From an optimization exercise on the open Yosys and OpenROAD flow, aimed at small area and a short achievable clock period; shortcuts taken in it are not production practice. RTL that was checked went through simulation tests only; none was proved equivalent to the original. The series may have gaps, and a smaller design here may also do less where the tests do not look. The RTL of runs 2 to 8 was laid out without a check of its function. Power is estimated from default activity; no workload was simulated.

==> run_1/final_all.png <==
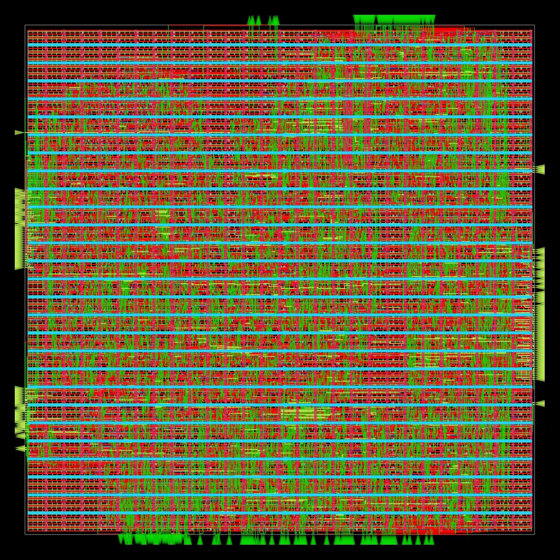
==> run_1/gate_families.png <==
Scale: 1.5 px per um.
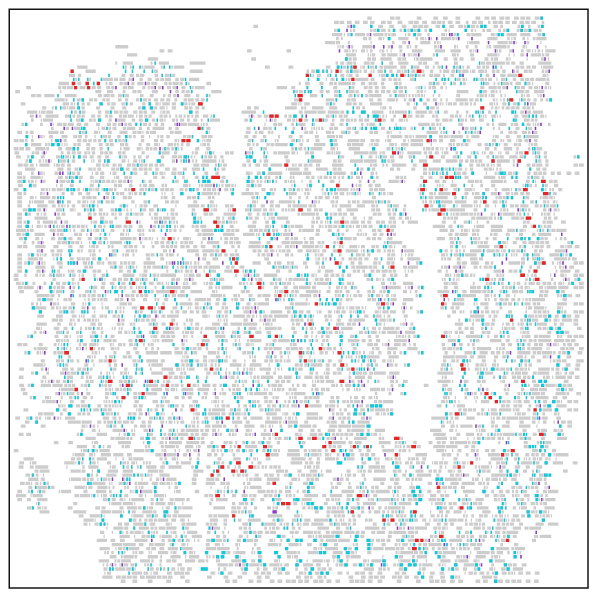
==> run_1/density.png <==
Scale: 1 px per um. 38 x 38 tiles, from white (low) to dark blue (high), 0 to 100% covered.
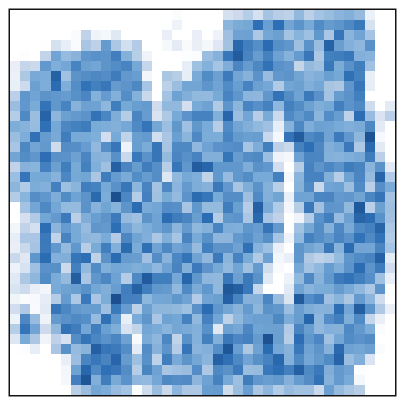
==> run_1/met3.png <==
Scale: 1 px per um. Cells faint in the background.
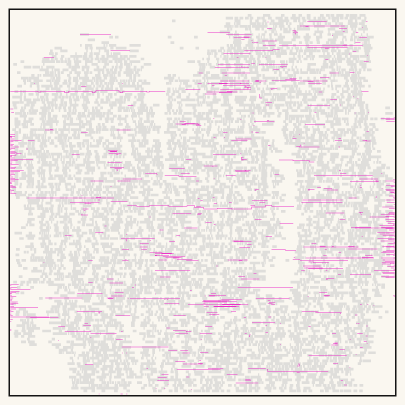
[flow/config.mk]
export PLATFORM = sky130hd
export DESIGN_NAME = solution
export DESIGN_NICKNAME = solution
export VERILOG_FILES = /design/flow/design.v
export SDC_FILE = /design/flow/constraint.sdc
export NUM_CORES = 4
export LEC_CHECK = 0
export CAP_MARGIN = 20
export CORE_MARGIN = 2
export CORE_UTILIZATION = 40
export SLEW_MARGIN = 20
[flow/constraint.sdc]
create_clock -name core_clock -period 100.0 [get_ports {clk}]
set_input_delay 20.0000 -clock core_clock [delete_from_list [all_inputs] [get_ports {clk}]]
set_output_delay 20.0000 -clock core_clock [all_outputs]
set_load 0.01 [all_outputs]
[flow/design.v]
`timescale 1ns/1ps
module solution (
    input clk,
    input rst,
    input row_valid,
    input [281:0] row_data,
    output reg [63:0] splitters_hit,
    output reg done
);
    localparam WIDTH = 141;
    localparam HEIGHT = 142;
    localparam ROW_BITS = 282;
    reg [31:0] y;
    reg [WIDTH-1:0] active_mask;
    reg [ROW_BITS-1:0] current_row_data;
    wire [WIDTH-1:0] next_active;
    wire [15:0]      row_hit_count;  
    genvar i;
    wire [WIDTH-1:0] effective_active;
    wire [WIDTH-1:0] is_split;
    wire [WIDTH-1:0] beam_throwing_left;  
    wire [WIDTH-1:0] beam_throwing_right;  
    wire [WIDTH-1:0] beam_passing_down;    
    generate
        for (i=0; i<WIDTH; i=i+1) begin : cells
            wire [1:0] code = current_row_data[2*i+1 : 2*i];
            assign is_split[i] = (code == 2'd1);
            wire is_source = (code == 2'd2);
            assign effective_active[i] = active_mask[i] | is_source;
            assign beam_throwing_left[i]  = effective_active[i] & is_split[i];
            assign beam_throwing_right[i] = effective_active[i] & is_split[i];
            assign beam_passing_down[i]   = effective_active[i] & (~is_split[i]);
        end
    endgenerate
    generate
        for (i=0; i<WIDTH; i=i+1) begin : routing
            wire from_left;
            wire from_right;
            wire from_up;
            if (i == 0) assign from_left = 0;
            else assign from_left = beam_throwing_right[i-1];  
            if (i == WIDTH-1) assign from_right = 0;
            else assign from_right = beam_throwing_left[i+1];  
            assign from_up = beam_passing_down[i];
            assign next_active[i] = from_left | from_right | from_up;
        end
    endgenerate
    reg [15:0] pop_count;
    integer k;
    always @(*) begin
        pop_count = 0;
        for (k=0; k<WIDTH; k=k+1) begin
            if (effective_active[k] && is_split[k]) begin
                pop_count = pop_count + 1;
            end
        end
    end
    always @(posedge clk) begin
        if (rst) begin
            y <= 0;
            active_mask <= 0;
            splitters_hit <= 0;
            done <= 0;
        end else begin
            if (!done && row_valid) begin
                splitters_hit <= splitters_hit + pop_count;
                active_mask <= next_active;
                if (y == HEIGHT - 1) begin
                    done <= 1;
                end else begin
                    y <= y + 1;
                end
            end
        end
    end
    always @(*) begin
        current_row_data = row_data;
    end
endmodule
[flow/run.sh]
#!/bin/bash
# synth_recipe.tcl (not shown) runs the flow's synth.tcl, then flattens the netlist and writes it again
# the make line also repeats each setting of config.mk as NAME=value (left out here)
make -C /OpenROAD-flow-scripts/flow DESIGN_CONFIG=/design/flow/config.mk WORK_HOME=/design/flow/orfs CLKGATE_MAP_FILE= SYNTH_SCRIPT=/design/flow/synth_recipe.tcl finish
==> results.sh, run 1 <==
export IMPL_path_max_fanout=5
export IMPL_numCtsBuffers=36
export IMPL_critPathTopFamily="adder cells"
export IMPL_viasPerCell=5.52
export IMPL_slowest_delay_ns=0.55
export IMPL_postCtsSetupRepairBufs=6
export IMPL_arrival_ns=96.12
export IMPL_crit_path_end="splitters_hit[63]"
export IMPL_hold_path_depth=2
export IMPL_finish_instance_area_mm2=0.0685
export IMPL_syn_area_per_cell_um2=7.28
export IMPL_seq_share=0.0695
export IMPL_reg2reg_depth=471
export IMPL_place_ws_ns=-1.93
export IMPL_grt_max_degree=107
export IMPL_yosys_warnings=1
export IMPL_synth_distinct_cells=151
export IMPL_status="timing/DRC/antenna clean"
export IMPL_seq_power_share=0.108
export IMPL_synth_compound_area_frac=0.184
export IMPL_p_clk_uw=133
export IMPL_largestClassByArea="multi-input gates"
export IMPL_wl_met1_um=85000
export IMPL_seqCellArea_mm2=0.00476
export IMPL_netlist_top_cells_count="958 x nor2_1, 893 x xnor2_1, 850 x nand2_1, 421 x xor2_1, 326 x a21oi_1"
export IMPL_initial_core_util=0.404
export IMPL_crit_top_cell="ha_1"
export IMPL_synth_edf_count=0
export IMPL_drt_initial_drc_count=3269
export IMPL_hold_viol_final=0
export IMPL_required_ns=100.48
export IMPL_clock_sinks=238
export IMPL_drtPass1Iterations=5
export IMPL_clkSlewWorstSetupHoldPaths_ns=0.06
export IMPL_multi_input_area_share=0.763
export IMPL_synth_fa_ha_area_frac=0.0367
export IMPL_dp_hpwl_um=142000
export IMPL_postCtsHoldBufs=0
export IMPL_multi_input_gates=7203
export IMPL_synth_cells=7969
About final_all.png:
chip height: 385 um
Final Non-Filler Cells: 10500
fin util: 0.477
row cnt: 139
Top Ports: 350

About gate_families.png:
NAND gates: drawn in cyan, cells 1574, most used nand2_1, where widely spread. inverters: drawn in purple, cells 299, most used inv_1, where widely spread. AND-OR and OR-AND gates: drawn in red, cells 184, most used a21o_1, where widely spread.

About density.png:
The mean over all tiles is 45%. 4.4% of the tiles are over 75% full. 11% of the tiles are nearly empty.

About met3.png:
The longest straight run is 86.2 um. The layer holds 3.2% of the routed length. 465 nets have wire on it. The layer carries 5600 um of wire.

[run 1: cell usage in the layout, fill, tap and decap left out, types with 85 or more instances in the layout]
| cell type | netlist | final |
|---|---|---|
| o21ai_0 | 295 | 267 |
| a31oi_1 | 103 | 97 |
| buf_4 | 14 | 431 |
| nor2_1 | 958 | 923 |
| nand3b_1 | 152 | 152 |
| inv_1 | 290 | 286 |
| nor3_1 | 219 | 211 |
| nand3_1 | 266 | 265 |
| dfxtp_1 | 238 | 238 |
| xnor3_1 | 134 | 134 |
| or2_2 | 134 | 133 |
| and2_1 | 91 | 90 |
| o22ai_1 | 141 | 138 |
| nor2b_1 | 223 | 220 |
| a311oi_1 | 136 | 136 |
| ha_1 | 160 | 132 |
| and3_1 | 103 | 101 |
| xnor2_1 | 893 | 891 |
| xor2_1 | 421 | 419 |
| clkdlybuf4s50_1 | 0 | 348 |
| nand4_1 | 85 | 85 |
| mux2i_1 | 109 | 108 |
| a21oi_1 | 326 | 294 |
| nand2_1 | 850 | 823 |
| nand2b_1 | 171 | 170 |
| or3_1 | 94 | 93 |
==> run_1/cell_classes.png <==
Scale: 1.5 px per um. Fill, decap, tap and diode cells in gray.
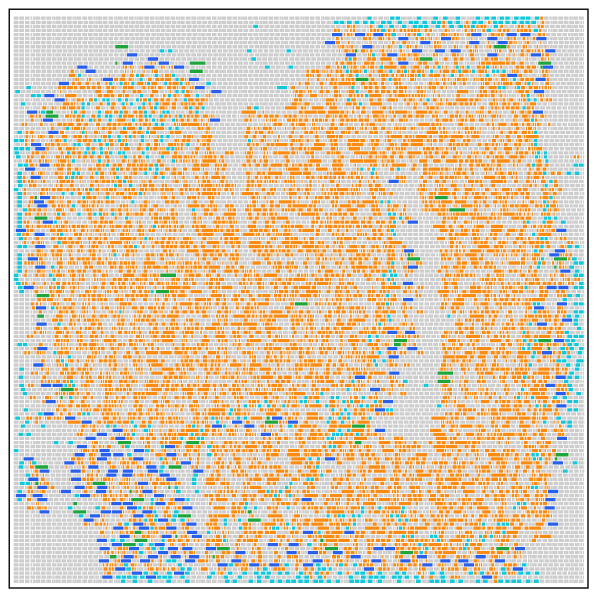

## Run 2: files that changed since run 1, shown whole
==> flow/design.v <==
`timescale 1ns/1ps
module solution (
    input clk,
    input rst,
    input row_valid,
    input [281:0] row_data,
    output [63:0] splitters_hit,
    output reg done
);
    localparam WIDTH = 141;
    localparam HEIGHT = 142;
    reg [7:0] y;                  
    reg [WIDTH-1:0] active;       
    wire take = row_valid & ~done & ~rst;
    wire [WIDTH-1:0] spl, src, hit;
    genvar i;
    generate
        for (i = 0; i < WIDTH; i = i + 1) begin : cells
            assign spl[i] = take & (row_data[2*i+1:2*i] == 2'd1);
            assign src[i] = take & (row_data[2*i+1:2*i] == 2'd2);
            assign hit[i] = active[i] & spl[i];
        end
    endgenerate
    wire [WIDTH-1:0] next_active = (active & ~spl) | src | (hit << 1) | (hit >> 1);
    always @(posedge clk) begin
        if (rst) begin
            active <= {WIDTH{1'b0}};
            y <= 8'd0;
            done <= 1'b0;
        end else begin
            active <= next_active;
            if (row_valid & ~done) begin
                y <= y + 8'd1;
                if (y == HEIGHT - 1) done <= 1'b1;
            end
        end
    end
    reg [7:0] pend0;
    wire s1 = hit[0] ^ hit[100] ^ hit[101];
    wire c2 = (hit[0] & hit[100]) | (hit[0] & hit[101]) | (hit[100] & hit[101]);
    wire s3 = hit[102] ^ hit[103] ^ hit[104];
    wire c4 = (hit[102] & hit[103]) | (hit[102] & hit[104]) | (hit[103] & hit[104]);
    wire s5 = hit[105] ^ hit[106] ^ hit[107];
    wire c6 = (hit[105] & hit[106]) | (hit[105] & hit[107]) | (hit[106] & hit[107]);
    wire s7 = hit[108] ^ hit[109] ^ hit[10];
    wire c8 = (hit[108] & hit[109]) | (hit[108] & hit[10]) | (hit[109] & hit[10]);
    wire s9 = hit[110] ^ hit[111] ^ hit[112];
    wire c10 = (hit[110] & hit[111]) | (hit[110] & hit[112]) | (hit[111] & hit[112]);
    wire s11 = hit[113] ^ hit[114] ^ hit[115];
    wire c12 = (hit[113] & hit[114]) | (hit[113] & hit[115]) | (hit[114] & hit[115]);
    wire s13 = hit[116] ^ hit[117] ^ hit[118];
    wire c14 = (hit[116] & hit[117]) | (hit[116] & hit[118]) | (hit[117] & hit[118]);
    wire s15 = hit[119] ^ hit[11] ^ hit[120];
    wire c16 = (hit[119] & hit[11]) | (hit[119] & hit[120]) | (hit[11] & hit[120]);
    wire s17 = hit[121] ^ hit[122] ^ hit[123];
    wire c18 = (hit[121] & hit[122]) | (hit[121] & hit[123]) | (hit[122] & hit[123]);
    wire s19 = hit[124] ^ hit[125] ^ hit[126];
    wire c20 = (hit[124] & hit[125]) | (hit[124] & hit[126]) | (hit[125] & hit[126]);
    wire s21 = hit[127] ^ hit[128] ^ hit[129];
    wire c22 = (hit[127] & hit[128]) | (hit[127] & hit[129]) | (hit[128] & hit[129]);
    wire s23 = hit[12] ^ hit[130] ^ hit[131];
    wire c24 = (hit[12] & hit[130]) | (hit[12] & hit[131]) | (hit[130] & hit[131]);
    wire s25 = hit[132] ^ hit[133] ^ hit[134];
    wire c26 = (hit[132] & hit[133]) | (hit[132] & hit[134]) | (hit[133] & hit[134]);
    wire s27 = hit[135] ^ hit[136] ^ hit[137];
    wire c28 = (hit[135] & hit[136]) | (hit[135] & hit[137]) | (hit[136] & hit[137]);
    wire s29 = hit[138] ^ hit[139] ^ hit[13];
    wire c30 = (hit[138] & hit[139]) | (hit[138] & hit[13]) | (hit[139] & hit[13]);
    wire s31 = hit[140] ^ hit[14] ^ hit[15];
    wire c32 = (hit[140] & hit[14]) | (hit[140] & hit[15]) | (hit[14] & hit[15]);
    wire s33 = hit[16] ^ hit[17] ^ hit[18];
    wire c34 = (hit[16] & hit[17]) | (hit[16] & hit[18]) | (hit[17] & hit[18]);
    wire s35 = hit[19] ^ hit[1] ^ hit[20];
    wire c36 = (hit[19] & hit[1]) | (hit[19] & hit[20]) | (hit[1] & hit[20]);
    wire s37 = hit[21] ^ hit[22] ^ hit[23];
    wire c38 = (hit[21] & hit[22]) | (hit[21] & hit[23]) | (hit[22] & hit[23]);
    wire s39 = hit[24] ^ hit[25] ^ hit[26];
    wire c40 = (hit[24] & hit[25]) | (hit[24] & hit[26]) | (hit[25] & hit[26]);
    wire s41 = hit[27] ^ hit[28] ^ hit[29];
    wire c42 = (hit[27] & hit[28]) | (hit[27] & hit[29]) | (hit[28] & hit[29]);
    wire s43 = hit[2] ^ hit[30] ^ hit[31];
    wire c44 = (hit[2] & hit[30]) | (hit[2] & hit[31]) | (hit[30] & hit[31]);
    wire s45 = hit[32] ^ hit[33] ^ hit[34];
    wire c46 = (hit[32] & hit[33]) | (hit[32] & hit[34]) | (hit[33] & hit[34]);
    wire s47 = hit[35] ^ hit[36] ^ hit[37];
    wire c48 = (hit[35] & hit[36]) | (hit[35] & hit[37]) | (hit[36] & hit[37]);
    wire s49 = hit[38] ^ hit[39] ^ hit[3];
    wire c50 = (hit[38] & hit[39]) | (hit[38] & hit[3]) | (hit[39] & hit[3]);
    wire s51 = hit[40] ^ hit[41] ^ hit[42];
    wire c52 = (hit[40] & hit[41]) | (hit[40] & hit[42]) | (hit[41] & hit[42]);
    wire s53 = hit[43] ^ hit[44] ^ hit[45];
    wire c54 = (hit[43] & hit[44]) | (hit[43] & hit[45]) | (hit[44] & hit[45]);
    wire s55 = hit[46] ^ hit[47] ^ hit[48];
    wire c56 = (hit[46] & hit[47]) | (hit[46] & hit[48]) | (hit[47] & hit[48]);
    wire s57 = hit[49] ^ hit[4] ^ hit[50];
    wire c58 = (hit[49] & hit[4]) | (hit[49] & hit[50]) | (hit[4] & hit[50]);
    wire s59 = hit[51] ^ hit[52] ^ hit[53];
    wire c60 = (hit[51] & hit[52]) | (hit[51] & hit[53]) | (hit[52] & hit[53]);
    wire s61 = hit[54] ^ hit[55] ^ hit[56];
    wire c62 = (hit[54] & hit[55]) | (hit[54] & hit[56]) | (hit[55] & hit[56]);
    wire s63 = hit[57] ^ hit[58] ^ hit[59];
    wire c64 = (hit[57] & hit[58]) | (hit[57] & hit[59]) | (hit[58] & hit[59]);
    wire s65 = hit[5] ^ hit[60] ^ hit[61];
    wire c66 = (hit[5] & hit[60]) | (hit[5] & hit[61]) | (hit[60] & hit[61]);
    wire s67 = hit[62] ^ hit[63] ^ hit[64];
    wire c68 = (hit[62] & hit[63]) | (hit[62] & hit[64]) | (hit[63] & hit[64]);
    wire s69 = hit[65] ^ hit[66] ^ hit[67];
    wire c70 = (hit[65] & hit[66]) | (hit[65] & hit[67]) | (hit[66] & hit[67]);
    wire s71 = hit[68] ^ hit[69] ^ hit[6];
    wire c72 = (hit[68] & hit[69]) | (hit[68] & hit[6]) | (hit[69] & hit[6]);
    wire s73 = hit[70] ^ hit[71] ^ hit[72];
    wire c74 = (hit[70] & hit[71]) | (hit[70] & hit[72]) | (hit[71] & hit[72]);
    wire s75 = hit[73] ^ hit[74] ^ hit[75];
    wire c76 = (hit[73] & hit[74]) | (hit[73] & hit[75]) | (hit[74] & hit[75]);
    wire s77 = hit[76] ^ hit[77] ^ hit[78];
    wire c78 = (hit[76] & hit[77]) | (hit[76] & hit[78]) | (hit[77] & hit[78]);
    wire s79 = hit[79] ^ hit[7] ^ hit[80];
    wire c80 = (hit[79] & hit[7]) | (hit[79] & hit[80]) | (hit[7] & hit[80]);
    wire s81 = hit[81] ^ hit[82] ^ hit[83];
    wire c82 = (hit[81] & hit[82]) | (hit[81] & hit[83]) | (hit[82] & hit[83]);
    wire s83 = hit[84] ^ hit[85] ^ hit[86];
    wire c84 = (hit[84] & hit[85]) | (hit[84] & hit[86]) | (hit[85] & hit[86]);
    wire s85 = hit[87] ^ hit[88] ^ hit[89];
    wire c86 = (hit[87] & hit[88]) | (hit[87] & hit[89]) | (hit[88] & hit[89]);
    wire s87 = hit[8] ^ hit[90] ^ hit[91];
    wire c88 = (hit[8] & hit[90]) | (hit[8] & hit[91]) | (hit[90] & hit[91]);
    wire s89 = hit[92] ^ hit[93] ^ hit[94];
    wire c90 = (hit[92] & hit[93]) | (hit[92] & hit[94]) | (hit[93] & hit[94]);
    wire s91 = hit[95] ^ hit[96] ^ hit[97];
    wire c92 = (hit[95] & hit[96]) | (hit[95] & hit[97]) | (hit[96] & hit[97]);
    wire s93 = hit[98] ^ hit[99] ^ hit[9];
    wire c94 = (hit[98] & hit[99]) | (hit[98] & hit[9]) | (hit[99] & hit[9]);
    wire s95 = s1 ^ s11 ^ s13;
    wire c96 = (s1 & s11) | (s1 & s13) | (s11 & s13);
    wire s97 = s15 ^ s17 ^ s19;
    wire c98 = (s15 & s17) | (s15 & s19) | (s17 & s19);
    wire s99 = s21 ^ s23 ^ s25;
    wire c100 = (s21 & s23) | (s21 & s25) | (s23 & s25);
    wire s101 = s27 ^ s29 ^ s3;
    wire c102 = (s27 & s29) | (s27 & s3) | (s29 & s3);
    wire s103 = s31 ^ s33 ^ s35;
    wire c104 = (s31 & s33) | (s31 & s35) | (s33 & s35);
    wire s105 = s37 ^ s39 ^ s41;
    wire c106 = (s37 & s39) | (s37 & s41) | (s39 & s41);
    wire s107 = s43 ^ s45 ^ s47;
    wire c108 = (s43 & s45) | (s43 & s47) | (s45 & s47);
    wire s109 = s49 ^ s5 ^ s51;
    wire c110 = (s49 & s5) | (s49 & s51) | (s5 & s51);
    wire s111 = s53 ^ s55 ^ s57;
    wire c112 = (s53 & s55) | (s53 & s57) | (s55 & s57);
    wire s113 = s59 ^ s61 ^ s63;
    wire c114 = (s59 & s61) | (s59 & s63) | (s61 & s63);
    wire s115 = s65 ^ s67 ^ s69;
    wire c116 = (s65 & s67) | (s65 & s69) | (s67 & s69);
    wire s117 = s7 ^ s71 ^ s73;
    wire c118 = (s7 & s71) | (s7 & s73) | (s71 & s73);
    wire s119 = s75 ^ s77 ^ s79;
    wire c120 = (s75 & s77) | (s75 & s79) | (s77 & s79);
    wire s121 = s81 ^ s83 ^ s85;
    wire c122 = (s81 & s83) | (s81 & s85) | (s83 & s85);
    wire s123 = s87 ^ s89 ^ s9;
    wire c124 = (s87 & s89) | (s87 & s9) | (s89 & s9);
    wire s125 = s91 ^ s93 ^ s101;
    wire c126 = (s91 & s93) | (s91 & s101) | (s93 & s101);
    wire s127 = s103 ^ s105 ^ s107;
    wire c128 = (s103 & s105) | (s103 & s107) | (s105 & s107);
    wire s129 = s109 ^ s111 ^ s113;
    wire c130 = (s109 & s111) | (s109 & s113) | (s111 & s113);
    wire s131 = s115 ^ s117 ^ s119;
    wire c132 = (s115 & s117) | (s115 & s119) | (s117 & s119);
    wire s133 = s121 ^ s123 ^ s95;
    wire c134 = (s121 & s123) | (s121 & s95) | (s123 & s95);
    wire s135 = s97 ^ s99 ^ s125;
    wire c136 = (s97 & s99) | (s97 & s125) | (s99 & s125);
    wire s137 = s127 ^ s129 ^ s131;
    wire c138 = (s127 & s129) | (s127 & s131) | (s129 & s131);
    wire s139 = s133 ^ s135 ^ s137;
    wire c140 = (s133 & s135) | (s133 & s137) | (s135 & s137);
    wire s141 = c10 ^ c12 ^ c14;
    wire c142 = (c10 & c12) | (c10 & c14) | (c12 & c14);
    wire s143 = c16 ^ c18 ^ c2;
    wire c144 = (c16 & c18) | (c16 & c2) | (c18 & c2);
    wire s145 = c20 ^ c22 ^ c24;
    wire c146 = (c20 & c22) | (c20 & c24) | (c22 & c24);
    wire s147 = c26 ^ c28 ^ c30;
    wire c148 = (c26 & c28) | (c26 & c30) | (c28 & c30);
    wire s149 = c32 ^ c34 ^ c36;
    wire c150 = (c32 & c34) | (c32 & c36) | (c34 & c36);
    wire s151 = c38 ^ c4 ^ c40;
    wire c152 = (c38 & c4) | (c38 & c40) | (c4 & c40);
    wire s153 = c42 ^ c44 ^ c46;
    wire c154 = (c42 & c44) | (c42 & c46) | (c44 & c46);
    wire s155 = c48 ^ c50 ^ c52;
    wire c156 = (c48 & c50) | (c48 & c52) | (c50 & c52);
    wire s157 = c54 ^ c56 ^ c58;
    wire c158 = (c54 & c56) | (c54 & c58) | (c56 & c58);
    wire s159 = c6 ^ c60 ^ c62;
    wire c160 = (c6 & c60) | (c6 & c62) | (c60 & c62);
    wire s161 = c64 ^ c66 ^ c68;
    wire c162 = (c64 & c66) | (c64 & c68) | (c66 & c68);
    wire s163 = c70 ^ c72 ^ c74;
    wire c164 = (c70 & c72) | (c70 & c74) | (c72 & c74);
    wire s165 = c76 ^ c78 ^ c8;
    wire c166 = (c76 & c78) | (c76 & c8) | (c78 & c8);
    wire s167 = c80 ^ c82 ^ c84;
    wire c168 = (c80 & c82) | (c80 & c84) | (c82 & c84);
    wire s169 = c86 ^ c88 ^ c90;
    wire c170 = (c86 & c88) | (c86 & c90) | (c88 & c90);
    wire s171 = c92 ^ c94 ^ c100;
    wire c172 = (c92 & c94) | (c92 & c100) | (c94 & c100);
    wire s173 = c102 ^ c104 ^ c106;
    wire c174 = (c102 & c104) | (c102 & c106) | (c104 & c106);
    wire s175 = c108 ^ c110 ^ c112;
    wire c176 = (c108 & c110) | (c108 & c112) | (c110 & c112);
    wire s177 = c114 ^ c116 ^ c118;
    wire c178 = (c114 & c116) | (c114 & c118) | (c116 & c118);
    wire s179 = c120 ^ c122 ^ c124;
    wire c180 = (c120 & c122) | (c120 & c124) | (c122 & c124);
    wire s181 = c96 ^ c98 ^ s141;
    wire c182 = (c96 & c98) | (c96 & s141) | (c98 & s141);
    wire s183 = s143 ^ s145 ^ s147;
    wire c184 = (s143 & s145) | (s143 & s147) | (s145 & s147);
    wire s185 = s149 ^ s151 ^ s153;
    wire c186 = (s149 & s151) | (s149 & s153) | (s151 & s153);
    wire s187 = s155 ^ s157 ^ s159;
    wire c188 = (s155 & s157) | (s155 & s159) | (s157 & s159);
    wire s189 = s161 ^ s163 ^ s165;
    wire c190 = (s161 & s163) | (s161 & s165) | (s163 & s165);
    wire s191 = s167 ^ s169 ^ c126;
    wire c192 = (s167 & s169) | (s167 & c126) | (s169 & c126);
    wire s193 = c128 ^ c130 ^ c132;
    wire c194 = (c128 & c130) | (c128 & c132) | (c130 & c132);
    wire s195 = c134 ^ s171 ^ s173;
    wire c196 = (c134 & s171) | (c134 & s173) | (s171 & s173);
    wire s197 = s175 ^ s177 ^ s179;
    wire c198 = (s175 & s177) | (s175 & s179) | (s177 & s179);
    wire s199 = s181 ^ s183 ^ s185;
    wire c200 = (s181 & s183) | (s181 & s185) | (s183 & s185);
    wire s201 = s187 ^ s189 ^ c136;
    wire c202 = (s187 & s189) | (s187 & c136) | (s189 & c136);
    wire s203 = c138 ^ s191 ^ s193;
    wire c204 = (c138 & s191) | (c138 & s193) | (s191 & s193);
    wire s205 = s195 ^ s197 ^ s199;
    wire c206 = (s195 & s197) | (s195 & s199) | (s197 & s199);
    wire s207 = c140 ^ s201 ^ s203;
    wire c208 = (c140 & s201) | (c140 & s203) | (s201 & s203);
    wire s209 = c142 ^ c144 ^ c146;
    wire c210 = (c142 & c144) | (c142 & c146) | (c144 & c146);
    wire s211 = c148 ^ c150 ^ c152;
    wire c212 = (c148 & c150) | (c148 & c152) | (c150 & c152);
    wire s213 = c154 ^ c156 ^ c158;
    wire c214 = (c154 & c156) | (c154 & c158) | (c156 & c158);
    wire s215 = c160 ^ c162 ^ c164;
    wire c216 = (c160 & c162) | (c160 & c164) | (c162 & c164);
    wire s217 = c166 ^ c168 ^ c170;
    wire c218 = (c166 & c168) | (c166 & c170) | (c168 & c170);
    wire s219 = c172 ^ c174 ^ c176;
    wire c220 = (c172 & c174) | (c172 & c176) | (c174 & c176);
    wire s221 = c178 ^ c180 ^ c182;
    wire c222 = (c178 & c180) | (c178 & c182) | (c180 & c182);
    wire s223 = c184 ^ c186 ^ c188;
    wire c224 = (c184 & c186) | (c184 & c188) | (c186 & c188);
    wire s225 = c190 ^ s209 ^ s211;
    wire c226 = (c190 & s209) | (c190 & s211) | (s209 & s211);
    wire s227 = s213 ^ s215 ^ s217;
    wire c228 = (s213 & s215) | (s213 & s217) | (s215 & s217);
    wire s229 = c192 ^ c194 ^ c196;
    wire c230 = (c192 & c194) | (c192 & c196) | (c194 & c196);
    wire s231 = c198 ^ c200 ^ s219;
    wire c232 = (c198 & c200) | (c198 & s219) | (c200 & s219);
    wire s233 = s221 ^ s223 ^ s225;
    wire c234 = (s221 & s223) | (s221 & s225) | (s223 & s225);
    wire s235 = s227 ^ c202 ^ c204;
    wire c236 = (s227 & c202) | (s227 & c204) | (c202 & c204);
    wire s237 = c206 ^ s229 ^ s231;
    wire c238 = (c206 & s229) | (c206 & s231) | (s229 & s231);
    wire s239 = s233 ^ c208 ^ s235;
    wire c240 = (s233 & c208) | (s233 & s235) | (c208 & s235);
    wire s241 = c210 ^ c212 ^ c214;
    wire c242 = (c210 & c212) | (c210 & c214) | (c212 & c214);
    wire s243 = c216 ^ c218 ^ c220;
    wire c244 = (c216 & c218) | (c216 & c220) | (c218 & c220);
    wire s245 = c222 ^ c224 ^ c226;
    wire c246 = (c222 & c224) | (c222 & c226) | (c224 & c226);
    wire s247 = c228 ^ s241 ^ c230;
    wire c248 = (c228 & s241) | (c228 & c230) | (s241 & c230);
    wire s249 = c232 ^ c234 ^ s243;
    wire c250 = (c232 & c234) | (c232 & s243) | (c234 & s243);
    wire s251 = s245 ^ c236 ^ c238;
    wire c252 = (s245 & c236) | (s245 & c238) | (c236 & c238);
    wire s253 = s247 ^ s249 ^ c240;
    wire c254 = (s247 & s249) | (s247 & c240) | (s249 & c240);
    wire s255 = c242 ^ c244 ^ c246;
    wire c256 = (c242 & c244) | (c242 & c246) | (c244 & c246);
    wire s257 = c248 ^ c250 ^ s255;
    wire c258 = (c248 & c250) | (c248 & s255) | (c250 & s255);
    wire s259 = c252 ^ s257 ^ c254;
    wire c260 = (c252 & s257) | (c252 & c254) | (s257 & c254);
    wire s261 = c256 ^ c258 ^ c260;
    wire c262 = (c256 & c258) | (c256 & c260) | (c258 & c260);
    wire s263 = s205 ^ s207;
    wire c264 = s205 & s207;
    wire s265 = s237 ^ s239 ^ c264;
    wire c266 = (s237 & s239) | (s237 & c264) | (s239 & c264);
    wire s267 = s251 ^ s253 ^ c266;
    wire c268 = (s251 & s253) | (s251 & c266) | (s253 & c266);
    wire s269 = s259 ^ c268;
    wire c270 = s259 & c268;
    wire s271 = s261 ^ c270;
    wire c272 = s261 & c270;
    wire s273 = c262 ^ c272;
    wire c274 = c262 & c272;
    wire [7:0] pend0_next = {c274, s273, s271, s269, s267, s265, s263, s139};
    reg [14:0] acc;
    wire s275 = acc[0] ^ pend0[0];
    wire c276 = acc[0] & pend0[0];
    wire s277 = acc[1] ^ pend0[1] ^ c276;
    wire c278 = (acc[1] & pend0[1]) | (acc[1] & c276) | (pend0[1] & c276);
    wire s279 = acc[2] ^ pend0[2] ^ c278;
    wire c280 = (acc[2] & pend0[2]) | (acc[2] & c278) | (pend0[2] & c278);
    wire s281 = acc[3] ^ pend0[3] ^ c280;
    wire c282 = (acc[3] & pend0[3]) | (acc[3] & c280) | (pend0[3] & c280);
    wire s283 = acc[4] ^ pend0[4] ^ c282;
    wire c284 = (acc[4] & pend0[4]) | (acc[4] & c282) | (pend0[4] & c282);
    wire s285 = acc[5] ^ pend0[5] ^ c284;
    wire c286 = (acc[5] & pend0[5]) | (acc[5] & c284) | (pend0[5] & c284);
    wire s287 = acc[6] ^ pend0[6] ^ c286;
    wire c288 = (acc[6] & pend0[6]) | (acc[6] & c286) | (pend0[6] & c286);
    wire s289 = acc[7] ^ pend0[7] ^ c288;
    wire c290 = (acc[7] & pend0[7]) | (acc[7] & c288) | (pend0[7] & c288);
    wire s291 = acc[8] ^ c290;
    wire c292 = acc[8] & c290;
    wire s293 = acc[9] ^ c292;
    wire c294 = acc[9] & c292;
    wire s295 = acc[10] ^ c294;
    wire c296 = acc[10] & c294;
    wire s297 = acc[11] ^ c296;
    wire c298 = acc[11] & c296;
    wire s299 = acc[12] ^ c298;
    wire c300 = acc[12] & c298;
    wire s301 = acc[13] ^ c300;
    wire c302 = acc[13] & c300;
    wire s303 = acc[14] ^ c302;
    wire c304 = acc[14] & c302;
    wire [14:0] total = {s303, s301, s299, s297, s295, s293, s291, s289, s287, s285, s283, s281, s279, s277, s275};
    always @(posedge clk) begin
        if (rst) acc <= 15'd0;
        else acc <= total;
        pend0 <= pend0_next;    
    end
    assign splitters_hit = {49'd0, total};
endmodule
==> run_2/cell_classes.png <==
Scale: 3 px per um. Fill, decap, tap and diode cells in gray.
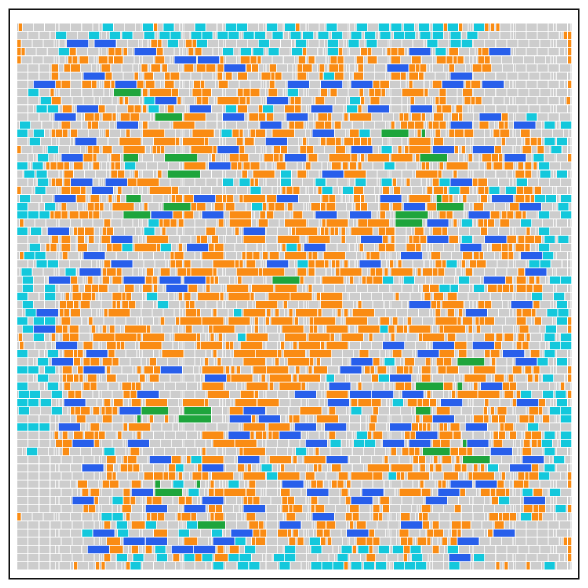
all other logic: drawn in orange, cells 1297, share of their area 58%. clock drivers and dummy loads: drawn in green, cells 31, share of their area 3.7%. flip-flops: drawn in blue, cells 173, share of their area 21%. other buffers and delay cells: drawn in cyan, cells 307, share of their area 18%.

==> run_2/met3.png <==
Scale: 2 px per um. Cells faint in the background.
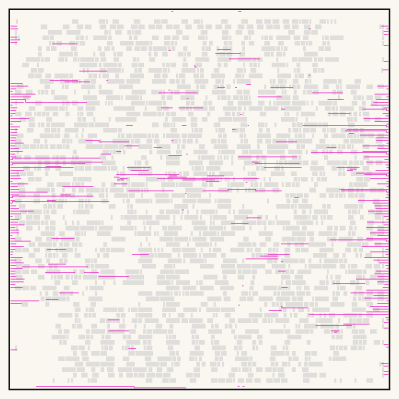
The wires run mostly horizontal. 249 nets have wire on it. The longest straight run is 50.6 um. The layer holds 5.6% of the routed length.

==> run 2 against run 1 <==
Effect of this change: combinational power is 94% lower; still clean on timing, DRC and antenna; highest routed layer is now met5; largest power group is now sequential cells; clock power shrank 45%; non-clock buffer count decreased by 475; power shrank 79%.
==> results.sh, run 2 <==
export IMPL_status="timing/DRC/antenna clean"
export IMPL_p_int_uw=142
export IMPL_finalWorstSetupSlack_ns=71.74
export IMPL_required_ns=100.33
export IMPL_finalCriticalPeriod_ns=28.26
export IMPL_yosys_warnings=1
export IMPL_postCtsHoldBufs=0
export IMPL_syn_area_per_cell_um2=8.86
export IMPL_powerSeq_uw=78.5
export IMPL_drtPass1Iterations=5
export IMPL_final_common_cell="inv_1"
export IMPL_drt_total_wl_um=42400
export IMPL_ff2ff_setup_slack_ns=91.57
export IMPL_synth_fa_ha_area_frac=0.216
export IMPL_wl_met1_um=19800
export IMPL_fin_util=0.517
export IMPL_yosys_area_share_simple=0.172
export IMPL_synth_area_mm2=0.0137
export IMPL_wl_met2_um=19300
export IMPL_core_mm2=0.0337
export IMPL_instances_no_fill=2258
export IMPL_synth_compound_area_frac=0.209
export IMPL_synth_edf_count=0
export IMPL_clkSlewWorstSetupHoldPaths_ns=0.06
export IMPL_grtUsageMet1=0.337
export IMPL_clock_sinks=173
export IMPL_setup_tns_final_ns=0
export IMPL_crit_path_end="pend0[6]"
export IMPL_drive_gt1_frac=0.0221
export IMPL_finish_instance_area_mm2=0.0174
export IMPL_postPlaceCellArea_mm2=0.0168
export IMPL_grt_max_degree=92
export IMPL_synth_distinct_cells=37
export IMPL_p_clk_uw=72.7
export IMPL_drt_initial_drc_count=823
export IMPL_p_comb_frac=0.226
export IMPL_numCtsBuffers=17
export IMPL_postCtsSetupRepairBufs=0
export IMPL_arrival_ns=28.59
export IMPL_async_flop_share=0
export IMPL_ctsHtreeMaxLevel=4
export IMPL_synth_top_family_by_area="adder cells"
export IMPL_top_layer="met5"
export IMPL_gr_usage_met2=0.368
export IMPL_cp_start_kind="input pin"
export IMPL_mostFrequentLayoutCells="338 x inv_1, 299 x clkdlybuf4s50_1, 173 x dfxtp_1"
export IMPL_dieArea_mm2=0.0358
export IMPL_hp_class="register to register"
export IMPL_seq_power_share=0.402
export IMPL_switchingPower_uw=53.3
export IMPL_area_growth_pct=26.7
export IMPL_place_ws_ns=71.27
export IMPL_antenna_found_initial=4
export IMPL_die_h_um=189
export IMPL_crit_path_end_kind="register"
export IMPL_io_pins=350
export IMPL_initial_core_util=0.408
export IMPL_path_max_fanout=91
export IMPL_ys_seq_area_frac=0.252
export IMPL_dp_hpwl_um=32600
export IMPL_post_place_cells=2225
export IMPL_netlist_top_cells_count="338 x inv_1, 173 x dfxtp_1, 142 x o21ai_0, 141 x nand4b_1"
export IMPL_rows=67
export IMPL_hold_viol_final=0
export IMPL_hold_path_depth=2
export IMPL_viasPerCell=5.42
export IMPL_synth_cells=1551
export IMPL_reg2reg_depth=23
export IMPL_grt_pass1_wl_um=66300
export IMPL_timing_rr_end="pend0[6]"
==> run 2: cell types whose count changed in the layout (fill, tap and decap cells not counted), moves of 140 or more <==
cell      previous run  this run
fa_1                 0       140
xnor2_1            891         2
nor3_1             211         0
nand3b_1           152         1
buf_4              431         7
nand2_1            823         2
nor2_1             923         5
xor2_1             419         1
a21oi_1            294         7
nand2b_1           170         0
nand3_1            265         1
==> run 2: area by class of cell <==
cell class	instances	area (um2)	area share
multi-input combinational	959	8440	0.485
sequential	173	3460	0.199
timing repair buffer	307	3060	0.176
inverter	338	1270	0.0729
tap	448	561	0.0322
clock buffer	24	482	0.0277
clock inverter	7	135	0.00776
antenna	2	5.00	0.000287
==> run 2: critical path, stage by stage <==
cell             delay, ns
clkdlybuf4s50_1       0.72
nor3b_4               0.92
buf_4                 0.47
buf_4                 0.86
nand4b_1              0.36
fa_1                  0.68
inv_1                 0.07
fa_1                  0.49
inv_1                 0.05
fa_1                  0.48
inv_1                 0.05
fa_1                  0.37
inv_1                 0.07
fa_1                  0.16
inv_1                 0.05
fa_1                  0.53
inv_1                 0.05
fa_1                  0.52
inv_1                 0.05
fa_1                  0.41
fa_1                  0.45
ha_1                  0.22
ha_1                  0.20
ha_1                  0.28
==> run_2/gate_families.png <==
Scale: 3 px per um.
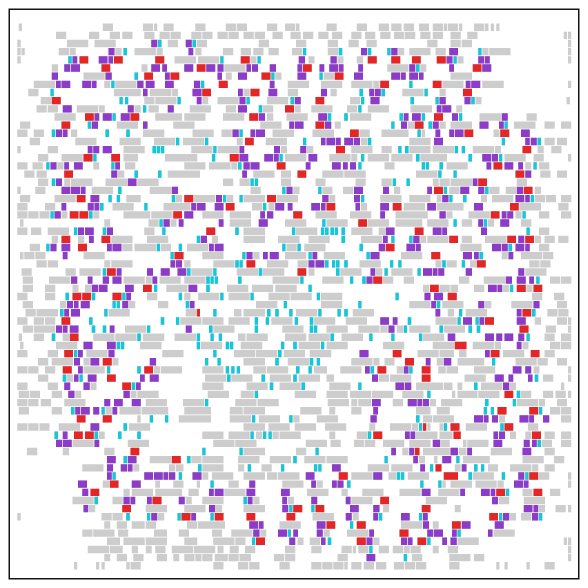

==> inputs of run 3 (changes only) <==
--- a/flow/design.v
+++ b/flow/design.v
@@ -36,5 +36,5 @@
         end
     end
-    reg [7:0] pend0;
+    reg [7:0] pend0, pend1;
     wire s1 = hit[0] ^ hit[100] ^ hit[101];
     wire c2 = (hit[0] & hit[100]) | (hit[0] & hit[101]) | (hit[100] & hit[101]);
@@ -299,53 +299,57 @@
     wire s261 = c256 ^ c258 ^ c260;
     wire c262 = (c256 & c258) | (c256 & c260) | (c258 & c260);
-    wire s263 = s205 ^ s207;
-    wire c264 = s205 & s207;
-    wire s265 = s237 ^ s239 ^ c264;
-    wire c266 = (s237 & s239) | (s237 & c264) | (s239 & c264);
-    wire s267 = s251 ^ s253 ^ c266;
-    wire c268 = (s251 & s253) | (s251 & c266) | (s253 & c266);
-    wire s269 = s259 ^ c268;
-    wire c270 = s259 & c268;
-    wire s271 = s261 ^ c270;
-    wire c272 = s261 & c270;
-    wire s273 = c262 ^ c272;
-    wire c274 = c262 & c272;
-    wire [7:0] pend0_next = {c274, s273, s271, s269, s267, s265, s263, s139};
+    wire [7:0] pend0_next = {1'b0, c262, s261, s259, s251, s237, s205, s139};
+    wire [7:0] pend1_next = {1'b0, 1'b0, 1'b0, 1'b0, s253, s239, s207, 1'b0};
     reg [14:0] acc;
-    wire s275 = acc[0] ^ pend0[0];
-    wire c276 = acc[0] & pend0[0];
-    wire s277 = acc[1] ^ pend0[1] ^ c276;
-    wire c278 = (acc[1] & pend0[1]) | (acc[1] & c276) | (pend0[1] & c276);
-    wire s279 = acc[2] ^ pend0[2] ^ c278;
-    wire c280 = (acc[2] & pend0[2]) | (acc[2] & c278) | (pend0[2] & c278);
-    wire s281 = acc[3] ^ pend0[3] ^ c280;
-    wire c282 = (acc[3] & pend0[3]) | (acc[3] & c280) | (pend0[3] & c280);
-    wire s283 = acc[4] ^ pend0[4] ^ c282;
-    wire c284 = (acc[4] & pend0[4]) | (acc[4] & c282) | (pend0[4] & c282);
-    wire s285 = acc[5] ^ pend0[5] ^ c284;
-    wire c286 = (acc[5] & pend0[5]) | (acc[5] & c284) | (pend0[5] & c284);
-    wire s287 = acc[6] ^ pend0[6] ^ c286;
-    wire c288 = (acc[6] & pend0[6]) | (acc[6] & c286) | (pend0[6] & c286);
-    wire s289 = acc[7] ^ pend0[7] ^ c288;
-    wire c290 = (acc[7] & pend0[7]) | (acc[7] & c288) | (pend0[7] & c288);
-    wire s291 = acc[8] ^ c290;
-    wire c292 = acc[8] & c290;
-    wire s293 = acc[9] ^ c292;
-    wire c294 = acc[9] & c292;
-    wire s295 = acc[10] ^ c294;
-    wire c296 = acc[10] & c294;
-    wire s297 = acc[11] ^ c296;
-    wire c298 = acc[11] & c296;
-    wire s299 = acc[12] ^ c298;
-    wire c300 = acc[12] & c298;
-    wire s301 = acc[13] ^ c300;
-    wire c302 = acc[13] & c300;
-    wire s303 = acc[14] ^ c302;
-    wire c304 = acc[14] & c302;
-    wire [14:0] total = {s303, s301, s299, s297, s295, s293, s291, s289, s287, s285, s283, s281, s279, s277, s275};
+    wire s263 = acc[0] ^ pend0[0] ^ pend1[0];
+    wire c264 = (acc[0] & pend0[0]) | (acc[0] & pend1[0]) | (pend0[0] & pend1[0]);
+    wire s265 = acc[1] ^ pend0[1] ^ pend1[1];
+    wire c266 = (acc[1] & pend0[1]) | (acc[1] & pend1[1]) | (pend0[1] & pend1[1]);
+    wire s267 = acc[2] ^ pend0[2] ^ pend1[2];
+    wire c268 = (acc[2] & pend0[2]) | (acc[2] & pend1[2]) | (pend0[2] & pend1[2]);
+    wire s269 = acc[3] ^ pend0[3] ^ pend1[3];
+    wire c270 = (acc[3] & pend0[3]) | (acc[3] & pend1[3]) | (pend0[3] & pend1[3]);
+    wire s271 = acc[4] ^ pend0[4] ^ pend1[4];
+    wire c272 = (acc[4] & pend0[4]) | (acc[4] & pend1[4]) | (pend0[4] & pend1[4]);
+    wire s273 = acc[5] ^ pend0[5] ^ pend1[5];
+    wire c274 = (acc[5] & pend0[5]) | (acc[5] & pend1[5]) | (pend0[5] & pend1[5]);
+    wire s275 = acc[6] ^ pend0[6] ^ pend1[6];
+    wire c276 = (acc[6] & pend0[6]) | (acc[6] & pend1[6]) | (pend0[6] & pend1[6]);
+    wire s277 = acc[7] ^ pend0[7] ^ pend1[7];
+    wire c278 = (acc[7] & pend0[7]) | (acc[7] & pend1[7]) | (pend0[7] & pend1[7]);
+    wire s279 = c264 ^ s265;
+    wire c280 = c264 & s265;
+    wire s281 = c266 ^ s267 ^ c280;
+    wire c282 = (c266 & s267) | (c266 & c280) | (s267 & c280);
+    wire s283 = c268 ^ s269 ^ c282;
+    wire c284 = (c268 & s269) | (c268 & c282) | (s269 & c282);
+    wire s285 = c270 ^ s271 ^ c284;
+    wire c286 = (c270 & s271) | (c270 & c284) | (s271 & c284);
+    wire s287 = c272 ^ s273 ^ c286;
+    wire c288 = (c272 & s273) | (c272 & c286) | (s273 & c286);
+    wire s289 = c274 ^ s275 ^ c288;
+    wire c290 = (c274 & s275) | (c274 & c288) | (s275 & c288);
+    wire s291 = c276 ^ s277 ^ c290;
+    wire c292 = (c276 & s277) | (c276 & c290) | (s277 & c290);
+    wire s293 = acc[8] ^ c278 ^ c292;
+    wire c294 = (acc[8] & c278) | (acc[8] & c292) | (c278 & c292);
+    wire s295 = acc[9] ^ c294;
+    wire c296 = acc[9] & c294;
+    wire s297 = acc[10] ^ c296;
+    wire c298 = acc[10] & c296;
+    wire s299 = acc[11] ^ c298;
+    wire c300 = acc[11] & c298;
+    wire s301 = acc[12] ^ c300;
+    wire c302 = acc[12] & c300;
+    wire s303 = acc[13] ^ c302;
+    wire c304 = acc[13] & c302;
+    wire s305 = acc[14] ^ c304;
+    wire c306 = acc[14] & c304;
+    wire [14:0] total = {s305, s303, s301, s299, s297, s295, s293, s291, s289, s287, s285, s283, s281, s279, s263};
     always @(posedge clk) begin
         if (rst) acc <= 15'd0;
         else acc <= total;
         pend0 <= pend0_next;    
+        pend1 <= pend1_next;    
     end
     assign splitters_hit = {49'd0, total};
==> run_3/gate_families.png <==
Scale: 3 px per um.
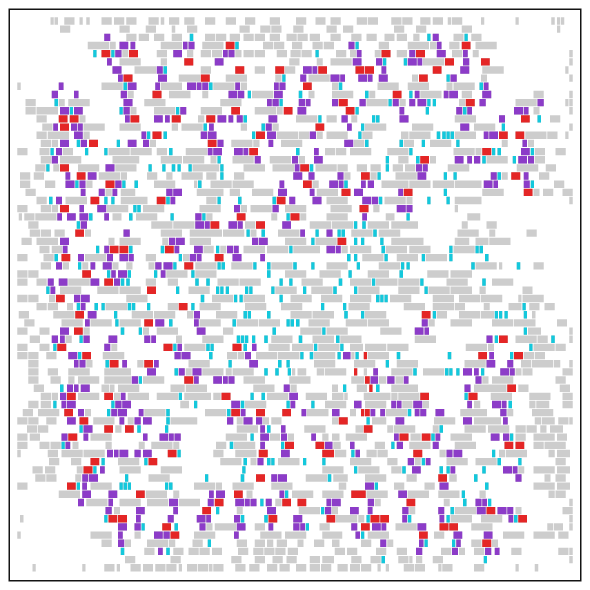
inverters: drawn in cyan, cells 352, most used inv_1, where widely spread. inverting AOI/OAI gates: drawn in purple, cells 433, most used o21ai_0, where widely spread. NAND gates: drawn in red, cells 150, most used nand4b_1, where widely spread.

==> run_3/final_all.png <==
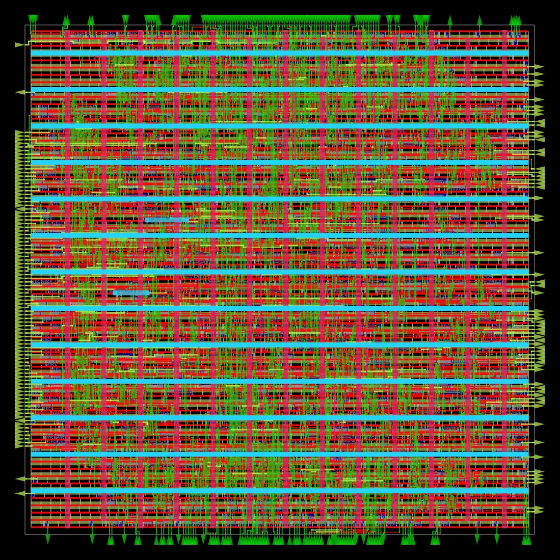
Final Non-Filler Cells: 2283
chip height: 190 um
fin util: 0.511

==> run 3 against run 2 <==
Effect of this change: non-clock buffer count decreased by 1; clock skew increased by 0.0042 ns; wire length increased by 2.2%; synthesized cell count increased by 1.2%; combinational power increased by 3%; highest routed layer unchanged; via count increased by 1.1%; critical path depth decreased by 6; synthesized area increased by 0.71%; register-to-register slack improved by 0.48 ns; clock power increased by 0.6%; still clean on timing, DRC and antenna; count of clock-buffer cells in the layout decreased by 1.
==> results.sh, run 3 <==
export IMPL_nNetsFinal=2250
export IMPL_drcViolationCount=0
export IMPL_critical_path_depth=18
export IMPL_drt_total_wl_um=43300
export IMPL_status="timing/DRC/antenna clean"
export IMPL_powerSeq_uw=79.3
export IMPL_drtPass1Iterations=4
export IMPL_switchingPower_uw=55.9
export IMPL_grtUsageTotal=0.239
export IMPL_cp_start_kind="input pin"
export IMPL_netlist_top_cells_count="352 x inv_1, 175 x dfxtp_1, 142 x nand4b_1, 141 x o21ai_0, 140 x fa_1"
export IMPL_post_place_cells=2248
export IMPL_crit_path_end_kind="register"
export IMPL_top_regs="active (141), acc (15), y (8)"
export IMPL_drt_initial_drc_count=692
export IMPL_seqCellArea_mm2=0.00350
export IMPL_finish_instance_area_mm2=0.0175
export IMPL_max_flop_register="active"
export IMPL_grt_pass1_vias=12345
export IMPL_finClkSkew_ns=0.0165
export IMPL_ys_ff_latch=175
export IMPL_ant_nets=0
export IMPL_clkSlewWorstSetupHoldPaths_ns=0.07
export IMPL_slowest_delay_ns=0.84
export IMPL_dieWidth_um=190
export IMPL_synth_top_flop_cell="dfxtp_1"
export IMPL_max_slew_margin=0.317
export IMPL_dp_hpwl_um=33500
export IMPL_p_clk_frac=0.370
export IMPL_synth_cells=1569
export IMPL_syn_area_per_cell_um2=8.82
export IMPL_core_mm2=0.0343
export IMPL_worstSetupPathType="input pin to register"
export IMPL_max_freq_mhz=36.1
export IMPL_final_common_cell="inv_1"
export IMPL_clk_latency_ns=0.44
export IMPL_drv_cap=0
export IMPL_async_flop_share=0
export IMPL_power_density_mw_per_mm2=11.3
export IMPL_grt_overflow_total=0
export IMPL_rsz0062_at_grt="false"
export IMPL_ys_top_cells_by_area="dfxtp_1 25%, fa_1 20%, inv_1 9.5%"
export IMPL_setup_tns_final_ns=0
export IMPL_cp_num_buf_inv=6
export IMPL_hp_class="register to register"
export IMPL_comb_power_uw=45.4
export IMPL_postCtsHoldBufs=0
export IMPL_mostFrequentLayoutCells="352 x inv_1, 299 x clkdlybuf4s50_1, 175 x dfxtp_1"
export IMPL_cts_tree="yes"
export IMPL_yosys_area_top_type_share=0.253
export IMPL_multi_input_area_mm2=0.00844
export IMPL_peakVddDrop_mv=0.0109
export IMPL_synth_area_mm2=0.0138
export IMPL_grt_max_degree=102
export IMPL_yosys_warnings=1
export IMPL_critPathTopFamily="adder cells"
export IMPL_io_pins=350
export IMPL_slowest_stage="buf_4"
export IMPL_largest_reg_flops=141
export IMPL_power_group_top="sequential cells"
export IMPL_initial_core_util=0.404
export IMPL_clock_sinks=175
export IMPL_cts_resized=0
export IMPL_reg2reg_depth=17
export IMPL_rows=68
export IMPL_synth_edf_count=0
export IMPL_p_int_uw=142
export IMPL_grt_pass1_wl_um=67400
export IMPL_gp_congestion=0.856
export IMPL_numPortBuffers=300
export IMPL_synth_distinct_cells=37
export IMPL_seq_power_share=0.401
export IMPL_worst_slew_pin_slew_ns=1.03
export IMPL_post_drt_wl_per_cell_um=19.0
export IMPL_hold_viol_final=0
export IMPL_yosysTopAreaCell="dfxtp_1"
export IMPL_crit_top_cell="fa_1"
export IMPL_ctsHtreeMaxLevel=4
export IMPL_place_ws_ns=71.69
export IMPL_finalCriticalPeriod_ns=27.73
export IMPL_ys_seq_area_frac=0.253
export IMPL_finalCritPeriodShare=0.277
export IMPL_crit_chain="clkdlybuf4s50_1 > nor3b_4 > buf_4 > buf_4 > nand4b_1 > fa_1 > inv_1 > fa_1 > inv_1 > fa_1 > fa_1 > fa_1 > inv_1 > fa_1 > fa_1 > fa_1 > fa_1 > fa_1"
export IMPL_finalWorstSetupSlack_ns=72.27
export IMPL_arrival_ns=28.04
export IMPL_drv_slew=0
export IMPL_hold_path_depth=2
export IMPL_path_max_fanout=83
export IMPL_viasPerCell=5.42
export IMPL_p_clk_uw=73.1
export IMPL_cts_buffer_depth=2
export IMPL_whs_ns=0.489
export IMPL_postPlaceCellArea_mm2=0.0169
export IMPL_p_leak_uw=0.00733
export IMPL_postCtsSetupRepairBufs=0
export IMPL_setup_viol=0
export IMPL_cts_root_buf="clkbuf_16"
export IMPL_antenna_found_initial=5
export IMPL_nFillCells=3202
export IMPL_required_ns=100.31
export IMPL_dieArea_mm2=0.0361
export IMPL_total_power_uw=198
export IMPL_area_growth_pct=26.6
export IMPL_numCtsBuffers=17
export IMPL_p_comb_frac=0.229
export IMPL_drive_gt1_frac=0.0236
export IMPL_p_sw_frac=0.283
-- run 3: worst paths after layout --
check	from	end	slack, ns
min	y[7]	y[7]	0.49
min reg2reg	y[7]	y[7]	0.49
max reg2reg	done	pend0[5]	92.05
max	row_valid	pend0[5]	72.27
-- run 3: kinds of logic (layout without fill, tap and decap cells) --
family / after synthesis / count (layout) / synth area share
adder cells (fa/ha/maj): 153 / 153 / 0.214
other: 1 / 53 / 0.000271
XOR/XNOR: 2 / 2 / 0.00127
multiplexers: 1 / 1 / 0.000814
AND/OR/NAND/NOR: 322 / 322 / 0.171
AO/OA/AOI/OAI: 433 / 433 / 0.208
buffers and inverters: 482 / 689 / 0.151
flip-flops: 175 / 175 / 0.253
-- run 3: layout make-up --
class,instances,area share
timing repair buffer,306,0.174
inverter,352,0.0754
clock buffer,23,0.0279
tap,455,0.0325
sequential,175,0.200
antenna,4,0.000572
multi-input combinational,960,0.482
clock inverter,8,0.00736
-- run 3: per-layer routing --
metal | part of all wire | vias up | global-route usage
met5 | 0.00060 | - | 0
met1 | 0.44 | 6067 | 0.312
met3 | 0.055 | 48 | 0.0489
li1 | - | 5890 | -
met4 | 0.021 | 4 | 0.0689
met2 | 0.48 | 368 | 0.402
==> run_3/cell_classes.png <==
Scale: 3 px per um. Fill, decap, tap and diode cells in gray.
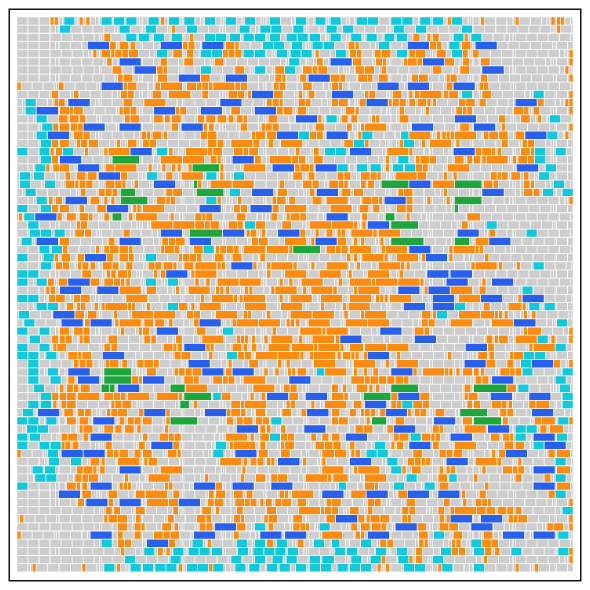

==> run 4: a larger rewrite; changed files in full <==
removed: flow/run.sh
==> flow/design.v <==
`timescale 1ns/1ps
module solution (
    input clk,
    input rst,
    input row_valid,
    input [281:0] row_data,
    output [63:0] splitters_hit,
    output reg done
);
    localparam WIDTH = 141;
    localparam HEIGHT = 142;
    reg [7:0] y;                   
    reg [WIDTH-1:0] active;        
    reg [9:0] pn;               
    reg [14:0] acc;              
    wire take = row_valid & ~done & ~rst;
    wire ntake = ~take;
    wire [WIDTH-1:0] nhit, d;
    genvar i;
    generate
        for (i = 0; i < WIDTH; i = i + 1) begin : cols
            wire nhl = (i == 0) ? 1'b1 : nhit[(i == 0) ? 0 : i - 1];
            wire nhr = (i == WIDTH - 1) ? 1'b1 : nhit[(i == WIDTH - 1) ? 0 : i + 1];
            bs_col u_col (
                .a(active[i]), .c0(row_data[2*i]), .c1(row_data[2*i+1]),
                .take(take), .ntake(ntake), .rst(rst), .nhl(nhl), .nhr(nhr),
                .nhit(nhit[i]), .d(d[i])
            );
        end
    endgenerate
    always @(posedge clk) begin
        active <= d;
        if (rst) begin
            y <= 8'd0;
            done <= 1'b0;
        end else if (take) begin
            y <= y + 8'd1;
            if (y == HEIGHT - 1) done <= 1'b1;
        end
    end
    wire s1, c2;
    bs_fa u_s1 (.a(nhit[0]), .b(nhit[100]), .c(nhit[101]), .s(s1), .co(c2));
    wire s3, c4;
    bs_fa u_s3 (.a(nhit[102]), .b(nhit[103]), .c(nhit[104]), .s(s3), .co(c4));
    wire s5, c6;
    bs_fa u_s5 (.a(nhit[105]), .b(nhit[106]), .c(nhit[107]), .s(s5), .co(c6));
    wire s7, c8;
    bs_fa u_s7 (.a(nhit[108]), .b(nhit[109]), .c(nhit[10]), .s(s7), .co(c8));
    wire s9, c10;
    bs_fa u_s9 (.a(nhit[110]), .b(nhit[111]), .c(nhit[112]), .s(s9), .co(c10));
    wire s11, c12;
    bs_fa u_s11 (.a(nhit[113]), .b(nhit[114]), .c(nhit[115]), .s(s11), .co(c12));
    wire s13, c14;
    bs_fa u_s13 (.a(nhit[116]), .b(nhit[117]), .c(nhit[118]), .s(s13), .co(c14));
    wire s15, c16;
    bs_fa u_s15 (.a(nhit[119]), .b(nhit[11]), .c(nhit[120]), .s(s15), .co(c16));
    wire s17, c18;
    bs_fa u_s17 (.a(nhit[121]), .b(nhit[122]), .c(nhit[123]), .s(s17), .co(c18));
    wire s19, c20;
    bs_fa u_s19 (.a(nhit[124]), .b(nhit[125]), .c(nhit[126]), .s(s19), .co(c20));
    wire s21, c22;
    bs_fa u_s21 (.a(nhit[127]), .b(nhit[128]), .c(nhit[129]), .s(s21), .co(c22));
    wire s23, c24;
    bs_fa u_s23 (.a(nhit[12]), .b(nhit[130]), .c(nhit[131]), .s(s23), .co(c24));
    wire s25, c26;
    bs_fa u_s25 (.a(nhit[132]), .b(nhit[133]), .c(nhit[134]), .s(s25), .co(c26));
    wire s27, c28;
    bs_fa u_s27 (.a(nhit[135]), .b(nhit[136]), .c(nhit[137]), .s(s27), .co(c28));
    wire s29, c30;
    bs_fa u_s29 (.a(nhit[138]), .b(nhit[139]), .c(nhit[13]), .s(s29), .co(c30));
    wire s31, c32;
    bs_fa u_s31 (.a(nhit[140]), .b(nhit[14]), .c(nhit[15]), .s(s31), .co(c32));
    wire s33, c34;
    bs_fa u_s33 (.a(nhit[16]), .b(nhit[17]), .c(nhit[18]), .s(s33), .co(c34));
    wire s35, c36;
    bs_fa u_s35 (.a(nhit[19]), .b(nhit[1]), .c(nhit[20]), .s(s35), .co(c36));
    wire s37, c38;
    bs_fa u_s37 (.a(nhit[21]), .b(nhit[22]), .c(nhit[23]), .s(s37), .co(c38));
    wire s39, c40;
    bs_fa u_s39 (.a(nhit[24]), .b(nhit[25]), .c(nhit[26]), .s(s39), .co(c40));
    wire s41, c42;
    bs_fa u_s41 (.a(nhit[27]), .b(nhit[28]), .c(nhit[29]), .s(s41), .co(c42));
    wire s43, c44;
    bs_fa u_s43 (.a(nhit[2]), .b(nhit[30]), .c(nhit[31]), .s(s43), .co(c44));
    wire s45, c46;
    bs_fa u_s45 (.a(nhit[32]), .b(nhit[33]), .c(nhit[34]), .s(s45), .co(c46));
    wire s47, c48;
    bs_fa u_s47 (.a(nhit[35]), .b(nhit[36]), .c(nhit[37]), .s(s47), .co(c48));
    wire s49, c50;
    bs_fa u_s49 (.a(nhit[38]), .b(nhit[39]), .c(nhit[3]), .s(s49), .co(c50));
    wire s51, c52;
    bs_fa u_s51 (.a(nhit[40]), .b(nhit[41]), .c(nhit[42]), .s(s51), .co(c52));
    wire s53, c54;
    bs_fa u_s53 (.a(nhit[43]), .b(nhit[44]), .c(nhit[45]), .s(s53), .co(c54));
    wire s55, c56;
    bs_fa u_s55 (.a(nhit[46]), .b(nhit[47]), .c(nhit[48]), .s(s55), .co(c56));
    wire s57, c58;
    bs_fa u_s57 (.a(nhit[49]), .b(nhit[4]), .c(nhit[50]), .s(s57), .co(c58));
    wire s59, c60;
    bs_fa u_s59 (.a(nhit[51]), .b(nhit[52]), .c(nhit[53]), .s(s59), .co(c60));
    wire s61, c62;
    bs_fa u_s61 (.a(nhit[54]), .b(nhit[55]), .c(nhit[56]), .s(s61), .co(c62));
    wire s63, c64;
    bs_fa u_s63 (.a(nhit[57]), .b(nhit[58]), .c(nhit[59]), .s(s63), .co(c64));
    wire s65, c66;
    bs_fa u_s65 (.a(nhit[5]), .b(nhit[60]), .c(nhit[61]), .s(s65), .co(c66));
    wire s67, c68;
    bs_fa u_s67 (.a(nhit[62]), .b(nhit[63]), .c(nhit[64]), .s(s67), .co(c68));
    wire s69, c70;
    bs_fa u_s69 (.a(nhit[65]), .b(nhit[66]), .c(nhit[67]), .s(s69), .co(c70));
    wire s71, c72;
    bs_fa u_s71 (.a(nhit[68]), .b(nhit[69]), .c(nhit[6]), .s(s71), .co(c72));
    wire s73, c74;
    bs_fa u_s73 (.a(nhit[70]), .b(nhit[71]), .c(nhit[72]), .s(s73), .co(c74));
    wire s75, c76;
    bs_fa u_s75 (.a(nhit[73]), .b(nhit[74]), .c(nhit[75]), .s(s75), .co(c76));
    wire s77, c78;
    bs_fa u_s77 (.a(nhit[76]), .b(nhit[77]), .c(nhit[78]), .s(s77), .co(c78));
    wire s79, c80;
    bs_fa u_s79 (.a(nhit[79]), .b(nhit[7]), .c(nhit[80]), .s(s79), .co(c80));
    wire s81, c82;
    bs_fa u_s81 (.a(nhit[81]), .b(nhit[82]), .c(nhit[83]), .s(s81), .co(c82));
    wire s83, c84;
    bs_fa u_s83 (.a(nhit[84]), .b(nhit[85]), .c(nhit[86]), .s(s83), .co(c84));
    wire s85, c86;
    bs_fa u_s85 (.a(nhit[87]), .b(nhit[88]), .c(nhit[89]), .s(s85), .co(c86));
    wire s87, c88;
    bs_fa u_s87 (.a(nhit[8]), .b(nhit[90]), .c(nhit[91]), .s(s87), .co(c88));
    wire s89, c90;
    bs_fa u_s89 (.a(nhit[92]), .b(nhit[93]), .c(nhit[94]), .s(s89), .co(c90));
    wire s91, c92;
    bs_fa u_s91 (.a(nhit[95]), .b(nhit[96]), .c(nhit[97]), .s(s91), .co(c92));
    wire s93, c94;
    bs_fa u_s93 (.a(nhit[98]), .b(nhit[99]), .c(nhit[9]), .s(s93), .co(c94));
    wire s95, c96;
    bs_fa u_s95 (.a(s1), .b(s11), .c(s13), .s(s95), .co(c96));
    wire s97, c98;
    bs_fa u_s97 (.a(s15), .b(s17), .c(s19), .s(s97), .co(c98));
    wire s99, c100;
    bs_fa u_s99 (.a(s21), .b(s23), .c(s25), .s(s99), .co(c100));
    wire s101, c102;
    bs_fa u_s101 (.a(s27), .b(s29), .c(s3), .s(s101), .co(c102));
    wire s103, c104;
    bs_fa u_s103 (.a(s31), .b(s33), .c(s35), .s(s103), .co(c104));
    wire s105, c106;
    bs_fa u_s105 (.a(s37), .b(s39), .c(s41), .s(s105), .co(c106));
    wire s107, c108;
    bs_fa u_s107 (.a(s43), .b(s45), .c(s47), .s(s107), .co(c108));
    wire s109, c110;
    bs_fa u_s109 (.a(s49), .b(s5), .c(s51), .s(s109), .co(c110));
    wire s111, c112;
    bs_fa u_s111 (.a(s53), .b(s55), .c(s57), .s(s111), .co(c112));
    wire s113, c114;
    bs_fa u_s113 (.a(s59), .b(s61), .c(s63), .s(s113), .co(c114));
    wire s115, c116;
    bs_fa u_s115 (.a(s65), .b(s67), .c(s69), .s(s115), .co(c116));
    wire s117, c118;
    bs_fa u_s117 (.a(s7), .b(s71), .c(s73), .s(s117), .co(c118));
    wire s119, c120;
    bs_fa u_s119 (.a(s75), .b(s77), .c(s79), .s(s119), .co(c120));
    wire s121, c122;
    bs_fa u_s121 (.a(s81), .b(s83), .c(s85), .s(s121), .co(c122));
    wire s123, c124;
    bs_fa u_s123 (.a(s87), .b(s89), .c(s9), .s(s123), .co(c124));
    wire s125, c126;
    bs_fa u_s125 (.a(s91), .b(s93), .c(s101), .s(s125), .co(c126));
    wire s127, c128;
    bs_fa u_s127 (.a(s103), .b(s105), .c(s107), .s(s127), .co(c128));
    wire s129, c130;
    bs_fa u_s129 (.a(s109), .b(s111), .c(s113), .s(s129), .co(c130));
    wire s131, c132;
    bs_fa u_s131 (.a(s115), .b(s117), .c(s119), .s(s131), .co(c132));
    wire s133, c134;
    bs_fa u_s133 (.a(s121), .b(s123), .c(s95), .s(s133), .co(c134));
    wire s135, c136;
    bs_fa u_s135 (.a(s97), .b(s99), .c(s125), .s(s135), .co(c136));
    wire s137, c138;
    bs_fa u_s137 (.a(s127), .b(s129), .c(s131), .s(s137), .co(c138));
    wire s139, c140;
    bs_fa u_s139 (.a(s133), .b(s135), .c(s137), .s(s139), .co(c140));
    wire s141, c142;
    bs_fa u_s141 (.a(c10), .b(c12), .c(c14), .s(s141), .co(c142));
    wire s143, c144;
    bs_fa u_s143 (.a(c16), .b(c18), .c(c2), .s(s143), .co(c144));
    wire s145, c146;
    bs_fa u_s145 (.a(c20), .b(c22), .c(c24), .s(s145), .co(c146));
    wire s147, c148;
    bs_fa u_s147 (.a(c26), .b(c28), .c(c30), .s(s147), .co(c148));
    wire s149, c150;
    bs_fa u_s149 (.a(c32), .b(c34), .c(c36), .s(s149), .co(c150));
    wire s151, c152;
    bs_fa u_s151 (.a(c38), .b(c4), .c(c40), .s(s151), .co(c152));
    wire s153, c154;
    bs_fa u_s153 (.a(c42), .b(c44), .c(c46), .s(s153), .co(c154));
    wire s155, c156;
    bs_fa u_s155 (.a(c48), .b(c50), .c(c52), .s(s155), .co(c156));
    wire s157, c158;
    bs_fa u_s157 (.a(c54), .b(c56), .c(c58), .s(s157), .co(c158));
    wire s159, c160;
    bs_fa u_s159 (.a(c6), .b(c60), .c(c62), .s(s159), .co(c160));
    wire s161, c162;
    bs_fa u_s161 (.a(c64), .b(c66), .c(c68), .s(s161), .co(c162));
    wire s163, c164;
    bs_fa u_s163 (.a(c70), .b(c72), .c(c74), .s(s163), .co(c164));
    wire s165, c166;
    bs_fa u_s165 (.a(c76), .b(c78), .c(c8), .s(s165), .co(c166));
    wire s167, c168;
    bs_fa u_s167 (.a(c80), .b(c82), .c(c84), .s(s167), .co(c168));
    wire s169, c170;
    bs_fa u_s169 (.a(c86), .b(c88), .c(c90), .s(s169), .co(c170));
    wire s171, c172;
    bs_fa u_s171 (.a(c92), .b(c94), .c(c100), .s(s171), .co(c172));
    wire s173, c174;
    bs_fa u_s173 (.a(c102), .b(c104), .c(c106), .s(s173), .co(c174));
    wire s175, c176;
    bs_fa u_s175 (.a(c108), .b(c110), .c(c112), .s(s175), .co(c176));
    wire s177, c178;
    bs_fa u_s177 (.a(c114), .b(c116), .c(c118), .s(s177), .co(c178));
    wire s179, c180;
    bs_fa u_s179 (.a(c120), .b(c122), .c(c124), .s(s179), .co(c180));
    wire s181, c182;
    bs_fa u_s181 (.a(c96), .b(c98), .c(s141), .s(s181), .co(c182));
    wire s183, c184;
    bs_fa u_s183 (.a(s143), .b(s145), .c(s147), .s(s183), .co(c184));
    wire s185, c186;
    bs_fa u_s185 (.a(s149), .b(s151), .c(s153), .s(s185), .co(c186));
    wire s187, c188;
    bs_fa u_s187 (.a(s155), .b(s157), .c(s159), .s(s187), .co(c188));
    wire s189, c190;
    bs_fa u_s189 (.a(s161), .b(s163), .c(s165), .s(s189), .co(c190));
    wire s191, c192;
    bs_fa u_s191 (.a(s167), .b(s169), .c(c126), .s(s191), .co(c192));
    wire s193, c194;
    bs_fa u_s193 (.a(c128), .b(c130), .c(c132), .s(s193), .co(c194));
    wire s195, c196;
    bs_fa u_s195 (.a(c134), .b(s171), .c(s173), .s(s195), .co(c196));
    wire s197, c198;
    bs_fa u_s197 (.a(s175), .b(s177), .c(s179), .s(s197), .co(c198));
    wire s199, c200;
    bs_fa u_s199 (.a(s181), .b(s183), .c(s185), .s(s199), .co(c200));
    wire s201, c202;
    bs_fa u_s201 (.a(s187), .b(s189), .c(c136), .s(s201), .co(c202));
    wire s203, c204;
    bs_fa u_s203 (.a(c138), .b(s191), .c(s193), .s(s203), .co(c204));
    wire s205, c206;
    bs_fa u_s205 (.a(s195), .b(s197), .c(s199), .s(s205), .co(c206));
    wire s207, c208;
    bs_fa u_s207 (.a(c140), .b(s201), .c(s203), .s(s207), .co(c208));
    wire s209, c210;
    bs_fa u_s209 (.a(c142), .b(c144), .c(c146), .s(s209), .co(c210));
    wire s211, c212;
    bs_fa u_s211 (.a(c148), .b(c150), .c(c152), .s(s211), .co(c212));
    wire s213, c214;
    bs_fa u_s213 (.a(c154), .b(c156), .c(c158), .s(s213), .co(c214));
    wire s215, c216;
    bs_fa u_s215 (.a(c160), .b(c162), .c(c164), .s(s215), .co(c216));
    wire s217, c218;
    bs_fa u_s217 (.a(c166), .b(c168), .c(c170), .s(s217), .co(c218));
    wire s219, c220;
    bs_fa u_s219 (.a(c172), .b(c174), .c(c176), .s(s219), .co(c220));
    wire s221, c222;
    bs_fa u_s221 (.a(c178), .b(c180), .c(c182), .s(s221), .co(c222));
    wire s223, c224;
    bs_fa u_s223 (.a(c184), .b(c186), .c(c188), .s(s223), .co(c224));
    wire s225, c226;
    bs_fa u_s225 (.a(c190), .b(s209), .c(s211), .s(s225), .co(c226));
    wire s227, c228;
    bs_fa u_s227 (.a(s213), .b(s215), .c(s217), .s(s227), .co(c228));
    wire s229, c230;
    bs_fa u_s229 (.a(c192), .b(c194), .c(c196), .s(s229), .co(c230));
    wire s231, c232;
    bs_fa u_s231 (.a(c198), .b(c200), .c(s219), .s(s231), .co(c232));
    wire s233, c234;
    bs_fa u_s233 (.a(s221), .b(s223), .c(s225), .s(s233), .co(c234));
    wire s235, c236;
    bs_fa u_s235 (.a(s227), .b(c202), .c(c204), .s(s235), .co(c236));
    wire s237, c238;
    bs_fa u_s237 (.a(c206), .b(s229), .c(s231), .s(s237), .co(c238));
    wire s239, c240;
    bs_fa u_s239 (.a(s233), .b(c208), .c(s235), .s(s239), .co(c240));
    wire s241, c242;
    bs_fa u_s241 (.a(c210), .b(c212), .c(c214), .s(s241), .co(c242));
    wire s243, c244;
    bs_fa u_s243 (.a(c216), .b(c218), .c(c220), .s(s243), .co(c244));
    wire s245, c246;
    bs_fa u_s245 (.a(c222), .b(c224), .c(c226), .s(s245), .co(c246));
    wire s247, c248;
    bs_fa u_s247 (.a(c228), .b(s241), .c(c230), .s(s247), .co(c248));
    wire s249, c250;
    bs_fa u_s249 (.a(c232), .b(c234), .c(s243), .s(s249), .co(c250));
    wire s251, c252;
    bs_fa u_s251 (.a(s245), .b(c236), .c(c238), .s(s251), .co(c252));
    wire s253, c254;
    bs_fa u_s253 (.a(s247), .b(s249), .c(c240), .s(s253), .co(c254));
    wire s255, c256;
    bs_fa u_s255 (.a(c242), .b(c244), .c(c246), .s(s255), .co(c256));
    wire s257, c258;
    bs_fa u_s257 (.a(c248), .b(c250), .c(s255), .s(s257), .co(c258));
    wire s259, c260;
    bs_fa u_s259 (.a(c252), .b(s257), .c(c254), .s(s259), .co(c260));
    wire s261, c262;
    bs_fa u_s261 (.a(c256), .b(c258), .c(c260), .s(s261), .co(c262));
    wire [9:0] pn_next = {c262, s261, s259, s253, s251, s239, s237, s207, s205, s139};
    wire [9:0] pt = ~pn;
    wire s263, c264;
    bs_fa u_s263 (.a(acc[1]), .b(pt[1]), .c(pt[2]), .s(s263), .co(c264));
    wire s265, c266;
    bs_fa u_s265 (.a(acc[2]), .b(pt[3]), .c(pt[4]), .s(s265), .co(c266));
    wire s267, c268;
    bs_fa u_s267 (.a(acc[3]), .b(pt[5]), .c(pt[6]), .s(s267), .co(c268));
    wire s269, c270;
    bs_fa u_s269 (.a(acc[4]), .b(pt[7]), .c(c268), .s(s269), .co(c270));
    wire s271, c272;
    bs_fa u_s271 (.a(acc[5]), .b(pt[8]), .c(c270), .s(s271), .co(c272));
    wire s273, c274;
    bs_fa u_s273 (.a(acc[6]), .b(pt[9]), .c(c272), .s(s273), .co(c274));
    wire s275, c276;
    bs_ha u_s275 (.a(acc[0]), .b(pt[0]), .s(s275), .co(c276));
    wire s277, c278;
    bs_ha u_s277 (.a(s263), .b(c276), .s(s277), .co(c278));
    wire s279, c280;
    bs_fa u_s279 (.a(c264), .b(s265), .c(c278), .s(s279), .co(c280));
    wire s281, c282;
    bs_fa u_s281 (.a(c266), .b(s267), .c(c280), .s(s281), .co(c282));
    wire s283, c284;
    bs_ha u_s283 (.a(s269), .b(c282), .s(s283), .co(c284));
    wire s285, c286;
    bs_ha u_s285 (.a(s271), .b(c284), .s(s285), .co(c286));
    wire s287, c288;
    bs_ha u_s287 (.a(s273), .b(c286), .s(s287), .co(c288));
    wire s289, c290;
    bs_fa u_s289 (.a(acc[7]), .b(c274), .c(c288), .s(s289), .co(c290));
    wire s291, c292;
    bs_ha u_s291 (.a(acc[8]), .b(c290), .s(s291), .co(c292));
    wire s293, c294;
    bs_ha u_s293 (.a(acc[9]), .b(c292), .s(s293), .co(c294));
    wire s295, c296;
    bs_ha u_s295 (.a(acc[10]), .b(c294), .s(s295), .co(c296));
    wire s297, c298;
    bs_ha u_s297 (.a(acc[11]), .b(c296), .s(s297), .co(c298));
    wire s299, c300;
    bs_ha u_s299 (.a(acc[12]), .b(c298), .s(s299), .co(c300));
    wire s301, c302;
    bs_ha u_s301 (.a(acc[13]), .b(c300), .s(s301), .co(c302));
    wire s303, c304;
    bs_ha u_s303 (.a(acc[14]), .b(c302), .s(s303), .co(c304));
    wire [14:0] total = {s303, s301, s299, s297, s295, s293, s291, s289, s287, s285, s283, s281, s279, s277, s275};
    always @(posedge clk) begin
        pn <= pn_next;                  
        if (rst) acc <= 15'd0;
        else acc <= total;
    end
    assign splitters_hit = {49'd0, total};
endmodule
module bs_col (
    input a, input c0, input c1, input take, input ntake, input rst,
    input nhl, input nhr,
    output nhit, output d
);
    assign nhit = ~(a & c0 & ~c1 & take);
    wire src = ~ntake & c1 & ~c0;
    wire nkeep = ~((a & nhit) | src);
    assign d = ~((nkeep & nhl & nhr) | rst);
endmodule
module bs_fa (input a, input b, input c, output s, output co);
    assign s = a ^ b ^ c;
    assign co = (a & b) | (a & c) | (b & c);
endmodule
module bs_ha (input a, input b, output s, output co);
    assign s = a ^ b;
    assign co = a & b;
endmodule
module bs_hac (input a, input b, output s, output co);
    assign s = ~(a ^ b);
    assign co = a | b;
endmodule
==> flow/flow/run.sh <==
#!/bin/bash
# Own layout flow: the standard flow, with
#  - the column cell bs_col mapped by hand (flow/bs_col_cells.v) before flattening,
#  - flow/extra.mk appended to config.mk (port buffer cell).
set -euo pipefail
cd "$(dirname "$0")/.."
W=$PWD
cat flow/extra.mk >> config.mk
# synthesis: the standard flow's script, with the hand-mapped bs_col read over the synthesized one
awk -v f="$W/flow/bs_col_cells.v" '{print} /source .*synth.tcl/ {print "read_verilog -overwrite " f}' \
  synth_recipe.tcl > my_synth.tcl
grep -q "read_verilog -overwrite" my_synth.tcl
sed "s#SYNTH_SCRIPT=[^ ]*#SYNTH_SCRIPT=$W/my_synth.tcl#" standard.sh > my_standard.sh
grep -q "my_synth.tcl" my_standard.sh
bash my_standard.sh ${FLOW_TARGET:-finish} > make_finish.log 2>&1
==> flow/flow/bs_col_cells.v <==
// bs_col (see rtl/solution.v) mapped by hand to sky130_fd_sc_hd cells.
// nhit = ~(a & c0 & ~c1 & take)
// src  = ~c0 & ~ntake & c1
// nk   = ~((a & nhit) | src)
// d    = ~((nk & nhl & nhr) | rst)
module bs_col (
    input a, input c0, input c1, input take, input ntake, input rst,
    input nhl, input nhr,
    output nhit, output d
);
    wire src, nk;
    sky130_fd_sc_hd__nand4b_1 g_hit (.A_N(c1), .B(c0), .C(a), .D(take), .Y(nhit));
    sky130_fd_sc_hd__nor3b_1 g_src (.A(c0), .B(ntake), .C_N(c1), .Y(src));
    sky130_fd_sc_hd__a21oi_1 g_keep (.A1(a), .A2(nhit), .B1(src), .Y(nk));
    sky130_fd_sc_hd__a31oi_1 g_d (.A1(nk), .A2(nhl), .A3(nhr), .B1(rst), .Y(d));
endmodule
==> flow/flow/extra.mk <==
# port buffers: the smallest buffer
export BUFFER_PORTS_ARGS = -buffer_cell sky130_fd_sc_hd__buf_1
==> flow/standard.sh <==
#!/bin/bash
# synth_recipe.tcl (not shown) runs the flow's synth.tcl, then flattens the netlist and writes it again
# the make line also repeats each setting of config.mk as NAME=value (left out here)
make -C /OpenROAD-flow-scripts/flow DESIGN_CONFIG=/design/flow/config.mk WORK_HOME=/design/flow/orfs CLKGATE_MAP_FILE= SYNTH_SCRIPT=/design/flow/synth_recipe.tcl "${@:-finish}"
==> flow/config.mk <==
export PLATFORM = sky130hd
export DESIGN_NAME = solution
export DESIGN_NICKNAME = solution
export VERILOG_FILES = /design/flow/design.v
export SDC_FILE = /design/flow/constraint.sdc
export NUM_CORES = 4
export LEC_CHECK = 0
export CAP_MARGIN = 20
export CORE_MARGIN = 2
export CORE_UTILIZATION = 40
export SLEW_MARGIN = 20
export SYNTH_HIERARCHICAL = 1
export SYNTH_MINIMUM_KEEP_SIZE = 0
# port buffers: the smallest buffer
export BUFFER_PORTS_ARGS = -buffer_cell sky130_fd_sc_hd__buf_1
==> run_4/cell_classes.png <==
Scale: 3 px per um. Fill, decap, tap and diode cells in gray.
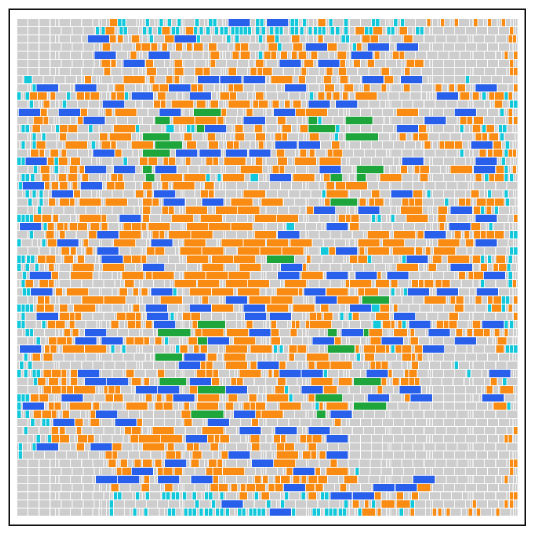
other buffers and delay cells: drawn in cyan, cells 306, share of their area 9.2%. all other logic: drawn in orange, cells 829, share of their area 58%. clock drivers and dummy loads: drawn in green, cells 32, share of their area 5.1%. flip-flops: drawn in blue, cells 175, share of their area 28%.

==> run_4/final_congestion.png <==
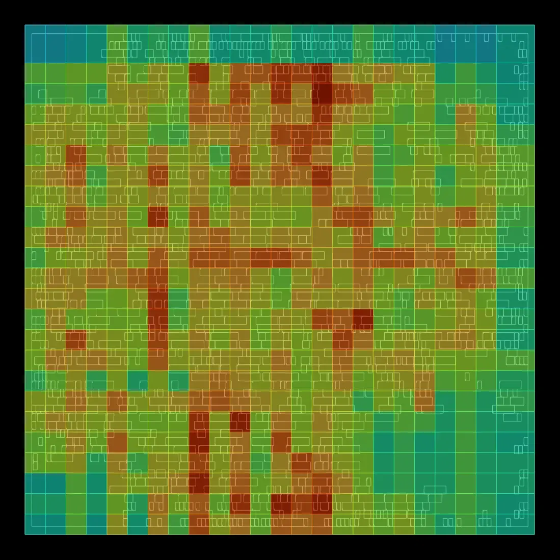
GRT Overall Usage: 0.223
routing usage on met1: 0.301

==> run 4 against run 3 <==
Effect of this change: still clean; sequential power fell by 5.9%; flip-flop and latch count unchanged; synthesized cell count shrank 35%; first-iteration DRC count is 12% lower; critical path depth down 3; die area shrank 19%; power shrank 14%; register-to-register slack improved by 0.80 ns; synthesized area down 19%; count of clock-buffer cells in the layout shrank 5.
==> results.sh, run 4 <==
export IMPL_mostFrequentLayoutCells="299 x buf_1, 175 x dfxtp_1, 146 x a21oi_1"
export IMPL_drv_cap=0
export IMPL_syn_area_per_cell_um2=11.0
export IMPL_ff2ff_setup_slack_ns=92.85
export IMPL_slowest_delay_ns=0.70
export IMPL_worst_slew_pin_slew_ns=0.847
export IMPL_wl_met2_um=15700
export IMPL_finalCritPeriodShare=0.268
export IMPL_finalCriticalPeriod_ns=26.82
export IMPL_core_mm2=0.0277
export IMPL_gr_usage_met2=0.361
export IMPL_power_density_mw_per_mm2=12.9
export IMPL_status="timing/DRC/antenna clean"
export IMPL_slowest_stage="buf_4"
export IMPL_drt_total_wl_um=33100
export IMPL_cp_num_buf_inv=3
export IMPL_area_growth_pct=17.8
export IMPL_dp_hpwl_um=25900
export IMPL_crit_path_end="pn[8]"
export IMPL_holdPathEnd="y[7]"
export IMPL_top_usage_layer="met2"
export IMPL_clkSlewWorstSetupHoldPaths_ns=0.07
export IMPL_dieArea_mm2=0.0294
export IMPL_cts_tree="yes"
export IMPL_arrival_ns=27.12
export IMPL_path_max_fanout=63
export IMPL_p_leak_uw=0.00356
export IMPL_nNetsFinal=1768
export IMPL_critical_path_depth=15
export IMPL_hp_class="register to register"
export IMPL_crit_top_cell="fa_1"
export IMPL_multi_input_area_mm2=0.00735
export IMPL_final_common_cell="buf_1"
export IMPL_drt_initial_drc_count=611
export IMPL_cts_root_buf="clkbuf_16"
export IMPL_initial_core_util=0.405
export IMPL_synth_area_mm2=0.0112
export IMPL_numCtsBuffers=17
export IMPL_max_freq_mhz=37.3
export IMPL_worstSetupPathType="input pin to register"
export IMPL_seqCellArea_mm2=0.00350
export IMPL_ctsHtreeMaxLevel=4
export IMPL_place_ws_ns=72.76
export IMPL_hold_viol_final=0
export IMPL_max_flop_register="active"
export IMPL_rows=61
export IMPL_clk_latency_ns=0.43
export IMPL_reg2reg_depth=14
export IMPL_cp_startpoint="rst"
export IMPL_antenna_found_initial=8
export IMPL_drv_slew=0
export IMPL_postCtsSetupRepairBufs=0
export IMPL_cts_resized=0
export IMPL_drive_gt1_frac=0.0306
export IMPL_crit_path_end_kind="register"
export IMPL_grt_max_degree=74
export IMPL_die_h_um=171
export IMPL_post_drt_wl_per_cell_um=19.2
export IMPL_grt_pass1_wl_um=50300
export IMPL_peakVddDrop_mv=0.0106
export IMPL_required_ns=100.30
export IMPL_viasPerCell=5.53
export IMPL_io_pins=350
export IMPL_crit_chain="clkbuf_4 > nor3b_2 > buf_4 > buf_4 > nand4b_1 > fa_1 > fa_1 > fa_1 > fa_1 > fa_1 > fa_1 > fa_1 > fa_1 > fa_1 > fa_1"
export IMPL_rsz0062_at_grt="false"
export IMPL_vias=9534
export IMPL_top_regs="active (141), acc (15), pn (10)"
export IMPL_grt_overflow_total=0
export IMPL_finClkSkew_ns=0.0128
export IMPL_clock_sinks=175
export IMPL_max_slew_margin=0.435
export IMPL_drcViolationCount=0
export IMPL_cts_buffer_depth=2
export IMPL_top_layer="met5"
export IMPL_finalWorstSetupSlack_ns=73.18
export IMPL_setup_tns_final_ns=0
export IMPL_cp_start_kind="input pin"
export IMPL_postCtsHoldBufs=0
export IMPL_synth_cells=1023
export IMPL_ant_nets=0
export IMPL_drtPass1Iterations=5
export IMPL_critPathTopFamily="adder cells"
export IMPL_numPortBuffers=300
export IMPL_worstHoldStart="y[7]"
export IMPL_nFillCells=2706
export IMPL_timing_rr_end="pn[8]"
export IMPL_timing_rr_start="done"
export IMPL_gp_congestion=0.846
export IMPL_grt_pass1_vias=9251
export IMPL_grt_met3_usage=0.0584
export IMPL_met3WireLength_um=2370
export IMPL_setup_viol=0
export IMPL_wl_met1_um=14600
export IMPL_yosys_warnings=7
export IMPL_largest_reg_flops=141
export IMPL_dieWidth_um=171
export IMPL_hold_path_depth=2
==> run 4: cell type report <==
type                       count  area share
tap                          378      0.0358
clock inverter                14      0.0155
antenna                        5    0.000947
timing repair buffer         306      0.0889
sequential                   175       0.265
inverter                      12     0.00360
multi-input combinational    817       0.557
clock buffer                  18      0.0332
==> run 4: worst register-to-register path, cell delays in order, from the launching register on <==
cell and delay [ns]:
dfxtp_1 0.36, nor3b_2 0.22, buf_4 0.56, buf_4 0.75, nand4b_1 0.48, fa_1 0.61, fa_1 0.55, fa_1 0.58
fa_1 0.44, fa_1 0.41, fa_1 0.46, fa_1 0.41, fa_1 0.38, fa_1 0.38, fa_1 0.44
==> run 4: power by group <==
group / internal [uW] / switching (uW) / total (uW)
clock: 43.2 / 31.4 / 74.6
combinational: 8.86 / 12.7 / 21.5
sequential: 73.0 / 1.61 / 74.6
==> run 4: through the flow <==
step                      total power, uW  utilization  cells  hold WS (ns)  area, um2
after CTS                             172        0.476   1720         0.499      13200
after global placement               97.3        0.453   1688         0.475      12600
final                                 171        0.477   1725         0.502      13200
after floorplan                      89.5            -   1072         0.456      11400
after global routing                  178        0.477   1722         0.529      13200
after detailed placement             97.5        0.453   1688         0.488      12600
==> run_4/final_all.png <==
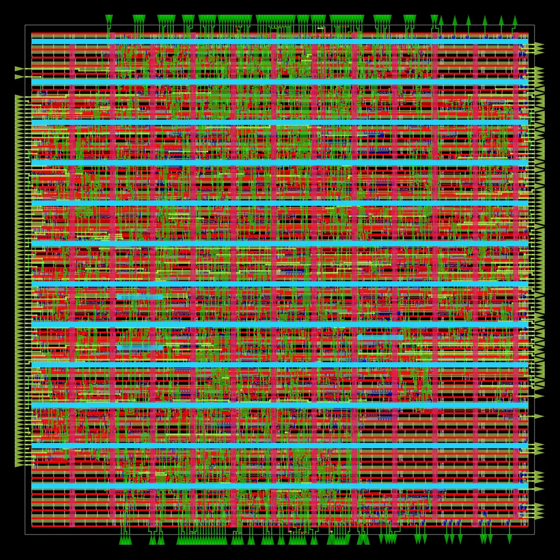

==> inputs of run 5 (changes only) <==
--- a/flow/design.v
+++ b/flow/design.v
@@ -14,6 +14,14 @@
     reg [9:0] pn;               
     reg [14:0] acc;              
-    wire take = row_valid & ~done & ~rst;
-    wire ntake = ~take;
+    localparam NTAKE = 8;
+    wire [NTAKE-1:0] take_g, ntake_g;
+    genvar k;
+    generate
+        for (k = 0; k < NTAKE; k = k + 1) begin : tk
+            bs_take u_take (.row_valid(row_valid), .done(done), .rst(rst),
+                            .take(take_g[k]), .ntake(ntake_g[k]));
+        end
+    endgenerate
+    wire take = take_g[0];
     wire [WIDTH-1:0] nhit, d;
     genvar i;
@@ -24,5 +32,6 @@
             bs_col u_col (
                 .a(active[i]), .c0(row_data[2*i]), .c1(row_data[2*i+1]),
-                .take(take), .ntake(ntake), .rst(rst), .nhl(nhl), .nhr(nhr),
+                .take(take_g[i * NTAKE / WIDTH]), .ntake(ntake_g[i * NTAKE / WIDTH]),
+                .rst(rst), .nhl(nhl), .nhr(nhr),
                 .nhit(nhit[i]), .d(d[i])
             );
@@ -363,4 +372,8 @@
     assign d = ~((nkeep & nhl & nhr) | rst);
 endmodule
+module bs_take (input row_valid, input done, input rst, output take, output ntake);
+    assign take = row_valid & ~done & ~rst;
+    assign ntake = ~take;
+endmodule
 module bs_fa (input a, input b, input c, output s, output co);
     assign s = a ^ b ^ c;
==> flow/flow/extra.mk (replaced) <==
# port buffers: the smallest buffer
export BUFFER_PORTS_ARGS = -buffer_cell sky130_fd_sc_hd__buf_1
# one tie cell per constant
export SKIP_REPAIR_TIE_FANOUT = 1
--- a/flow/config.mk
+++ b/flow/config.mk
@@ -14,2 +14,4 @@
 # port buffers: the smallest buffer
 export BUFFER_PORTS_ARGS = -buffer_cell sky130_fd_sc_hd__buf_1
+# one tie cell per constant
+export SKIP_REPAIR_TIE_FANOUT = 1
==> run_5/final_all.png <==
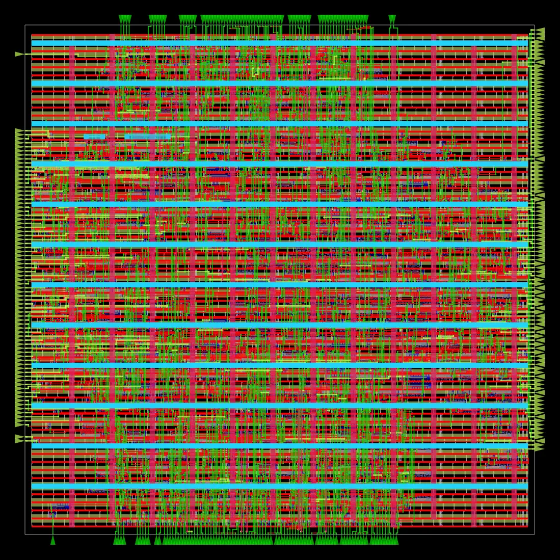
fin util: 0.472
Routed WL: 33400 um
Die ar.: 0.0296 mm2
Die Wd: 172 um
chip height: 172 um

==> run_5/gate_families.png <==
Scale: 3 px per um.
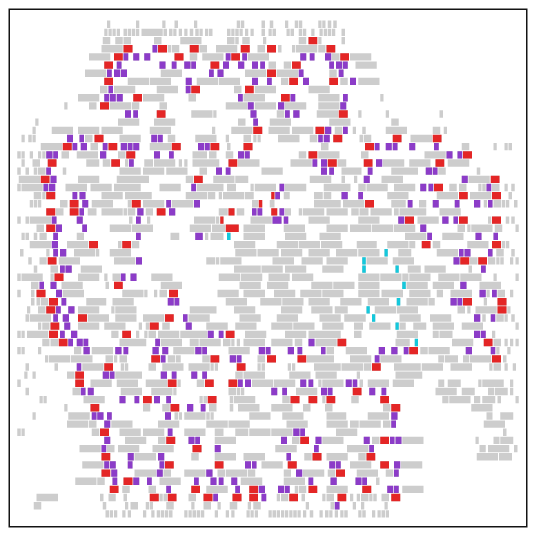
NAND gates: drawn in red, cells 147, most used nand4b_1, where widely spread. inverters: drawn in cyan, cells 11, most used inv_1, where middle right. inverting AOI/OAI gates: drawn in purple, cells 290, most used a21oi_1, where widely spread.

==> run 5 against run 4 <==
Effect of this change: cell area shrank 0.76%; fmax is 2.0% higher; wire length rose by 0.78%; power shrank 4.2%; synthesized area up 0.68%; sequential power barely moved; worst setup slack improved by 0.53 ns; clock power is 9.9% lower; register-to-register slack gained 0.50 ns; core utilization decreased by 0.49 points; die area up 0.66%; critical path type unchanged; highest routed layer unchanged.
==> results.sh, run 5 <==
export IMPL_status="timing/DRC/antenna clean"
export IMPL_seq_share=0.267
export IMPL_synth_cells=1032
export IMPL_clkCellAreaFrac=0.0443
export IMPL_numPortBuffers=300
export IMPL_post_place_cells=1649
export IMPL_clkSlewWorstSetupHoldPaths_ns=0.06
export IMPL_largest_reg_flops=141
export IMPL_grt_pass1_wl_um=50900
export IMPL_p_sw_frac=0.260
export IMPL_critPathTopFamily="adder cells"
export IMPL_seqCellArea_mm2=0.00350
export IMPL_arrival_ns=26.59
export IMPL_postCtsSetupRepairBufs=0
export IMPL_postPlaceCellArea_mm2=0.0125
export IMPL_finish_instance_area_mm2=0.0131
export IMPL_slowest_delay_ns=1.01
export IMPL_drtPass1Iterations=5
export IMPL_dp_hpwl_um=26200
export IMPL_top_regs="active (141), acc (15), pn (10)"
export IMPL_max_flop_register="active"
export IMPL_slowest_stage="nor3b_2"
export IMPL_nNetsFinal=1729
export IMPL_whs_ns=0.495
export IMPL_max_freq_mhz=38.0
export IMPL_switchingPower_uw=42.5
export IMPL_finalCritPeriodShare=0.263
export IMPL_power_density_mw_per_mm2=12.5
export IMPL_grtUsageTotal=0.226
export IMPL_gp_congestion=0.835
export IMPL_drive_gt1_frac=0.0346
export IMPL_final_common_cell="buf_1"
export IMPL_vias=9501
export IMPL_rows=61
export IMPL_nFillCells=2713
export IMPL_peakVddDrop_mv=0.00978
export IMPL_cts_tree="yes"
export IMPL_required_ns=100.30
export IMPL_clk_latency_ns=0.42
export IMPL_seq_cells=175
export IMPL_initial_core_util=0.407
export IMPL_comb_power_uw=21.6
export IMPL_cp_start_kind="input pin"
export IMPL_max_slew_margin=0.269
export IMPL_crit_path_end_kind="register"
export IMPL_ctsHtreeMaxLevel=4
export IMPL_ant_nets=0
export IMPL_signal_buffers=305
export IMPL_setup_tns_final_ns=0
export IMPL_cts_buffer_depth=2
export IMPL_yosys_warnings=7
export IMPL_numCtsBuffers=17
export IMPL_multi_input_area_mm2=0.00733
export IMPL_multi_input_gates=780
export IMPL_finalCriticalPeriod_ns=26.29
export IMPL_drv_cap=0
export IMPL_clock_sinks=175
export IMPL_p_clk_uw=67.2
export IMPL_tapcell_inserted=378
export IMPL_power_group_top="sequential cells"
export IMPL_area_growth_pct=16.1
export IMPL_synth_area_mm2=0.0113
export IMPL_hold_viol_final=0
export IMPL_antenna_found_initial=2
export IMPL_grt_max_degree=182
export IMPL_clock_buffers=21
export IMPL_worst_slew_pin_slew_ns=1.09
export IMPL_postCtsHoldBufs=0
export IMPL_mostFrequentLayoutCells="299 x buf_1, 175 x dfxtp_1, 144 x a21oi_1"
export IMPL_p_leak_uw=0.00344
export IMPL_seq_power_share=0.456
export IMPL_worstSetupPathType="input pin to register"
export IMPL_drcViolationCount=0
export IMPL_finClkSkew_ns=0.0116
export IMPL_crit_top_cell="fa_1"
export IMPL_io_pins=350
export IMPL_inverters=11
export IMPL_p_clk_frac=0.411
export IMPL_crit_chain="clkbuf_4 > buf_12 > nor3b_2 > nand4b_1 > fa_1 > fa_1 > fa_1 > fa_1 > fa_1 > fa_1 > fa_1 > fa_1 > fa_1 > fa_1"
export IMPL_cp_num_buf_inv=2
export IMPL_p_comb_frac=0.132
export IMPL_largestClassByArea="multi-input gates"
export IMPL_antennaDiodeCount=2
export IMPL_drt_initial_drc_count=580
export IMPL_path_max_fanout=181
export IMPL_cts_resized=0
export IMPL_cts_root_buf="clkbuf_16"
export IMPL_grt_pass1_vias=9554
export IMPL_powerSeq_uw=74.6
export IMPL_buffer_area_frac=0.0900
export IMPL_setup_viol=0
export IMPL_p_int_uw=121
export IMPL_grt_overflow_total=0
export IMPL_syn_area_per_cell_um2=10.9
export IMPL_multi_input_area_share=0.559
export IMPL_rsz0062_at_grt="false"
export IMPL_viasPerCell=5.65
-- run 5: cell types whose count changed in the layout (fill, tap and decap cells not counted), sizes merged, moves of 3 or more --
cell / change
conb: -49
or3b: +8
nor3b: +7
inv: -5
clkbuf: +3
diode: -3
xor2: +3
-- run 5: per-layer routing --
metal | up-vias | global-route usage | wire [um]
met5 | - | 0 | 19
met4 | 4 | 0.0720 | 660
met3 | 39 | 0.0513 | 2250
met2 | 306 | 0.376 | 16100
met1 | 4667 | 0.292 | 14400
li1 | 4485 | - | -
-- run 5: metrics by stage --
| stage | power, uW | util | setup slack [ns] |
|---|---|---|---|
| finish | 163 | 0.472 | 73.71 |
| global route | 171 | 0.472 | 73.51 |
| CTS | 165 | 0.471 | 73.76 |
| detailed placement | 97.5 | 0.450 | 73.31 |
| global placement | 97.3 | 0.450 | 73.19 |
| floorplan | 89.5 | - | 73.51 |
-- run 5: final timing paths --
path,start,to,slack (ns),cells past startpoint
max,rst,pn[8],73.71,14
min,y[7],y[7],0.50,2
max reg2reg,done,pn[8],93.35,13
min reg2reg,y[7],y[7],0.50,2
-- run 5: tightest hold or removal path, cell delays in order (launching register included) --
cell and delay (ns):
dfxtp_1 0.32, o21ai_0 0.07, a21oi_1 0.06
==> run_5/met3.png <==
Scale: 2 px per um. Cells faint in the background.
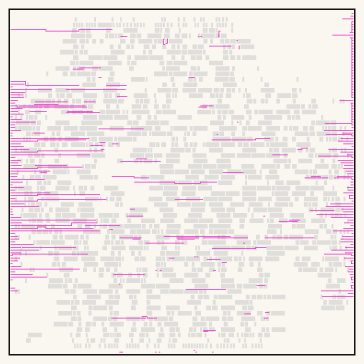

==> inputs of run 6 (changes only) <==
--- a/flow/config.mk
+++ b/flow/config.mk
@@ -8,5 +8,6 @@
 export CAP_MARGIN = 20
 export CORE_MARGIN = 2
-export CORE_UTILIZATION = 40
+export CORE_UTILIZATION = 65
+export CTS_BUF_LIST = sky130_fd_sc_hd__clkbuf_4 sky130_fd_sc_hd__clkbuf_8
 export SLEW_MARGIN = 20
 export SYNTH_HIERARCHICAL = 1
==> run_6/met3.png <==
Scale: 3 px per um. Cells faint in the background.
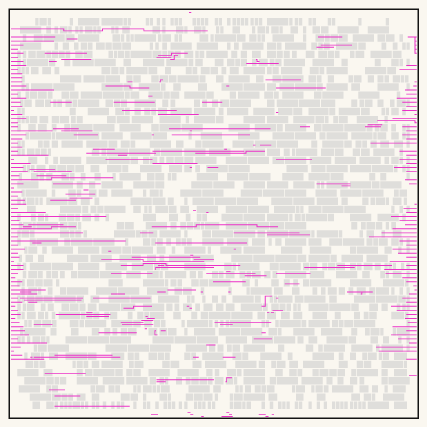
The wires run mostly horizontal. The longest straight run is 37.9 um. 245 nets have wire on it. The layer holds 7.0% of the routed length.

==> run_6/gate_families.png <==
Scale: 4 px per um.
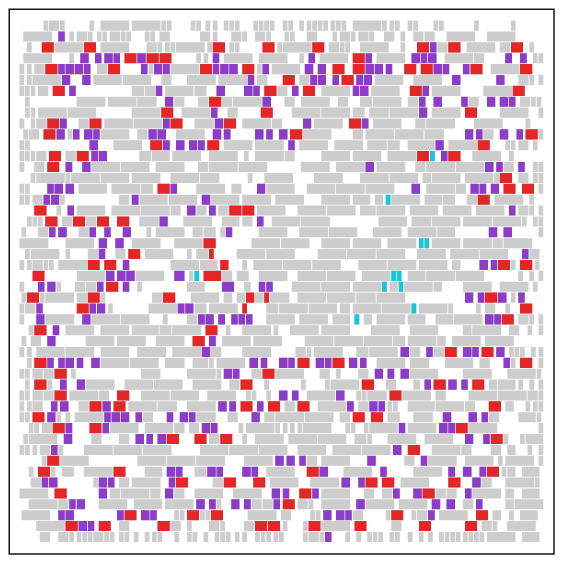
inverters: drawn in cyan, cells 11, most used inv_1. NAND gates: drawn in red, cells 147, most used nand4b_1, where widely spread. inverting AOI/OAI gates: drawn in purple, cells 290, most used a21oi_1, where widely spread.

==> run 6 against run 5 <==
Effect of this change: register-to-register slack worse by 0.35 ns; worst setup slack worse by 0.71 ns; die area is 38% lower; count of clock-buffer cells in the layout down 4; highest routed layer is now met4; via count rose by 1.8%; critical endpoint unchanged; cell area fell by 3.3%; fmax down 2.6%; synthesized area unchanged; combinational power is essentially flat.
==> results.sh, run 6 <==
export IMPL_crit_path_end_kind="register"
export IMPL_max_flop_register="active"
export IMPL_reg2reg_depth=12
export IMPL_timing_rr_start="done"
export IMPL_comb_power_uw=21.6
export IMPL_path_max_fanout=91
export IMPL_drv_cap=0
export IMPL_syn_area_per_cell_um2=10.9
export IMPL_dieArea_mm2=0.0184
export IMPL_cts_tree="yes"
export IMPL_clock_sinks=175
export IMPL_largest_reg_flops=141
export IMPL_seqCellArea_mm2=0.00350
export IMPL_clkSlewWorstSetupHoldPaths_ns=0.09
export IMPL_drcViolationCount=0
export IMPL_postCtsHoldBufs=0
export IMPL_drt_initial_drc_count=685
export IMPL_multi_input_area_mm2=0.00732
export IMPL_power_group_top="sequential cells"
export IMPL_critical_path_depth=16
export IMPL_place_ws_ns=72.52
export IMPL_rows=48
export IMPL_area_growth_pct=12.2
export IMPL_peakVddDrop_mv=0.00859
export IMPL_die_h_um=136
export IMPL_seq_power_share=0.521
export IMPL_max_freq_mhz=37.0
export IMPL_grt_overflow_total=0
export IMPL_status="timing/DRC/antenna clean"
export IMPL_postCtsSetupRepairBufs=0
export IMPL_viasPerCell=6.33
export IMPL_crit_chain="clkbuf_4 > buf_4 > buf_4 > nor3b_2 > buf_4 > nand4b_1 > fa_1 > fa_1 > fa_1 > fa_1 > fa_1 > fa_1 > fa_1 > fa_1 > fa_1 > fa_1"
export IMPL_setup_tns_final_ns=0
export IMPL_mostFrequentLayoutCells="299 x buf_1, 175 x dfxtp_1, 144 x a21oi_1"
export IMPL_antennaDiodeCount=0
export IMPL_top_regs="active (141), acc (15), pn (10)"
export IMPL_setup_viol=0
export IMPL_synth_area_mm2=0.0113
export IMPL_initial_core_util=0.660
export IMPL_drt_total_wl_um=30300
export IMPL_dieWidth_um=136
export IMPL_hold_viol_final=0
export IMPL_vias=9670
export IMPL_numCtsBuffers=17
export IMPL_drive_gt1_frac=0.0368
export IMPL_p_clk_uw=46.9
export IMPL_finalCritPeriodShare=0.270
export IMPL_numPortBuffers=300
export IMPL_crit_path_end="pn[8]"
export IMPL_cts_root_buf="clkbuf_8"
export IMPL_worst_slew_pin_slew_ns=1.15
export IMPL_cp_startpoint="rst"
export IMPL_cts_resized=0
export IMPL_nFillCells=1307
[run 6: worst min-delay path by stage]
stage                     slack [ns]   end  cells past startpoint  startpoint
after CTS                       0.50  y[7]                      2        y[7]
after detailed placement        0.48  y[7]                      2        y[7]
final                           0.51  y[7]                      2        y[7]
after global placement          0.47  y[7]                      2        y[7]
after floorplan                 0.46  y[7]                      2        y[7]
after global routing            0.54  y[7]                      2        y[7]
[run 6: cell type report]
cell class	count	share of cell area
Timing Repair Buffer	305	0.0921
Clock inverter	15	0.0101
Inverter	11	0.00326
Multi-Input combinational cell	780	0.578
Tap cell	225	0.0222
Sequential cell	175	0.276
Clock buffer	17	0.0185
[run 6: through the flow]
stage               total power [uW]  area, um2  hold slack, ns   util  instances
finish                           143      12700           0.505  0.741       1528
global route                     150      12700           0.536  0.741       1528
CTS                              143      12600           0.496  0.739       1527
detailed placement              97.3      12300           0.483  0.718       1495
global placement                96.8      12300           0.469  0.718       1495
floorplan                       89.5      11300           0.458      -       1032
[run 6: per-layer routing]
layer  vias up  global-route usage  part of all wire
met5         -                   0                 0
met4         0               0.126             0.032
met3        57              0.0515             0.070
met2       398               0.554              0.48
met1      4746               0.461              0.42
li1       4469                   -                 -
==> run_6/final_congestion.png <==
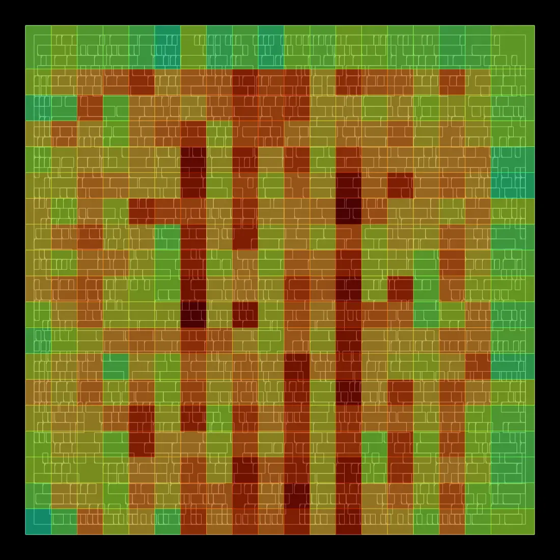

==> inputs of run 7 (changes only) <==
--- a/flow/design.v
+++ b/flow/design.v
@@ -15,10 +15,10 @@
     reg [14:0] acc;              
     localparam NTAKE = 8;
-    wire [NTAKE-1:0] take_g, ntake_g;
+    wire [NTAKE-1:0] take_g, ntake_g, rst_g;
     genvar k;
     generate
         for (k = 0; k < NTAKE; k = k + 1) begin : tk
             bs_take u_take (.row_valid(row_valid), .done(done), .rst(rst),
-                            .take(take_g[k]), .ntake(ntake_g[k]));
+                            .take(take_g[k]), .ntake(ntake_g[k]), .rst_l(rst_g[k]));
         end
     endgenerate
@@ -33,5 +33,5 @@
                 .a(active[i]), .c0(row_data[2*i]), .c1(row_data[2*i+1]),
                 .take(take_g[i * NTAKE / WIDTH]), .ntake(ntake_g[i * NTAKE / WIDTH]),
-                .rst(rst), .nhl(nhl), .nhr(nhr),
+                .rst(rst_g[i * NTAKE / WIDTH]), .nhl(nhl), .nhr(nhr),
                 .nhit(nhit[i]), .d(d[i])
             );
@@ -372,7 +372,9 @@
     assign d = ~((nkeep & nhl & nhr) | rst);
 endmodule
-module bs_take (input row_valid, input done, input rst, output take, output ntake);
+module bs_take (input row_valid, input done, input rst, output take, output ntake,
+                output rst_l);
     assign take = row_valid & ~done & ~rst;
     assign ntake = ~take;
+    assign rst_l = rst;
 endmodule
 module bs_fa (input a, input b, input c, output s, output co);
--- a/flow/flow/bs_col_cells.v
+++ b/flow/flow/bs_col_cells.v
@@ -1,3 +1,5 @@
-// bs_col (see rtl/solution.v) mapped by hand to sky130_fd_sc_hd cells.
+// bs_col and bs_take (see rtl/solution.v) mapped by hand to sky130_fd_sc_hd cells.
+//
+// bs_col:
 // nhit = ~(a & c0 & ~c1 & take)
 // src  = ~c0 & ~ntake & c1
@@ -15,2 +17,11 @@
     sky130_fd_sc_hd__a31oi_1 g_d (.A1(nk), .A2(nhl), .A3(nhr), .B1(rst), .Y(d));
 endmodule
+
+// bs_take:
+// ntake = done | rst | ~row_valid, take = ~ntake, rst_l = rst (buffered)
+module bs_take (input row_valid, input done, input rst, output take, output ntake,
+                output rst_l);
+    sky130_fd_sc_hd__or3b_2 g_ntake (.A(done), .B(rst), .C_N(row_valid), .X(ntake));
+    sky130_fd_sc_hd__inv_4 g_take (.A(ntake), .Y(take));
+    sky130_fd_sc_hd__buf_2 g_rst (.A(rst), .X(rst_l));
+endmodule
==> run_7/final_congestion.png <==
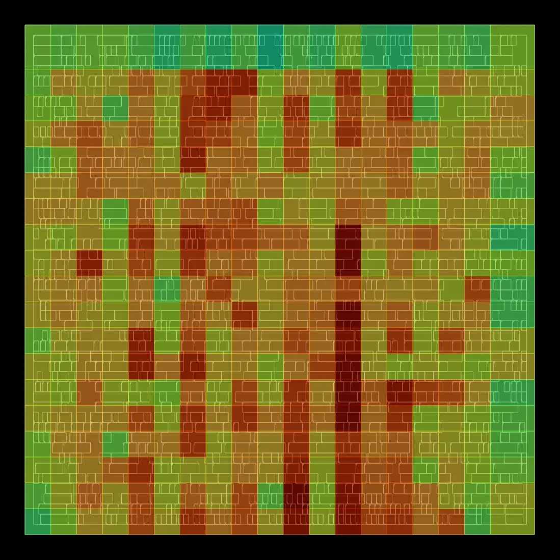
fin util: 0.732
grt met2 use: 0.541
M3 GR Usage: 0.0742

==> run 7 against run 6 <==
Effect of this change: combinational power decreased by 2%; final cell count fell by 0.20%; register-to-register slack improved by 0.30 ns; cell area down 0.77%; flip-flop and latch count is the same; non-clock buffer count decreased by 4; clock power down 2%; die area up 0.26%; synthesized area up 0.27%; wire length decreased by 2.1%; global-route usage shrank 1.1 points; largest cell class unchanged; largest power group unchanged; highest routed layer unchanged.
==> results.sh, run 7 <==
export IMPL_nFillCells=1336
export IMPL_finish_instance_area_mm2=0.0126
export IMPL_instances_no_fill=1525
export IMPL_cts_root_buf="clkbuf_8"
export IMPL_slowest_stage="buf_4"
export IMPL_top_regs="active (141), acc (15), pn (10)"
export IMPL_yosys_warnings=7
export IMPL_clkSlewWorstSetupHoldPaths_ns=0.09
export IMPL_cts_tree="yes"
export IMPL_clk_latency_ns=0.47
export IMPL_antenna_found_initial=0
export IMPL_io_pins=350
export IMPL_area_growth_pct=11.1
export IMPL_power_density_mw_per_mm2=11.3
export IMPL_setup_tns_final_ns=0
export IMPL_seqCellArea_mm2=0.00350
export IMPL_nNetsFinal=1725
export IMPL_worst_slew_pin_slew_ns=0.958
export IMPL_crit_chain="clkbuf_4 > buf_4 > or3b_2 > inv_4 > nand4b_1 > fa_1 > fa_1 > fa_1 > fa_1 > fa_1 > fa_1 > fa_1 > fa_1 > fa_1 > fa_1"
export IMPL_clock_sinks=175
export IMPL_status="timing/DRC/antenna clean"
export IMPL_core_mm2=0.0172
export IMPL_grt_pass1_wl_um=46900
export IMPL_total_power_uw=142
export IMPL_drive_gt1_frac=0.0400
export IMPL_vias=9500
export IMPL_grtUsageMet1=0.438
export IMPL_synth_cells=1040
export IMPL_critPathTopFamily="adder cells"
export IMPL_finalCriticalPeriod_ns=26.95
export IMPL_max_flop_register="active"
export IMPL_drv_cap=0
export IMPL_dieArea_mm2=0.0185
export IMPL_rsz0062_at_grt="false"
export IMPL_drtPass1Iterations=5
export IMPL_drt_initial_drc_count=558
export IMPL_crit_path_end_kind="register"
export IMPL_path_max_fanout=92
export IMPL_grt_overflow_total=0
export IMPL_grt_max_degree=93
export IMPL_viasPerCell=6.23
export IMPL_grt_pass1_vias=9392
export IMPL_syn_area_per_cell_um2=10.9
export IMPL_numCtsBuffers=17
export IMPL_drt_total_wl_um=29700
export IMPL_peakVddDrop_mv=0.00791
export IMPL_postCtsHoldBufs=0
export IMPL_dieWidth_um=136
export IMPL_multi_input_area_mm2=0.00720
export IMPL_worstSetupPathType="input pin to register"
export IMPL_cts_resized=0
export IMPL_post_place_cells=1492
export IMPL_synth_area_mm2=0.0113
export IMPL_post_drt_wl_per_cell_um=19.5
export IMPL_crit_top_cell="fa_1"
export IMPL_hold_viol_final=0
export IMPL_drcViolationCount=0
export IMPL_postCtsSetupRepairBufs=0
export IMPL_finalCritPeriodShare=0.269
export IMPL_whs_ns=0.500
export IMPL_mostFrequentLayoutCells="299 x buf_1, 175 x dfxtp_1, 144 x a21oi_1"
export IMPL_numPortBuffers=300
export IMPL_hp_class="register to register"
export IMPL_postPlaceCellArea_mm2=0.0122
export IMPL_top_usage_layer="met2"
export IMPL_required_ns=100.35
export IMPL_rows=48
export IMPL_gp_congestion=0.867
export IMPL_finClkSkew_ns=0.0192
export IMPL_finalWorstSetupSlack_ns=73.05
export IMPL_setup_viol=0
export IMPL_cp_startpoint="rst"
export IMPL_worstHoldStart="y[7]"
export IMPL_timing_rr_start="done"
export IMPL_max_freq_mhz=37.1
export IMPL_die_h_um=136
export IMPL_cts_buffer_depth=2
export IMPL_place_ws_ns=72.57
export IMPL_final_common_cell="buf_1"
export IMPL_largest_reg_flops=141
export IMPL_p_leak_uw=0.00333
export IMPL_initial_core_util=0.659
export IMPL_slowest_delay_ns=0.88
export IMPL_cp_start_kind="input pin"
export IMPL_ctsHtreeMaxLevel=4
export IMPL_drv_slew=0
==> run_7/cell_classes.png <==
Scale: 4 px per um. Fill, decap, tap and diode cells in gray.
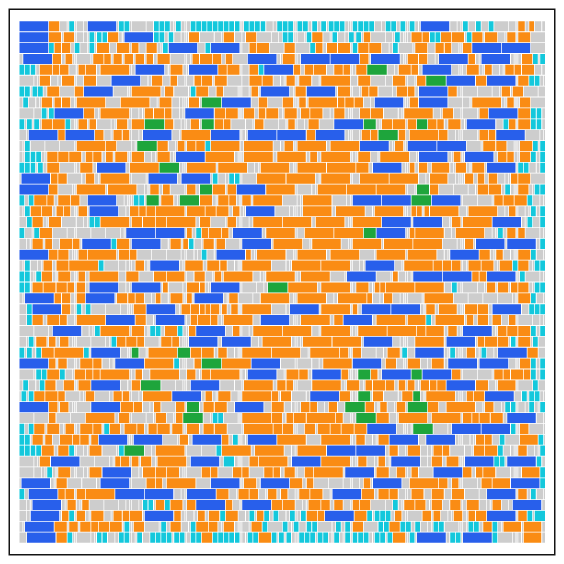
other buffers and delay cells: drawn in cyan, cells 301, share of their area 9.3%. all other logic: drawn in orange, cells 791, share of their area 59%. flip-flops: drawn in blue, cells 175, share of their area 28%. clock drivers and dummy loads: drawn in green, cells 32, share of their area 2.9%.

run 7: worst paths after layout:
| kind | end | slack, ns | cells after the start |
|---|---|---|---|
| worst max-delay path | pn[8] | 73.05 | 15 |
| worst min-delay path | y[7] | 0.50 | 2 |
| worst max register to register | pn[8] | 93.30 | 13 |
| worst min register to register | y[7] | 0.50 | 2 |
run 7: worst reg2reg max path, delay by kind of cell, from the launching register on:
family,cells,cell delay [ns]
adders and majority gates,10,4.72
DFF,1,0.49
and+or+nand+nor,2,1.05
buffers and inverters,1,0.31
run 7: layout make-up:
type	count	area share
antenna	1	0.000199
tap	225	0.0224
timing repair buffer	301	0.0904
sequential	175	0.279
clock buffer	19	0.0203
multi-input combinational	772	0.573
inverter	19	0.00726
clock inverter	13	0.00836
run 7: power breakdown:
| part | switching, uW | internal [uW] | total, uW |
|---|---|---|---|
| logic | 12.1 | 9.07 | 21.2 |
| registers | 1.59 | 73.0 | 74.5 |
| clock network | 27.4 | 18.6 | 46.0 |
| total | 41.2 | 101 | 142 |
run 7: metal layers:
layer | vias up | share of wire
li1 | 4459 | -
met1 | 4665 | 0.42
met2 | 342 | 0.49
met3 | 34 | 0.073
met4 | 0 | 0.016
met5 | - | 0
==> run_7/gate_families.png <==
Scale: 4 px per um.
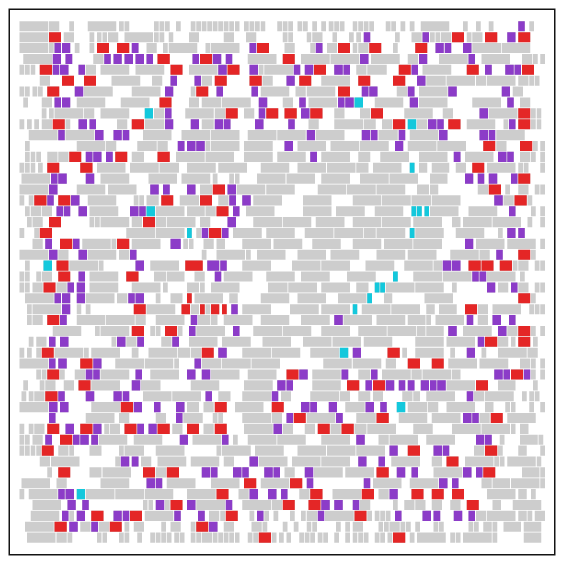

==> inputs of run 8 (changes only) <==
--- a/flow/design.v
+++ b/flow/design.v
@@ -6,11 +6,12 @@
     input [281:0] row_data,
     output [63:0] splitters_hit,
-    output reg done
+    output done
 );
     localparam WIDTH = 141;
     localparam HEIGHT = 142;
     reg [7:0] y;                   
+    reg running;                   
     reg [WIDTH-1:0] active;        
-    reg [9:0] pn;               
+    reg [15:0] pn;               
     reg [14:0] acc;              
     localparam NTAKE = 8;
@@ -19,5 +20,5 @@
     generate
         for (k = 0; k < NTAKE; k = k + 1) begin : tk
-            bs_take u_take (.row_valid(row_valid), .done(done), .rst(rst),
+            bs_take u_take (.row_valid(row_valid), .running(running), .rst(rst),
                             .take(take_g[k]), .ntake(ntake_g[k]), .rst_l(rst_g[k]));
         end
@@ -38,14 +39,16 @@
         end
     endgenerate
+    wire rst0 = rst_g[0];
     always @(posedge clk) begin
         active <= d;
-        if (rst) begin
+        if (rst0) begin
             y <= 8'd0;
-            done <= 1'b0;
+            running <= 1'b1;
         end else if (take) begin
             y <= y + 8'd1;
-            if (y == HEIGHT - 1) done <= 1'b1;
+            if (y == HEIGHT - 1) running <= 1'b0;
         end
     end
+    assign done = ~running;
     wire s1, c2;
     bs_fa u_s1 (.a(nhit[0]), .b(nhit[100]), .c(nhit[101]), .s(s1), .co(c2));
@@ -287,75 +290,52 @@
     bs_fa u_s237 (.a(c206), .b(s229), .c(s231), .s(s237), .co(c238));
     wire s239, c240;
-    bs_fa u_s239 (.a(s233), .b(c208), .c(s235), .s(s239), .co(c240));
+    bs_fa u_s239 (.a(c210), .b(c212), .c(c214), .s(s239), .co(c240));
     wire s241, c242;
-    bs_fa u_s241 (.a(c210), .b(c212), .c(c214), .s(s241), .co(c242));
+    bs_fa u_s241 (.a(c216), .b(c218), .c(c220), .s(s241), .co(c242));
     wire s243, c244;
-    bs_fa u_s243 (.a(c216), .b(c218), .c(c220), .s(s243), .co(c244));
+    bs_fa u_s243 (.a(c222), .b(c224), .c(c226), .s(s243), .co(c244));
     wire s245, c246;
-    bs_fa u_s245 (.a(c222), .b(c224), .c(c226), .s(s245), .co(c246));
+    bs_fa u_s245 (.a(c228), .b(s239), .c(c230), .s(s245), .co(c246));
     wire s247, c248;
-    bs_fa u_s247 (.a(c228), .b(s241), .c(c230), .s(s247), .co(c248));
+    bs_fa u_s247 (.a(c232), .b(c234), .c(s241), .s(s247), .co(c248));
     wire s249, c250;
-    bs_fa u_s249 (.a(c232), .b(c234), .c(s243), .s(s249), .co(c250));
+    bs_fa u_s249 (.a(c240), .b(c242), .c(c244), .s(s249), .co(c250));
+    wire [15:0] pn_next = {c250, s249, c248, c246, s247, s245, c238, c236, s243, s237, s235, c208, s233, s207, s205, s139};
+    wire [15:0] pt = ~pn;
     wire s251, c252;
-    bs_fa u_s251 (.a(s245), .b(c236), .c(c238), .s(s251), .co(c252));
+    bs_ha u_s251 (.a(acc[2]), .b(pt[3]), .s(s251), .co(c252));
     wire s253, c254;
-    bs_fa u_s253 (.a(s247), .b(s249), .c(c240), .s(s253), .co(c254));
+    bs_fa u_s253 (.a(acc[3]), .b(pt[10]), .c(pt[11]), .s(s253), .co(c254));
     wire s255, c256;
-    bs_fa u_s255 (.a(c242), .b(c244), .c(c246), .s(s255), .co(c256));
+    bs_ha u_s255 (.a(pt[7]), .b(pt[8]), .s(s255), .co(c256));
     wire s257, c258;
-    bs_fa u_s257 (.a(c248), .b(c250), .c(s255), .s(s257), .co(c258));
+    bs_fa u_s257 (.a(acc[4]), .b(pt[12]), .c(pt[13]), .s(s257), .co(c258));
     wire s259, c260;
-    bs_fa u_s259 (.a(c252), .b(s257), .c(c254), .s(s259), .co(c260));
+    bs_ha u_s259 (.a(pt[4]), .b(pt[5]), .s(s259), .co(c260));
     wire s261, c262;
-    bs_fa u_s261 (.a(c256), .b(c258), .c(c260), .s(s261), .co(c262));
-    wire [9:0] pn_next = {c262, s261, s259, s253, s251, s239, s237, s207, s205, s139};
-    wire [9:0] pt = ~pn;
+    bs_fa u_s261 (.a(pt[9]), .b(c252), .c(s255), .s(s261), .co(c262));
     wire s263, c264;
-    bs_fa u_s263 (.a(acc[1]), .b(pt[1]), .c(pt[2]), .s(s263), .co(c264));
+    bs_fa u_s263 (.a(pt[14]), .b(c256), .c(c254), .s(s263), .co(c264));
     wire s265, c266;
-    bs_fa u_s265 (.a(acc[2]), .b(pt[3]), .c(pt[4]), .s(s265), .co(c266));
+    bs_ha u_s265 (.a(acc[5]), .b(pt[15]), .s(s265), .co(c266));
     wire s267, c268;
-    bs_fa u_s267 (.a(acc[3]), .b(pt[5]), .c(pt[6]), .s(s267), .co(c268));
+    bs_ha u_s267 (.a(acc[1]), .b(pt[1]), .s(s267), .co(c268));
     wire s269, c270;
-    bs_fa u_s269 (.a(acc[4]), .b(pt[7]), .c(c268), .s(s269), .co(c270));
+    bs_fa u_s269 (.a(pt[6]), .b(s251), .c(s259), .s(s269), .co(c270));
     wire s271, c272;
-    bs_fa u_s271 (.a(acc[5]), .b(pt[8]), .c(c270), .s(s271), .co(c272));
+    bs_fa u_s271 (.a(c260), .b(s253), .c(s261), .s(s271), .co(c272));
     wire s273, c274;
-    bs_fa u_s273 (.a(acc[6]), .b(pt[9]), .c(c272), .s(s273), .co(c274));
+    bs_fa u_s273 (.a(s257), .b(c262), .c(s263), .s(s273), .co(c274));
     wire s275, c276;
-    bs_ha u_s275 (.a(acc[0]), .b(pt[0]), .s(s275), .co(c276));
+    bs_fa u_s275 (.a(s265), .b(c258), .c(c264), .s(s275), .co(c276));
     wire s277, c278;
-    bs_ha u_s277 (.a(s263), .b(c276), .s(s277), .co(c278));
-    wire s279, c280;
-    bs_fa u_s279 (.a(c264), .b(s265), .c(c278), .s(s279), .co(c280));
-    wire s281, c282;
-    bs_fa u_s281 (.a(c266), .b(s267), .c(c280), .s(s281), .co(c282));
-    wire s283, c284;
-    bs_ha u_s283 (.a(s269), .b(c282), .s(s283), .co(c284));
-    wire s285, c286;
-    bs_ha u_s285 (.a(s271), .b(c284), .s(s285), .co(c286));
-    wire s287, c288;
-    bs_ha u_s287 (.a(s273), .b(c286), .s(s287), .co(c288));
-    wire s289, c290;
-    bs_fa u_s289 (.a(acc[7]), .b(c274), .c(c288), .s(s289), .co(c290));
-    wire s291, c292;
-    bs_ha u_s291 (.a(acc[8]), .b(c290), .s(s291), .co(c292));
-    wire s293, c294;
-    bs_ha u_s293 (.a(acc[9]), .b(c292), .s(s293), .co(c294));
-    wire s295, c296;
-    bs_ha u_s295 (.a(acc[10]), .b(c294), .s(s295), .co(c296));
-    wire s297, c298;
-    bs_ha u_s297 (.a(acc[11]), .b(c296), .s(s297), .co(c298));
-    wire s299, c300;
-    bs_ha u_s299 (.a(acc[12]), .b(c298), .s(s299), .co(c300));
-    wire s301, c302;
-    bs_ha u_s301 (.a(acc[13]), .b(c300), .s(s301), .co(c302));
-    wire s303, c304;
-    bs_ha u_s303 (.a(acc[14]), .b(c302), .s(s303), .co(c304));
-    wire [14:0] total = {s303, s301, s299, s297, s295, s293, s291, s289, s287, s285, s283, s281, s279, s277, s275};
+    bs_ha u_s277 (.a(acc[6]), .b(c266), .s(s277), .co(c278));
+    wire [14:0] fr0 = {acc[14], acc[13], acc[12], acc[11], acc[10], acc[9], acc[8], c278, c276, c274, c272, c270, c268, s267, acc[0]};
+    wire [14:0] fr1 = {1'b0, 1'b0, 1'b0, 1'b0, 1'b0, 1'b0, 1'b0, acc[7], s277, s275, s273, s271, s269, pt[2], pt[0]};
+    wire [14:0] fsum = fr0 + fr1;
+    wire [14:0] total = {fsum[14], fsum[13], fsum[12], fsum[11], fsum[10], fsum[9], fsum[8], fsum[7], fsum[6], fsum[5], fsum[4], fsum[3], fsum[2], fsum[1], fsum[0]};
     always @(posedge clk) begin
         pn <= pn_next;                  
-        if (rst) acc <= 15'd0;
+        if (rst0) acc <= 15'd0;
         else acc <= total;
     end
@@ -372,7 +352,7 @@
     assign d = ~((nkeep & nhl & nhr) | rst);
 endmodule
-module bs_take (input row_valid, input done, input rst, output take, output ntake,
+module bs_take (input row_valid, input running, input rst, output take, output ntake,
                 output rst_l);
-    assign take = row_valid & ~done & ~rst;
+    assign take = row_valid & running & ~rst;
     assign ntake = ~take;
     assign rst_l = rst;
--- a/flow/flow/bs_col_cells.v
+++ b/flow/flow/bs_col_cells.v
@@ -19,9 +19,9 @@
 
 // bs_take:
-// ntake = done | rst | ~row_valid, take = ~ntake, rst_l = rst (buffered)
-module bs_take (input row_valid, input done, input rst, output take, output ntake,
+// take = row_valid & running & ~rst, ntake = ~take, rst_l = rst (buffered)
+module bs_take (input row_valid, input running, input rst, output take, output ntake,
                 output rst_l);
-    sky130_fd_sc_hd__or3b_2 g_ntake (.A(done), .B(rst), .C_N(row_valid), .X(ntake));
-    sky130_fd_sc_hd__inv_4 g_take (.A(ntake), .Y(take));
+    sky130_fd_sc_hd__and3b_2 g_take (.A_N(rst), .B(running), .C(row_valid), .X(take));
+    sky130_fd_sc_hd__nand3b_1 g_ntake (.A_N(rst), .B(running), .C(row_valid), .Y(ntake));
     sky130_fd_sc_hd__buf_2 g_rst (.A(rst), .X(rst_l));
 endmodule
==> run_8/gate_families.png <==
Scale: 4 px per um.
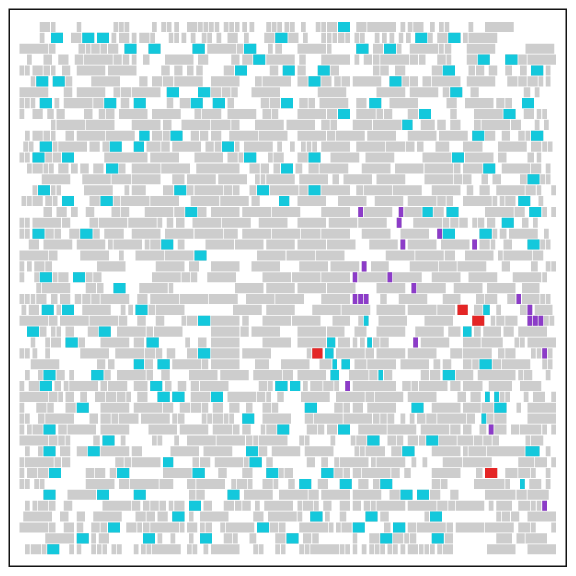
NAND gates: drawn in cyan, cells 164, most used nand4b_1, where widely spread. inverters: drawn in purple, cells 23, most used inv_1. AND-OR and OR-AND gates: drawn in red, cells 4, most used a21o_1, where middle right.

==> run 8 against run 7 <==
Effect of this change: still clean; first-iteration DRC count grew 9.7%; die area is 4.3% higher; clock power rose by 16%; power rose by 7.0%; synthesized cell count is 6.0% higher; fmax rose by 9.0%; critical path depth shrank 5; final cell count increased by 5.1%; core utilization is 0.74 points higher; synthesized area is 4.4% higher; critical path type unchanged.
==> results.sh, run 8 <==
export IMPL_drv_slew=0
export IMPL_p_leak_uw=0.00368
export IMPL_viasPerCell=6.34
export IMPL_numCtsBuffers=17
export IMPL_crit_chain="clkbuf_4 > buf_4 > and3b_2 > nand4b_1 > fa_1 > fa_1 > fa_1 > fa_1 > fa_1 > fa_1"
export IMPL_rsz0062_at_grt="false"
export IMPL_grt_met3_usage=0.0732
export IMPL_holdPathEnd="y[7]"
export IMPL_synth_area_mm2=0.0118
export IMPL_setup_tns_final_ns=0
export IMPL_syn_area_per_cell_um2=10.7
export IMPL_hold_viol_final=0
export IMPL_total_power_uw=152
export IMPL_powerSeq_uw=77.0
export IMPL_clock_sinks=181
export IMPL_postCtsHoldBufs=0
export IMPL_dieWidth_um=139
export IMPL_drtPass1Iterations=6
export IMPL_timing_rr_start="running"
export IMPL_worstSetupPathType="input pin to register"
export IMPL_nNetsFinal=1797
export IMPL_p_comb_frac=0.141
export IMPL_required_ns=100.35
export IMPL_critical_path_depth=10
export IMPL_max_freq_mhz=40.5
export IMPL_numPortBuffers=300
export IMPL_cp_start_kind="input pin"
export IMPL_initial_core_util=0.661
export IMPL_path_max_fanout=81
export IMPL_ff2ff_setup_slack_ns=94.83
export IMPL_hold_path_depth=2
export IMPL_cts_root_buf="clkbuf_8"
export IMPL_core_mm2=0.0179
export IMPL_wl_met1_um=13200
export IMPL_critPathTopFamily="adder cells"
export IMPL_gp_congestion=0.890
export IMPL_p_clk_uw=53.2
export IMPL_rows=49
export IMPL_drt_initial_drc_count=612
export IMPL_status="timing/DRC/antenna clean"
export IMPL_cts_tree="yes"
export IMPL_slowest_delay_ns=0.74
export IMPL_drcViolationCount=0
export IMPL_final_common_cell="buf_1"
export IMPL_top_layer="met4"
export IMPL_grt_overflow_total=0
export IMPL_grt_pass1_wl_um=50100
export IMPL_crit_path_end_kind="register"
export IMPL_drv_cap=0
==> run_8/final_all.png <==
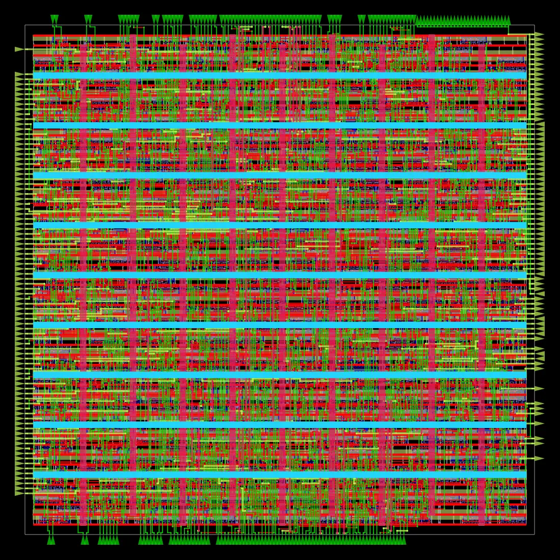
post-route cell area: 0.0132 mm2
Die ar.: 0.0193 mm2

-- run 8: worst reg2reg max path: stages (launching register included) --
cell and delay, ns:
dfxtp_1 0.89, and3b_2 0.69, nand4b_1 0.41, fa_1 0.61, fa_1 0.53, fa_1 0.45, fa_1 0.53, fa_1 0.46
fa_1 0.48
-- run 8: worst max-delay path by stage --
stage	startpoint	to	slack [ns]
finish	rst	pn[2]	75.28
floorplan	rst	pn[2]	76.32
detailed placement	rst	pn[2]	74.82
global route	rst	pn[2]	75.14
CTS	rst	pn[2]	75.35
global placement	rst	pn[6]	74.90
-- run 8: final cells by class --
type	count	area [um2]	area share
Multi-Input combinational cell	837	7690	0.581
Sequential cell	181	3620	0.274
Timing Repair Buffer	302	1140	0.0865
Tap cell	229	287	0.0216
Clock buffer	22	278	0.0210
Clock inverter	9	129	0.00973
Inverter	23	86.3	0.00652
-- run 8: through the flow --
step	setup WS, ns	instances
2_1_floorplan	76.32	1102
3_3_place_gp	74.90	1572
3_5_place_dp	74.82	1572
4_1_cts	75.35	1603
5_1_grt	75.14	1603
6_report	75.28	1603

## afterwards: timing with drivers on the ports
The results above use ideal ports. As a check the final layouts listed here were re-extracted and re-timed, cells and wires unchanged.
Step 1: set_driving_cell puts a clkbuf_16 on clk and a buf_2 on each other input, an assumption about the parent block.
Step 2 adds t to the input delays and takes it off the output delays; t is the mean of the earliest and latest rising clock arrival at the registers after step 1. Input paths then give back, and output paths get back, about the clock's delay inside the block.
a / b / c = ideal ports / drivers / drivers and shift; a / b = the first two.
| run | t (ns) | setup slack, ns | hold WS [ns] | cell pins on the clock port's net |
|---|---|---|---|---|
| run 1 | 0.684 | 4.364 / 4.415 / 3.731 | 0.479 / 0.479 / 0.479 | 1 |
| run 2 | 0.492 | 71.735 / 71.747 / 71.255 | 0.491 / 0.491 / 0.491 | 1 |
| run 3 | 0.489 | 72.267 / 72.292 / 71.803 | 0.489 / 0.489 / 0.489 | 1 |
| run 4 | 0.477 | 73.177 / 73.204 / 72.727 | 0.502 / 0.502 / 0.502 | 1 |
| run 5 | 0.466 | 73.706 / 73.733 / 73.267 | 0.495 / 0.495 / 0.495 | 1 |
| run 6 | 0.507 | 72.999 / 73.018 / 72.511 | 0.505 / 0.505 / 0.505 | 1 |
| run 7 | 0.508 | 73.053 / 73.073 / 72.565 | 0.500 / 0.500 / 0.500 | 1 |
| run 8 | 0.510 | 75.281 / 75.295 / 74.785 | 0.516 / 0.516 / 0.516 | 1 |
After both steps every run listed still meets setup and hold. The setup slack of run 1, which loses most, moves by +0.051 ns with the drivers and by -0.633 ns with both steps.
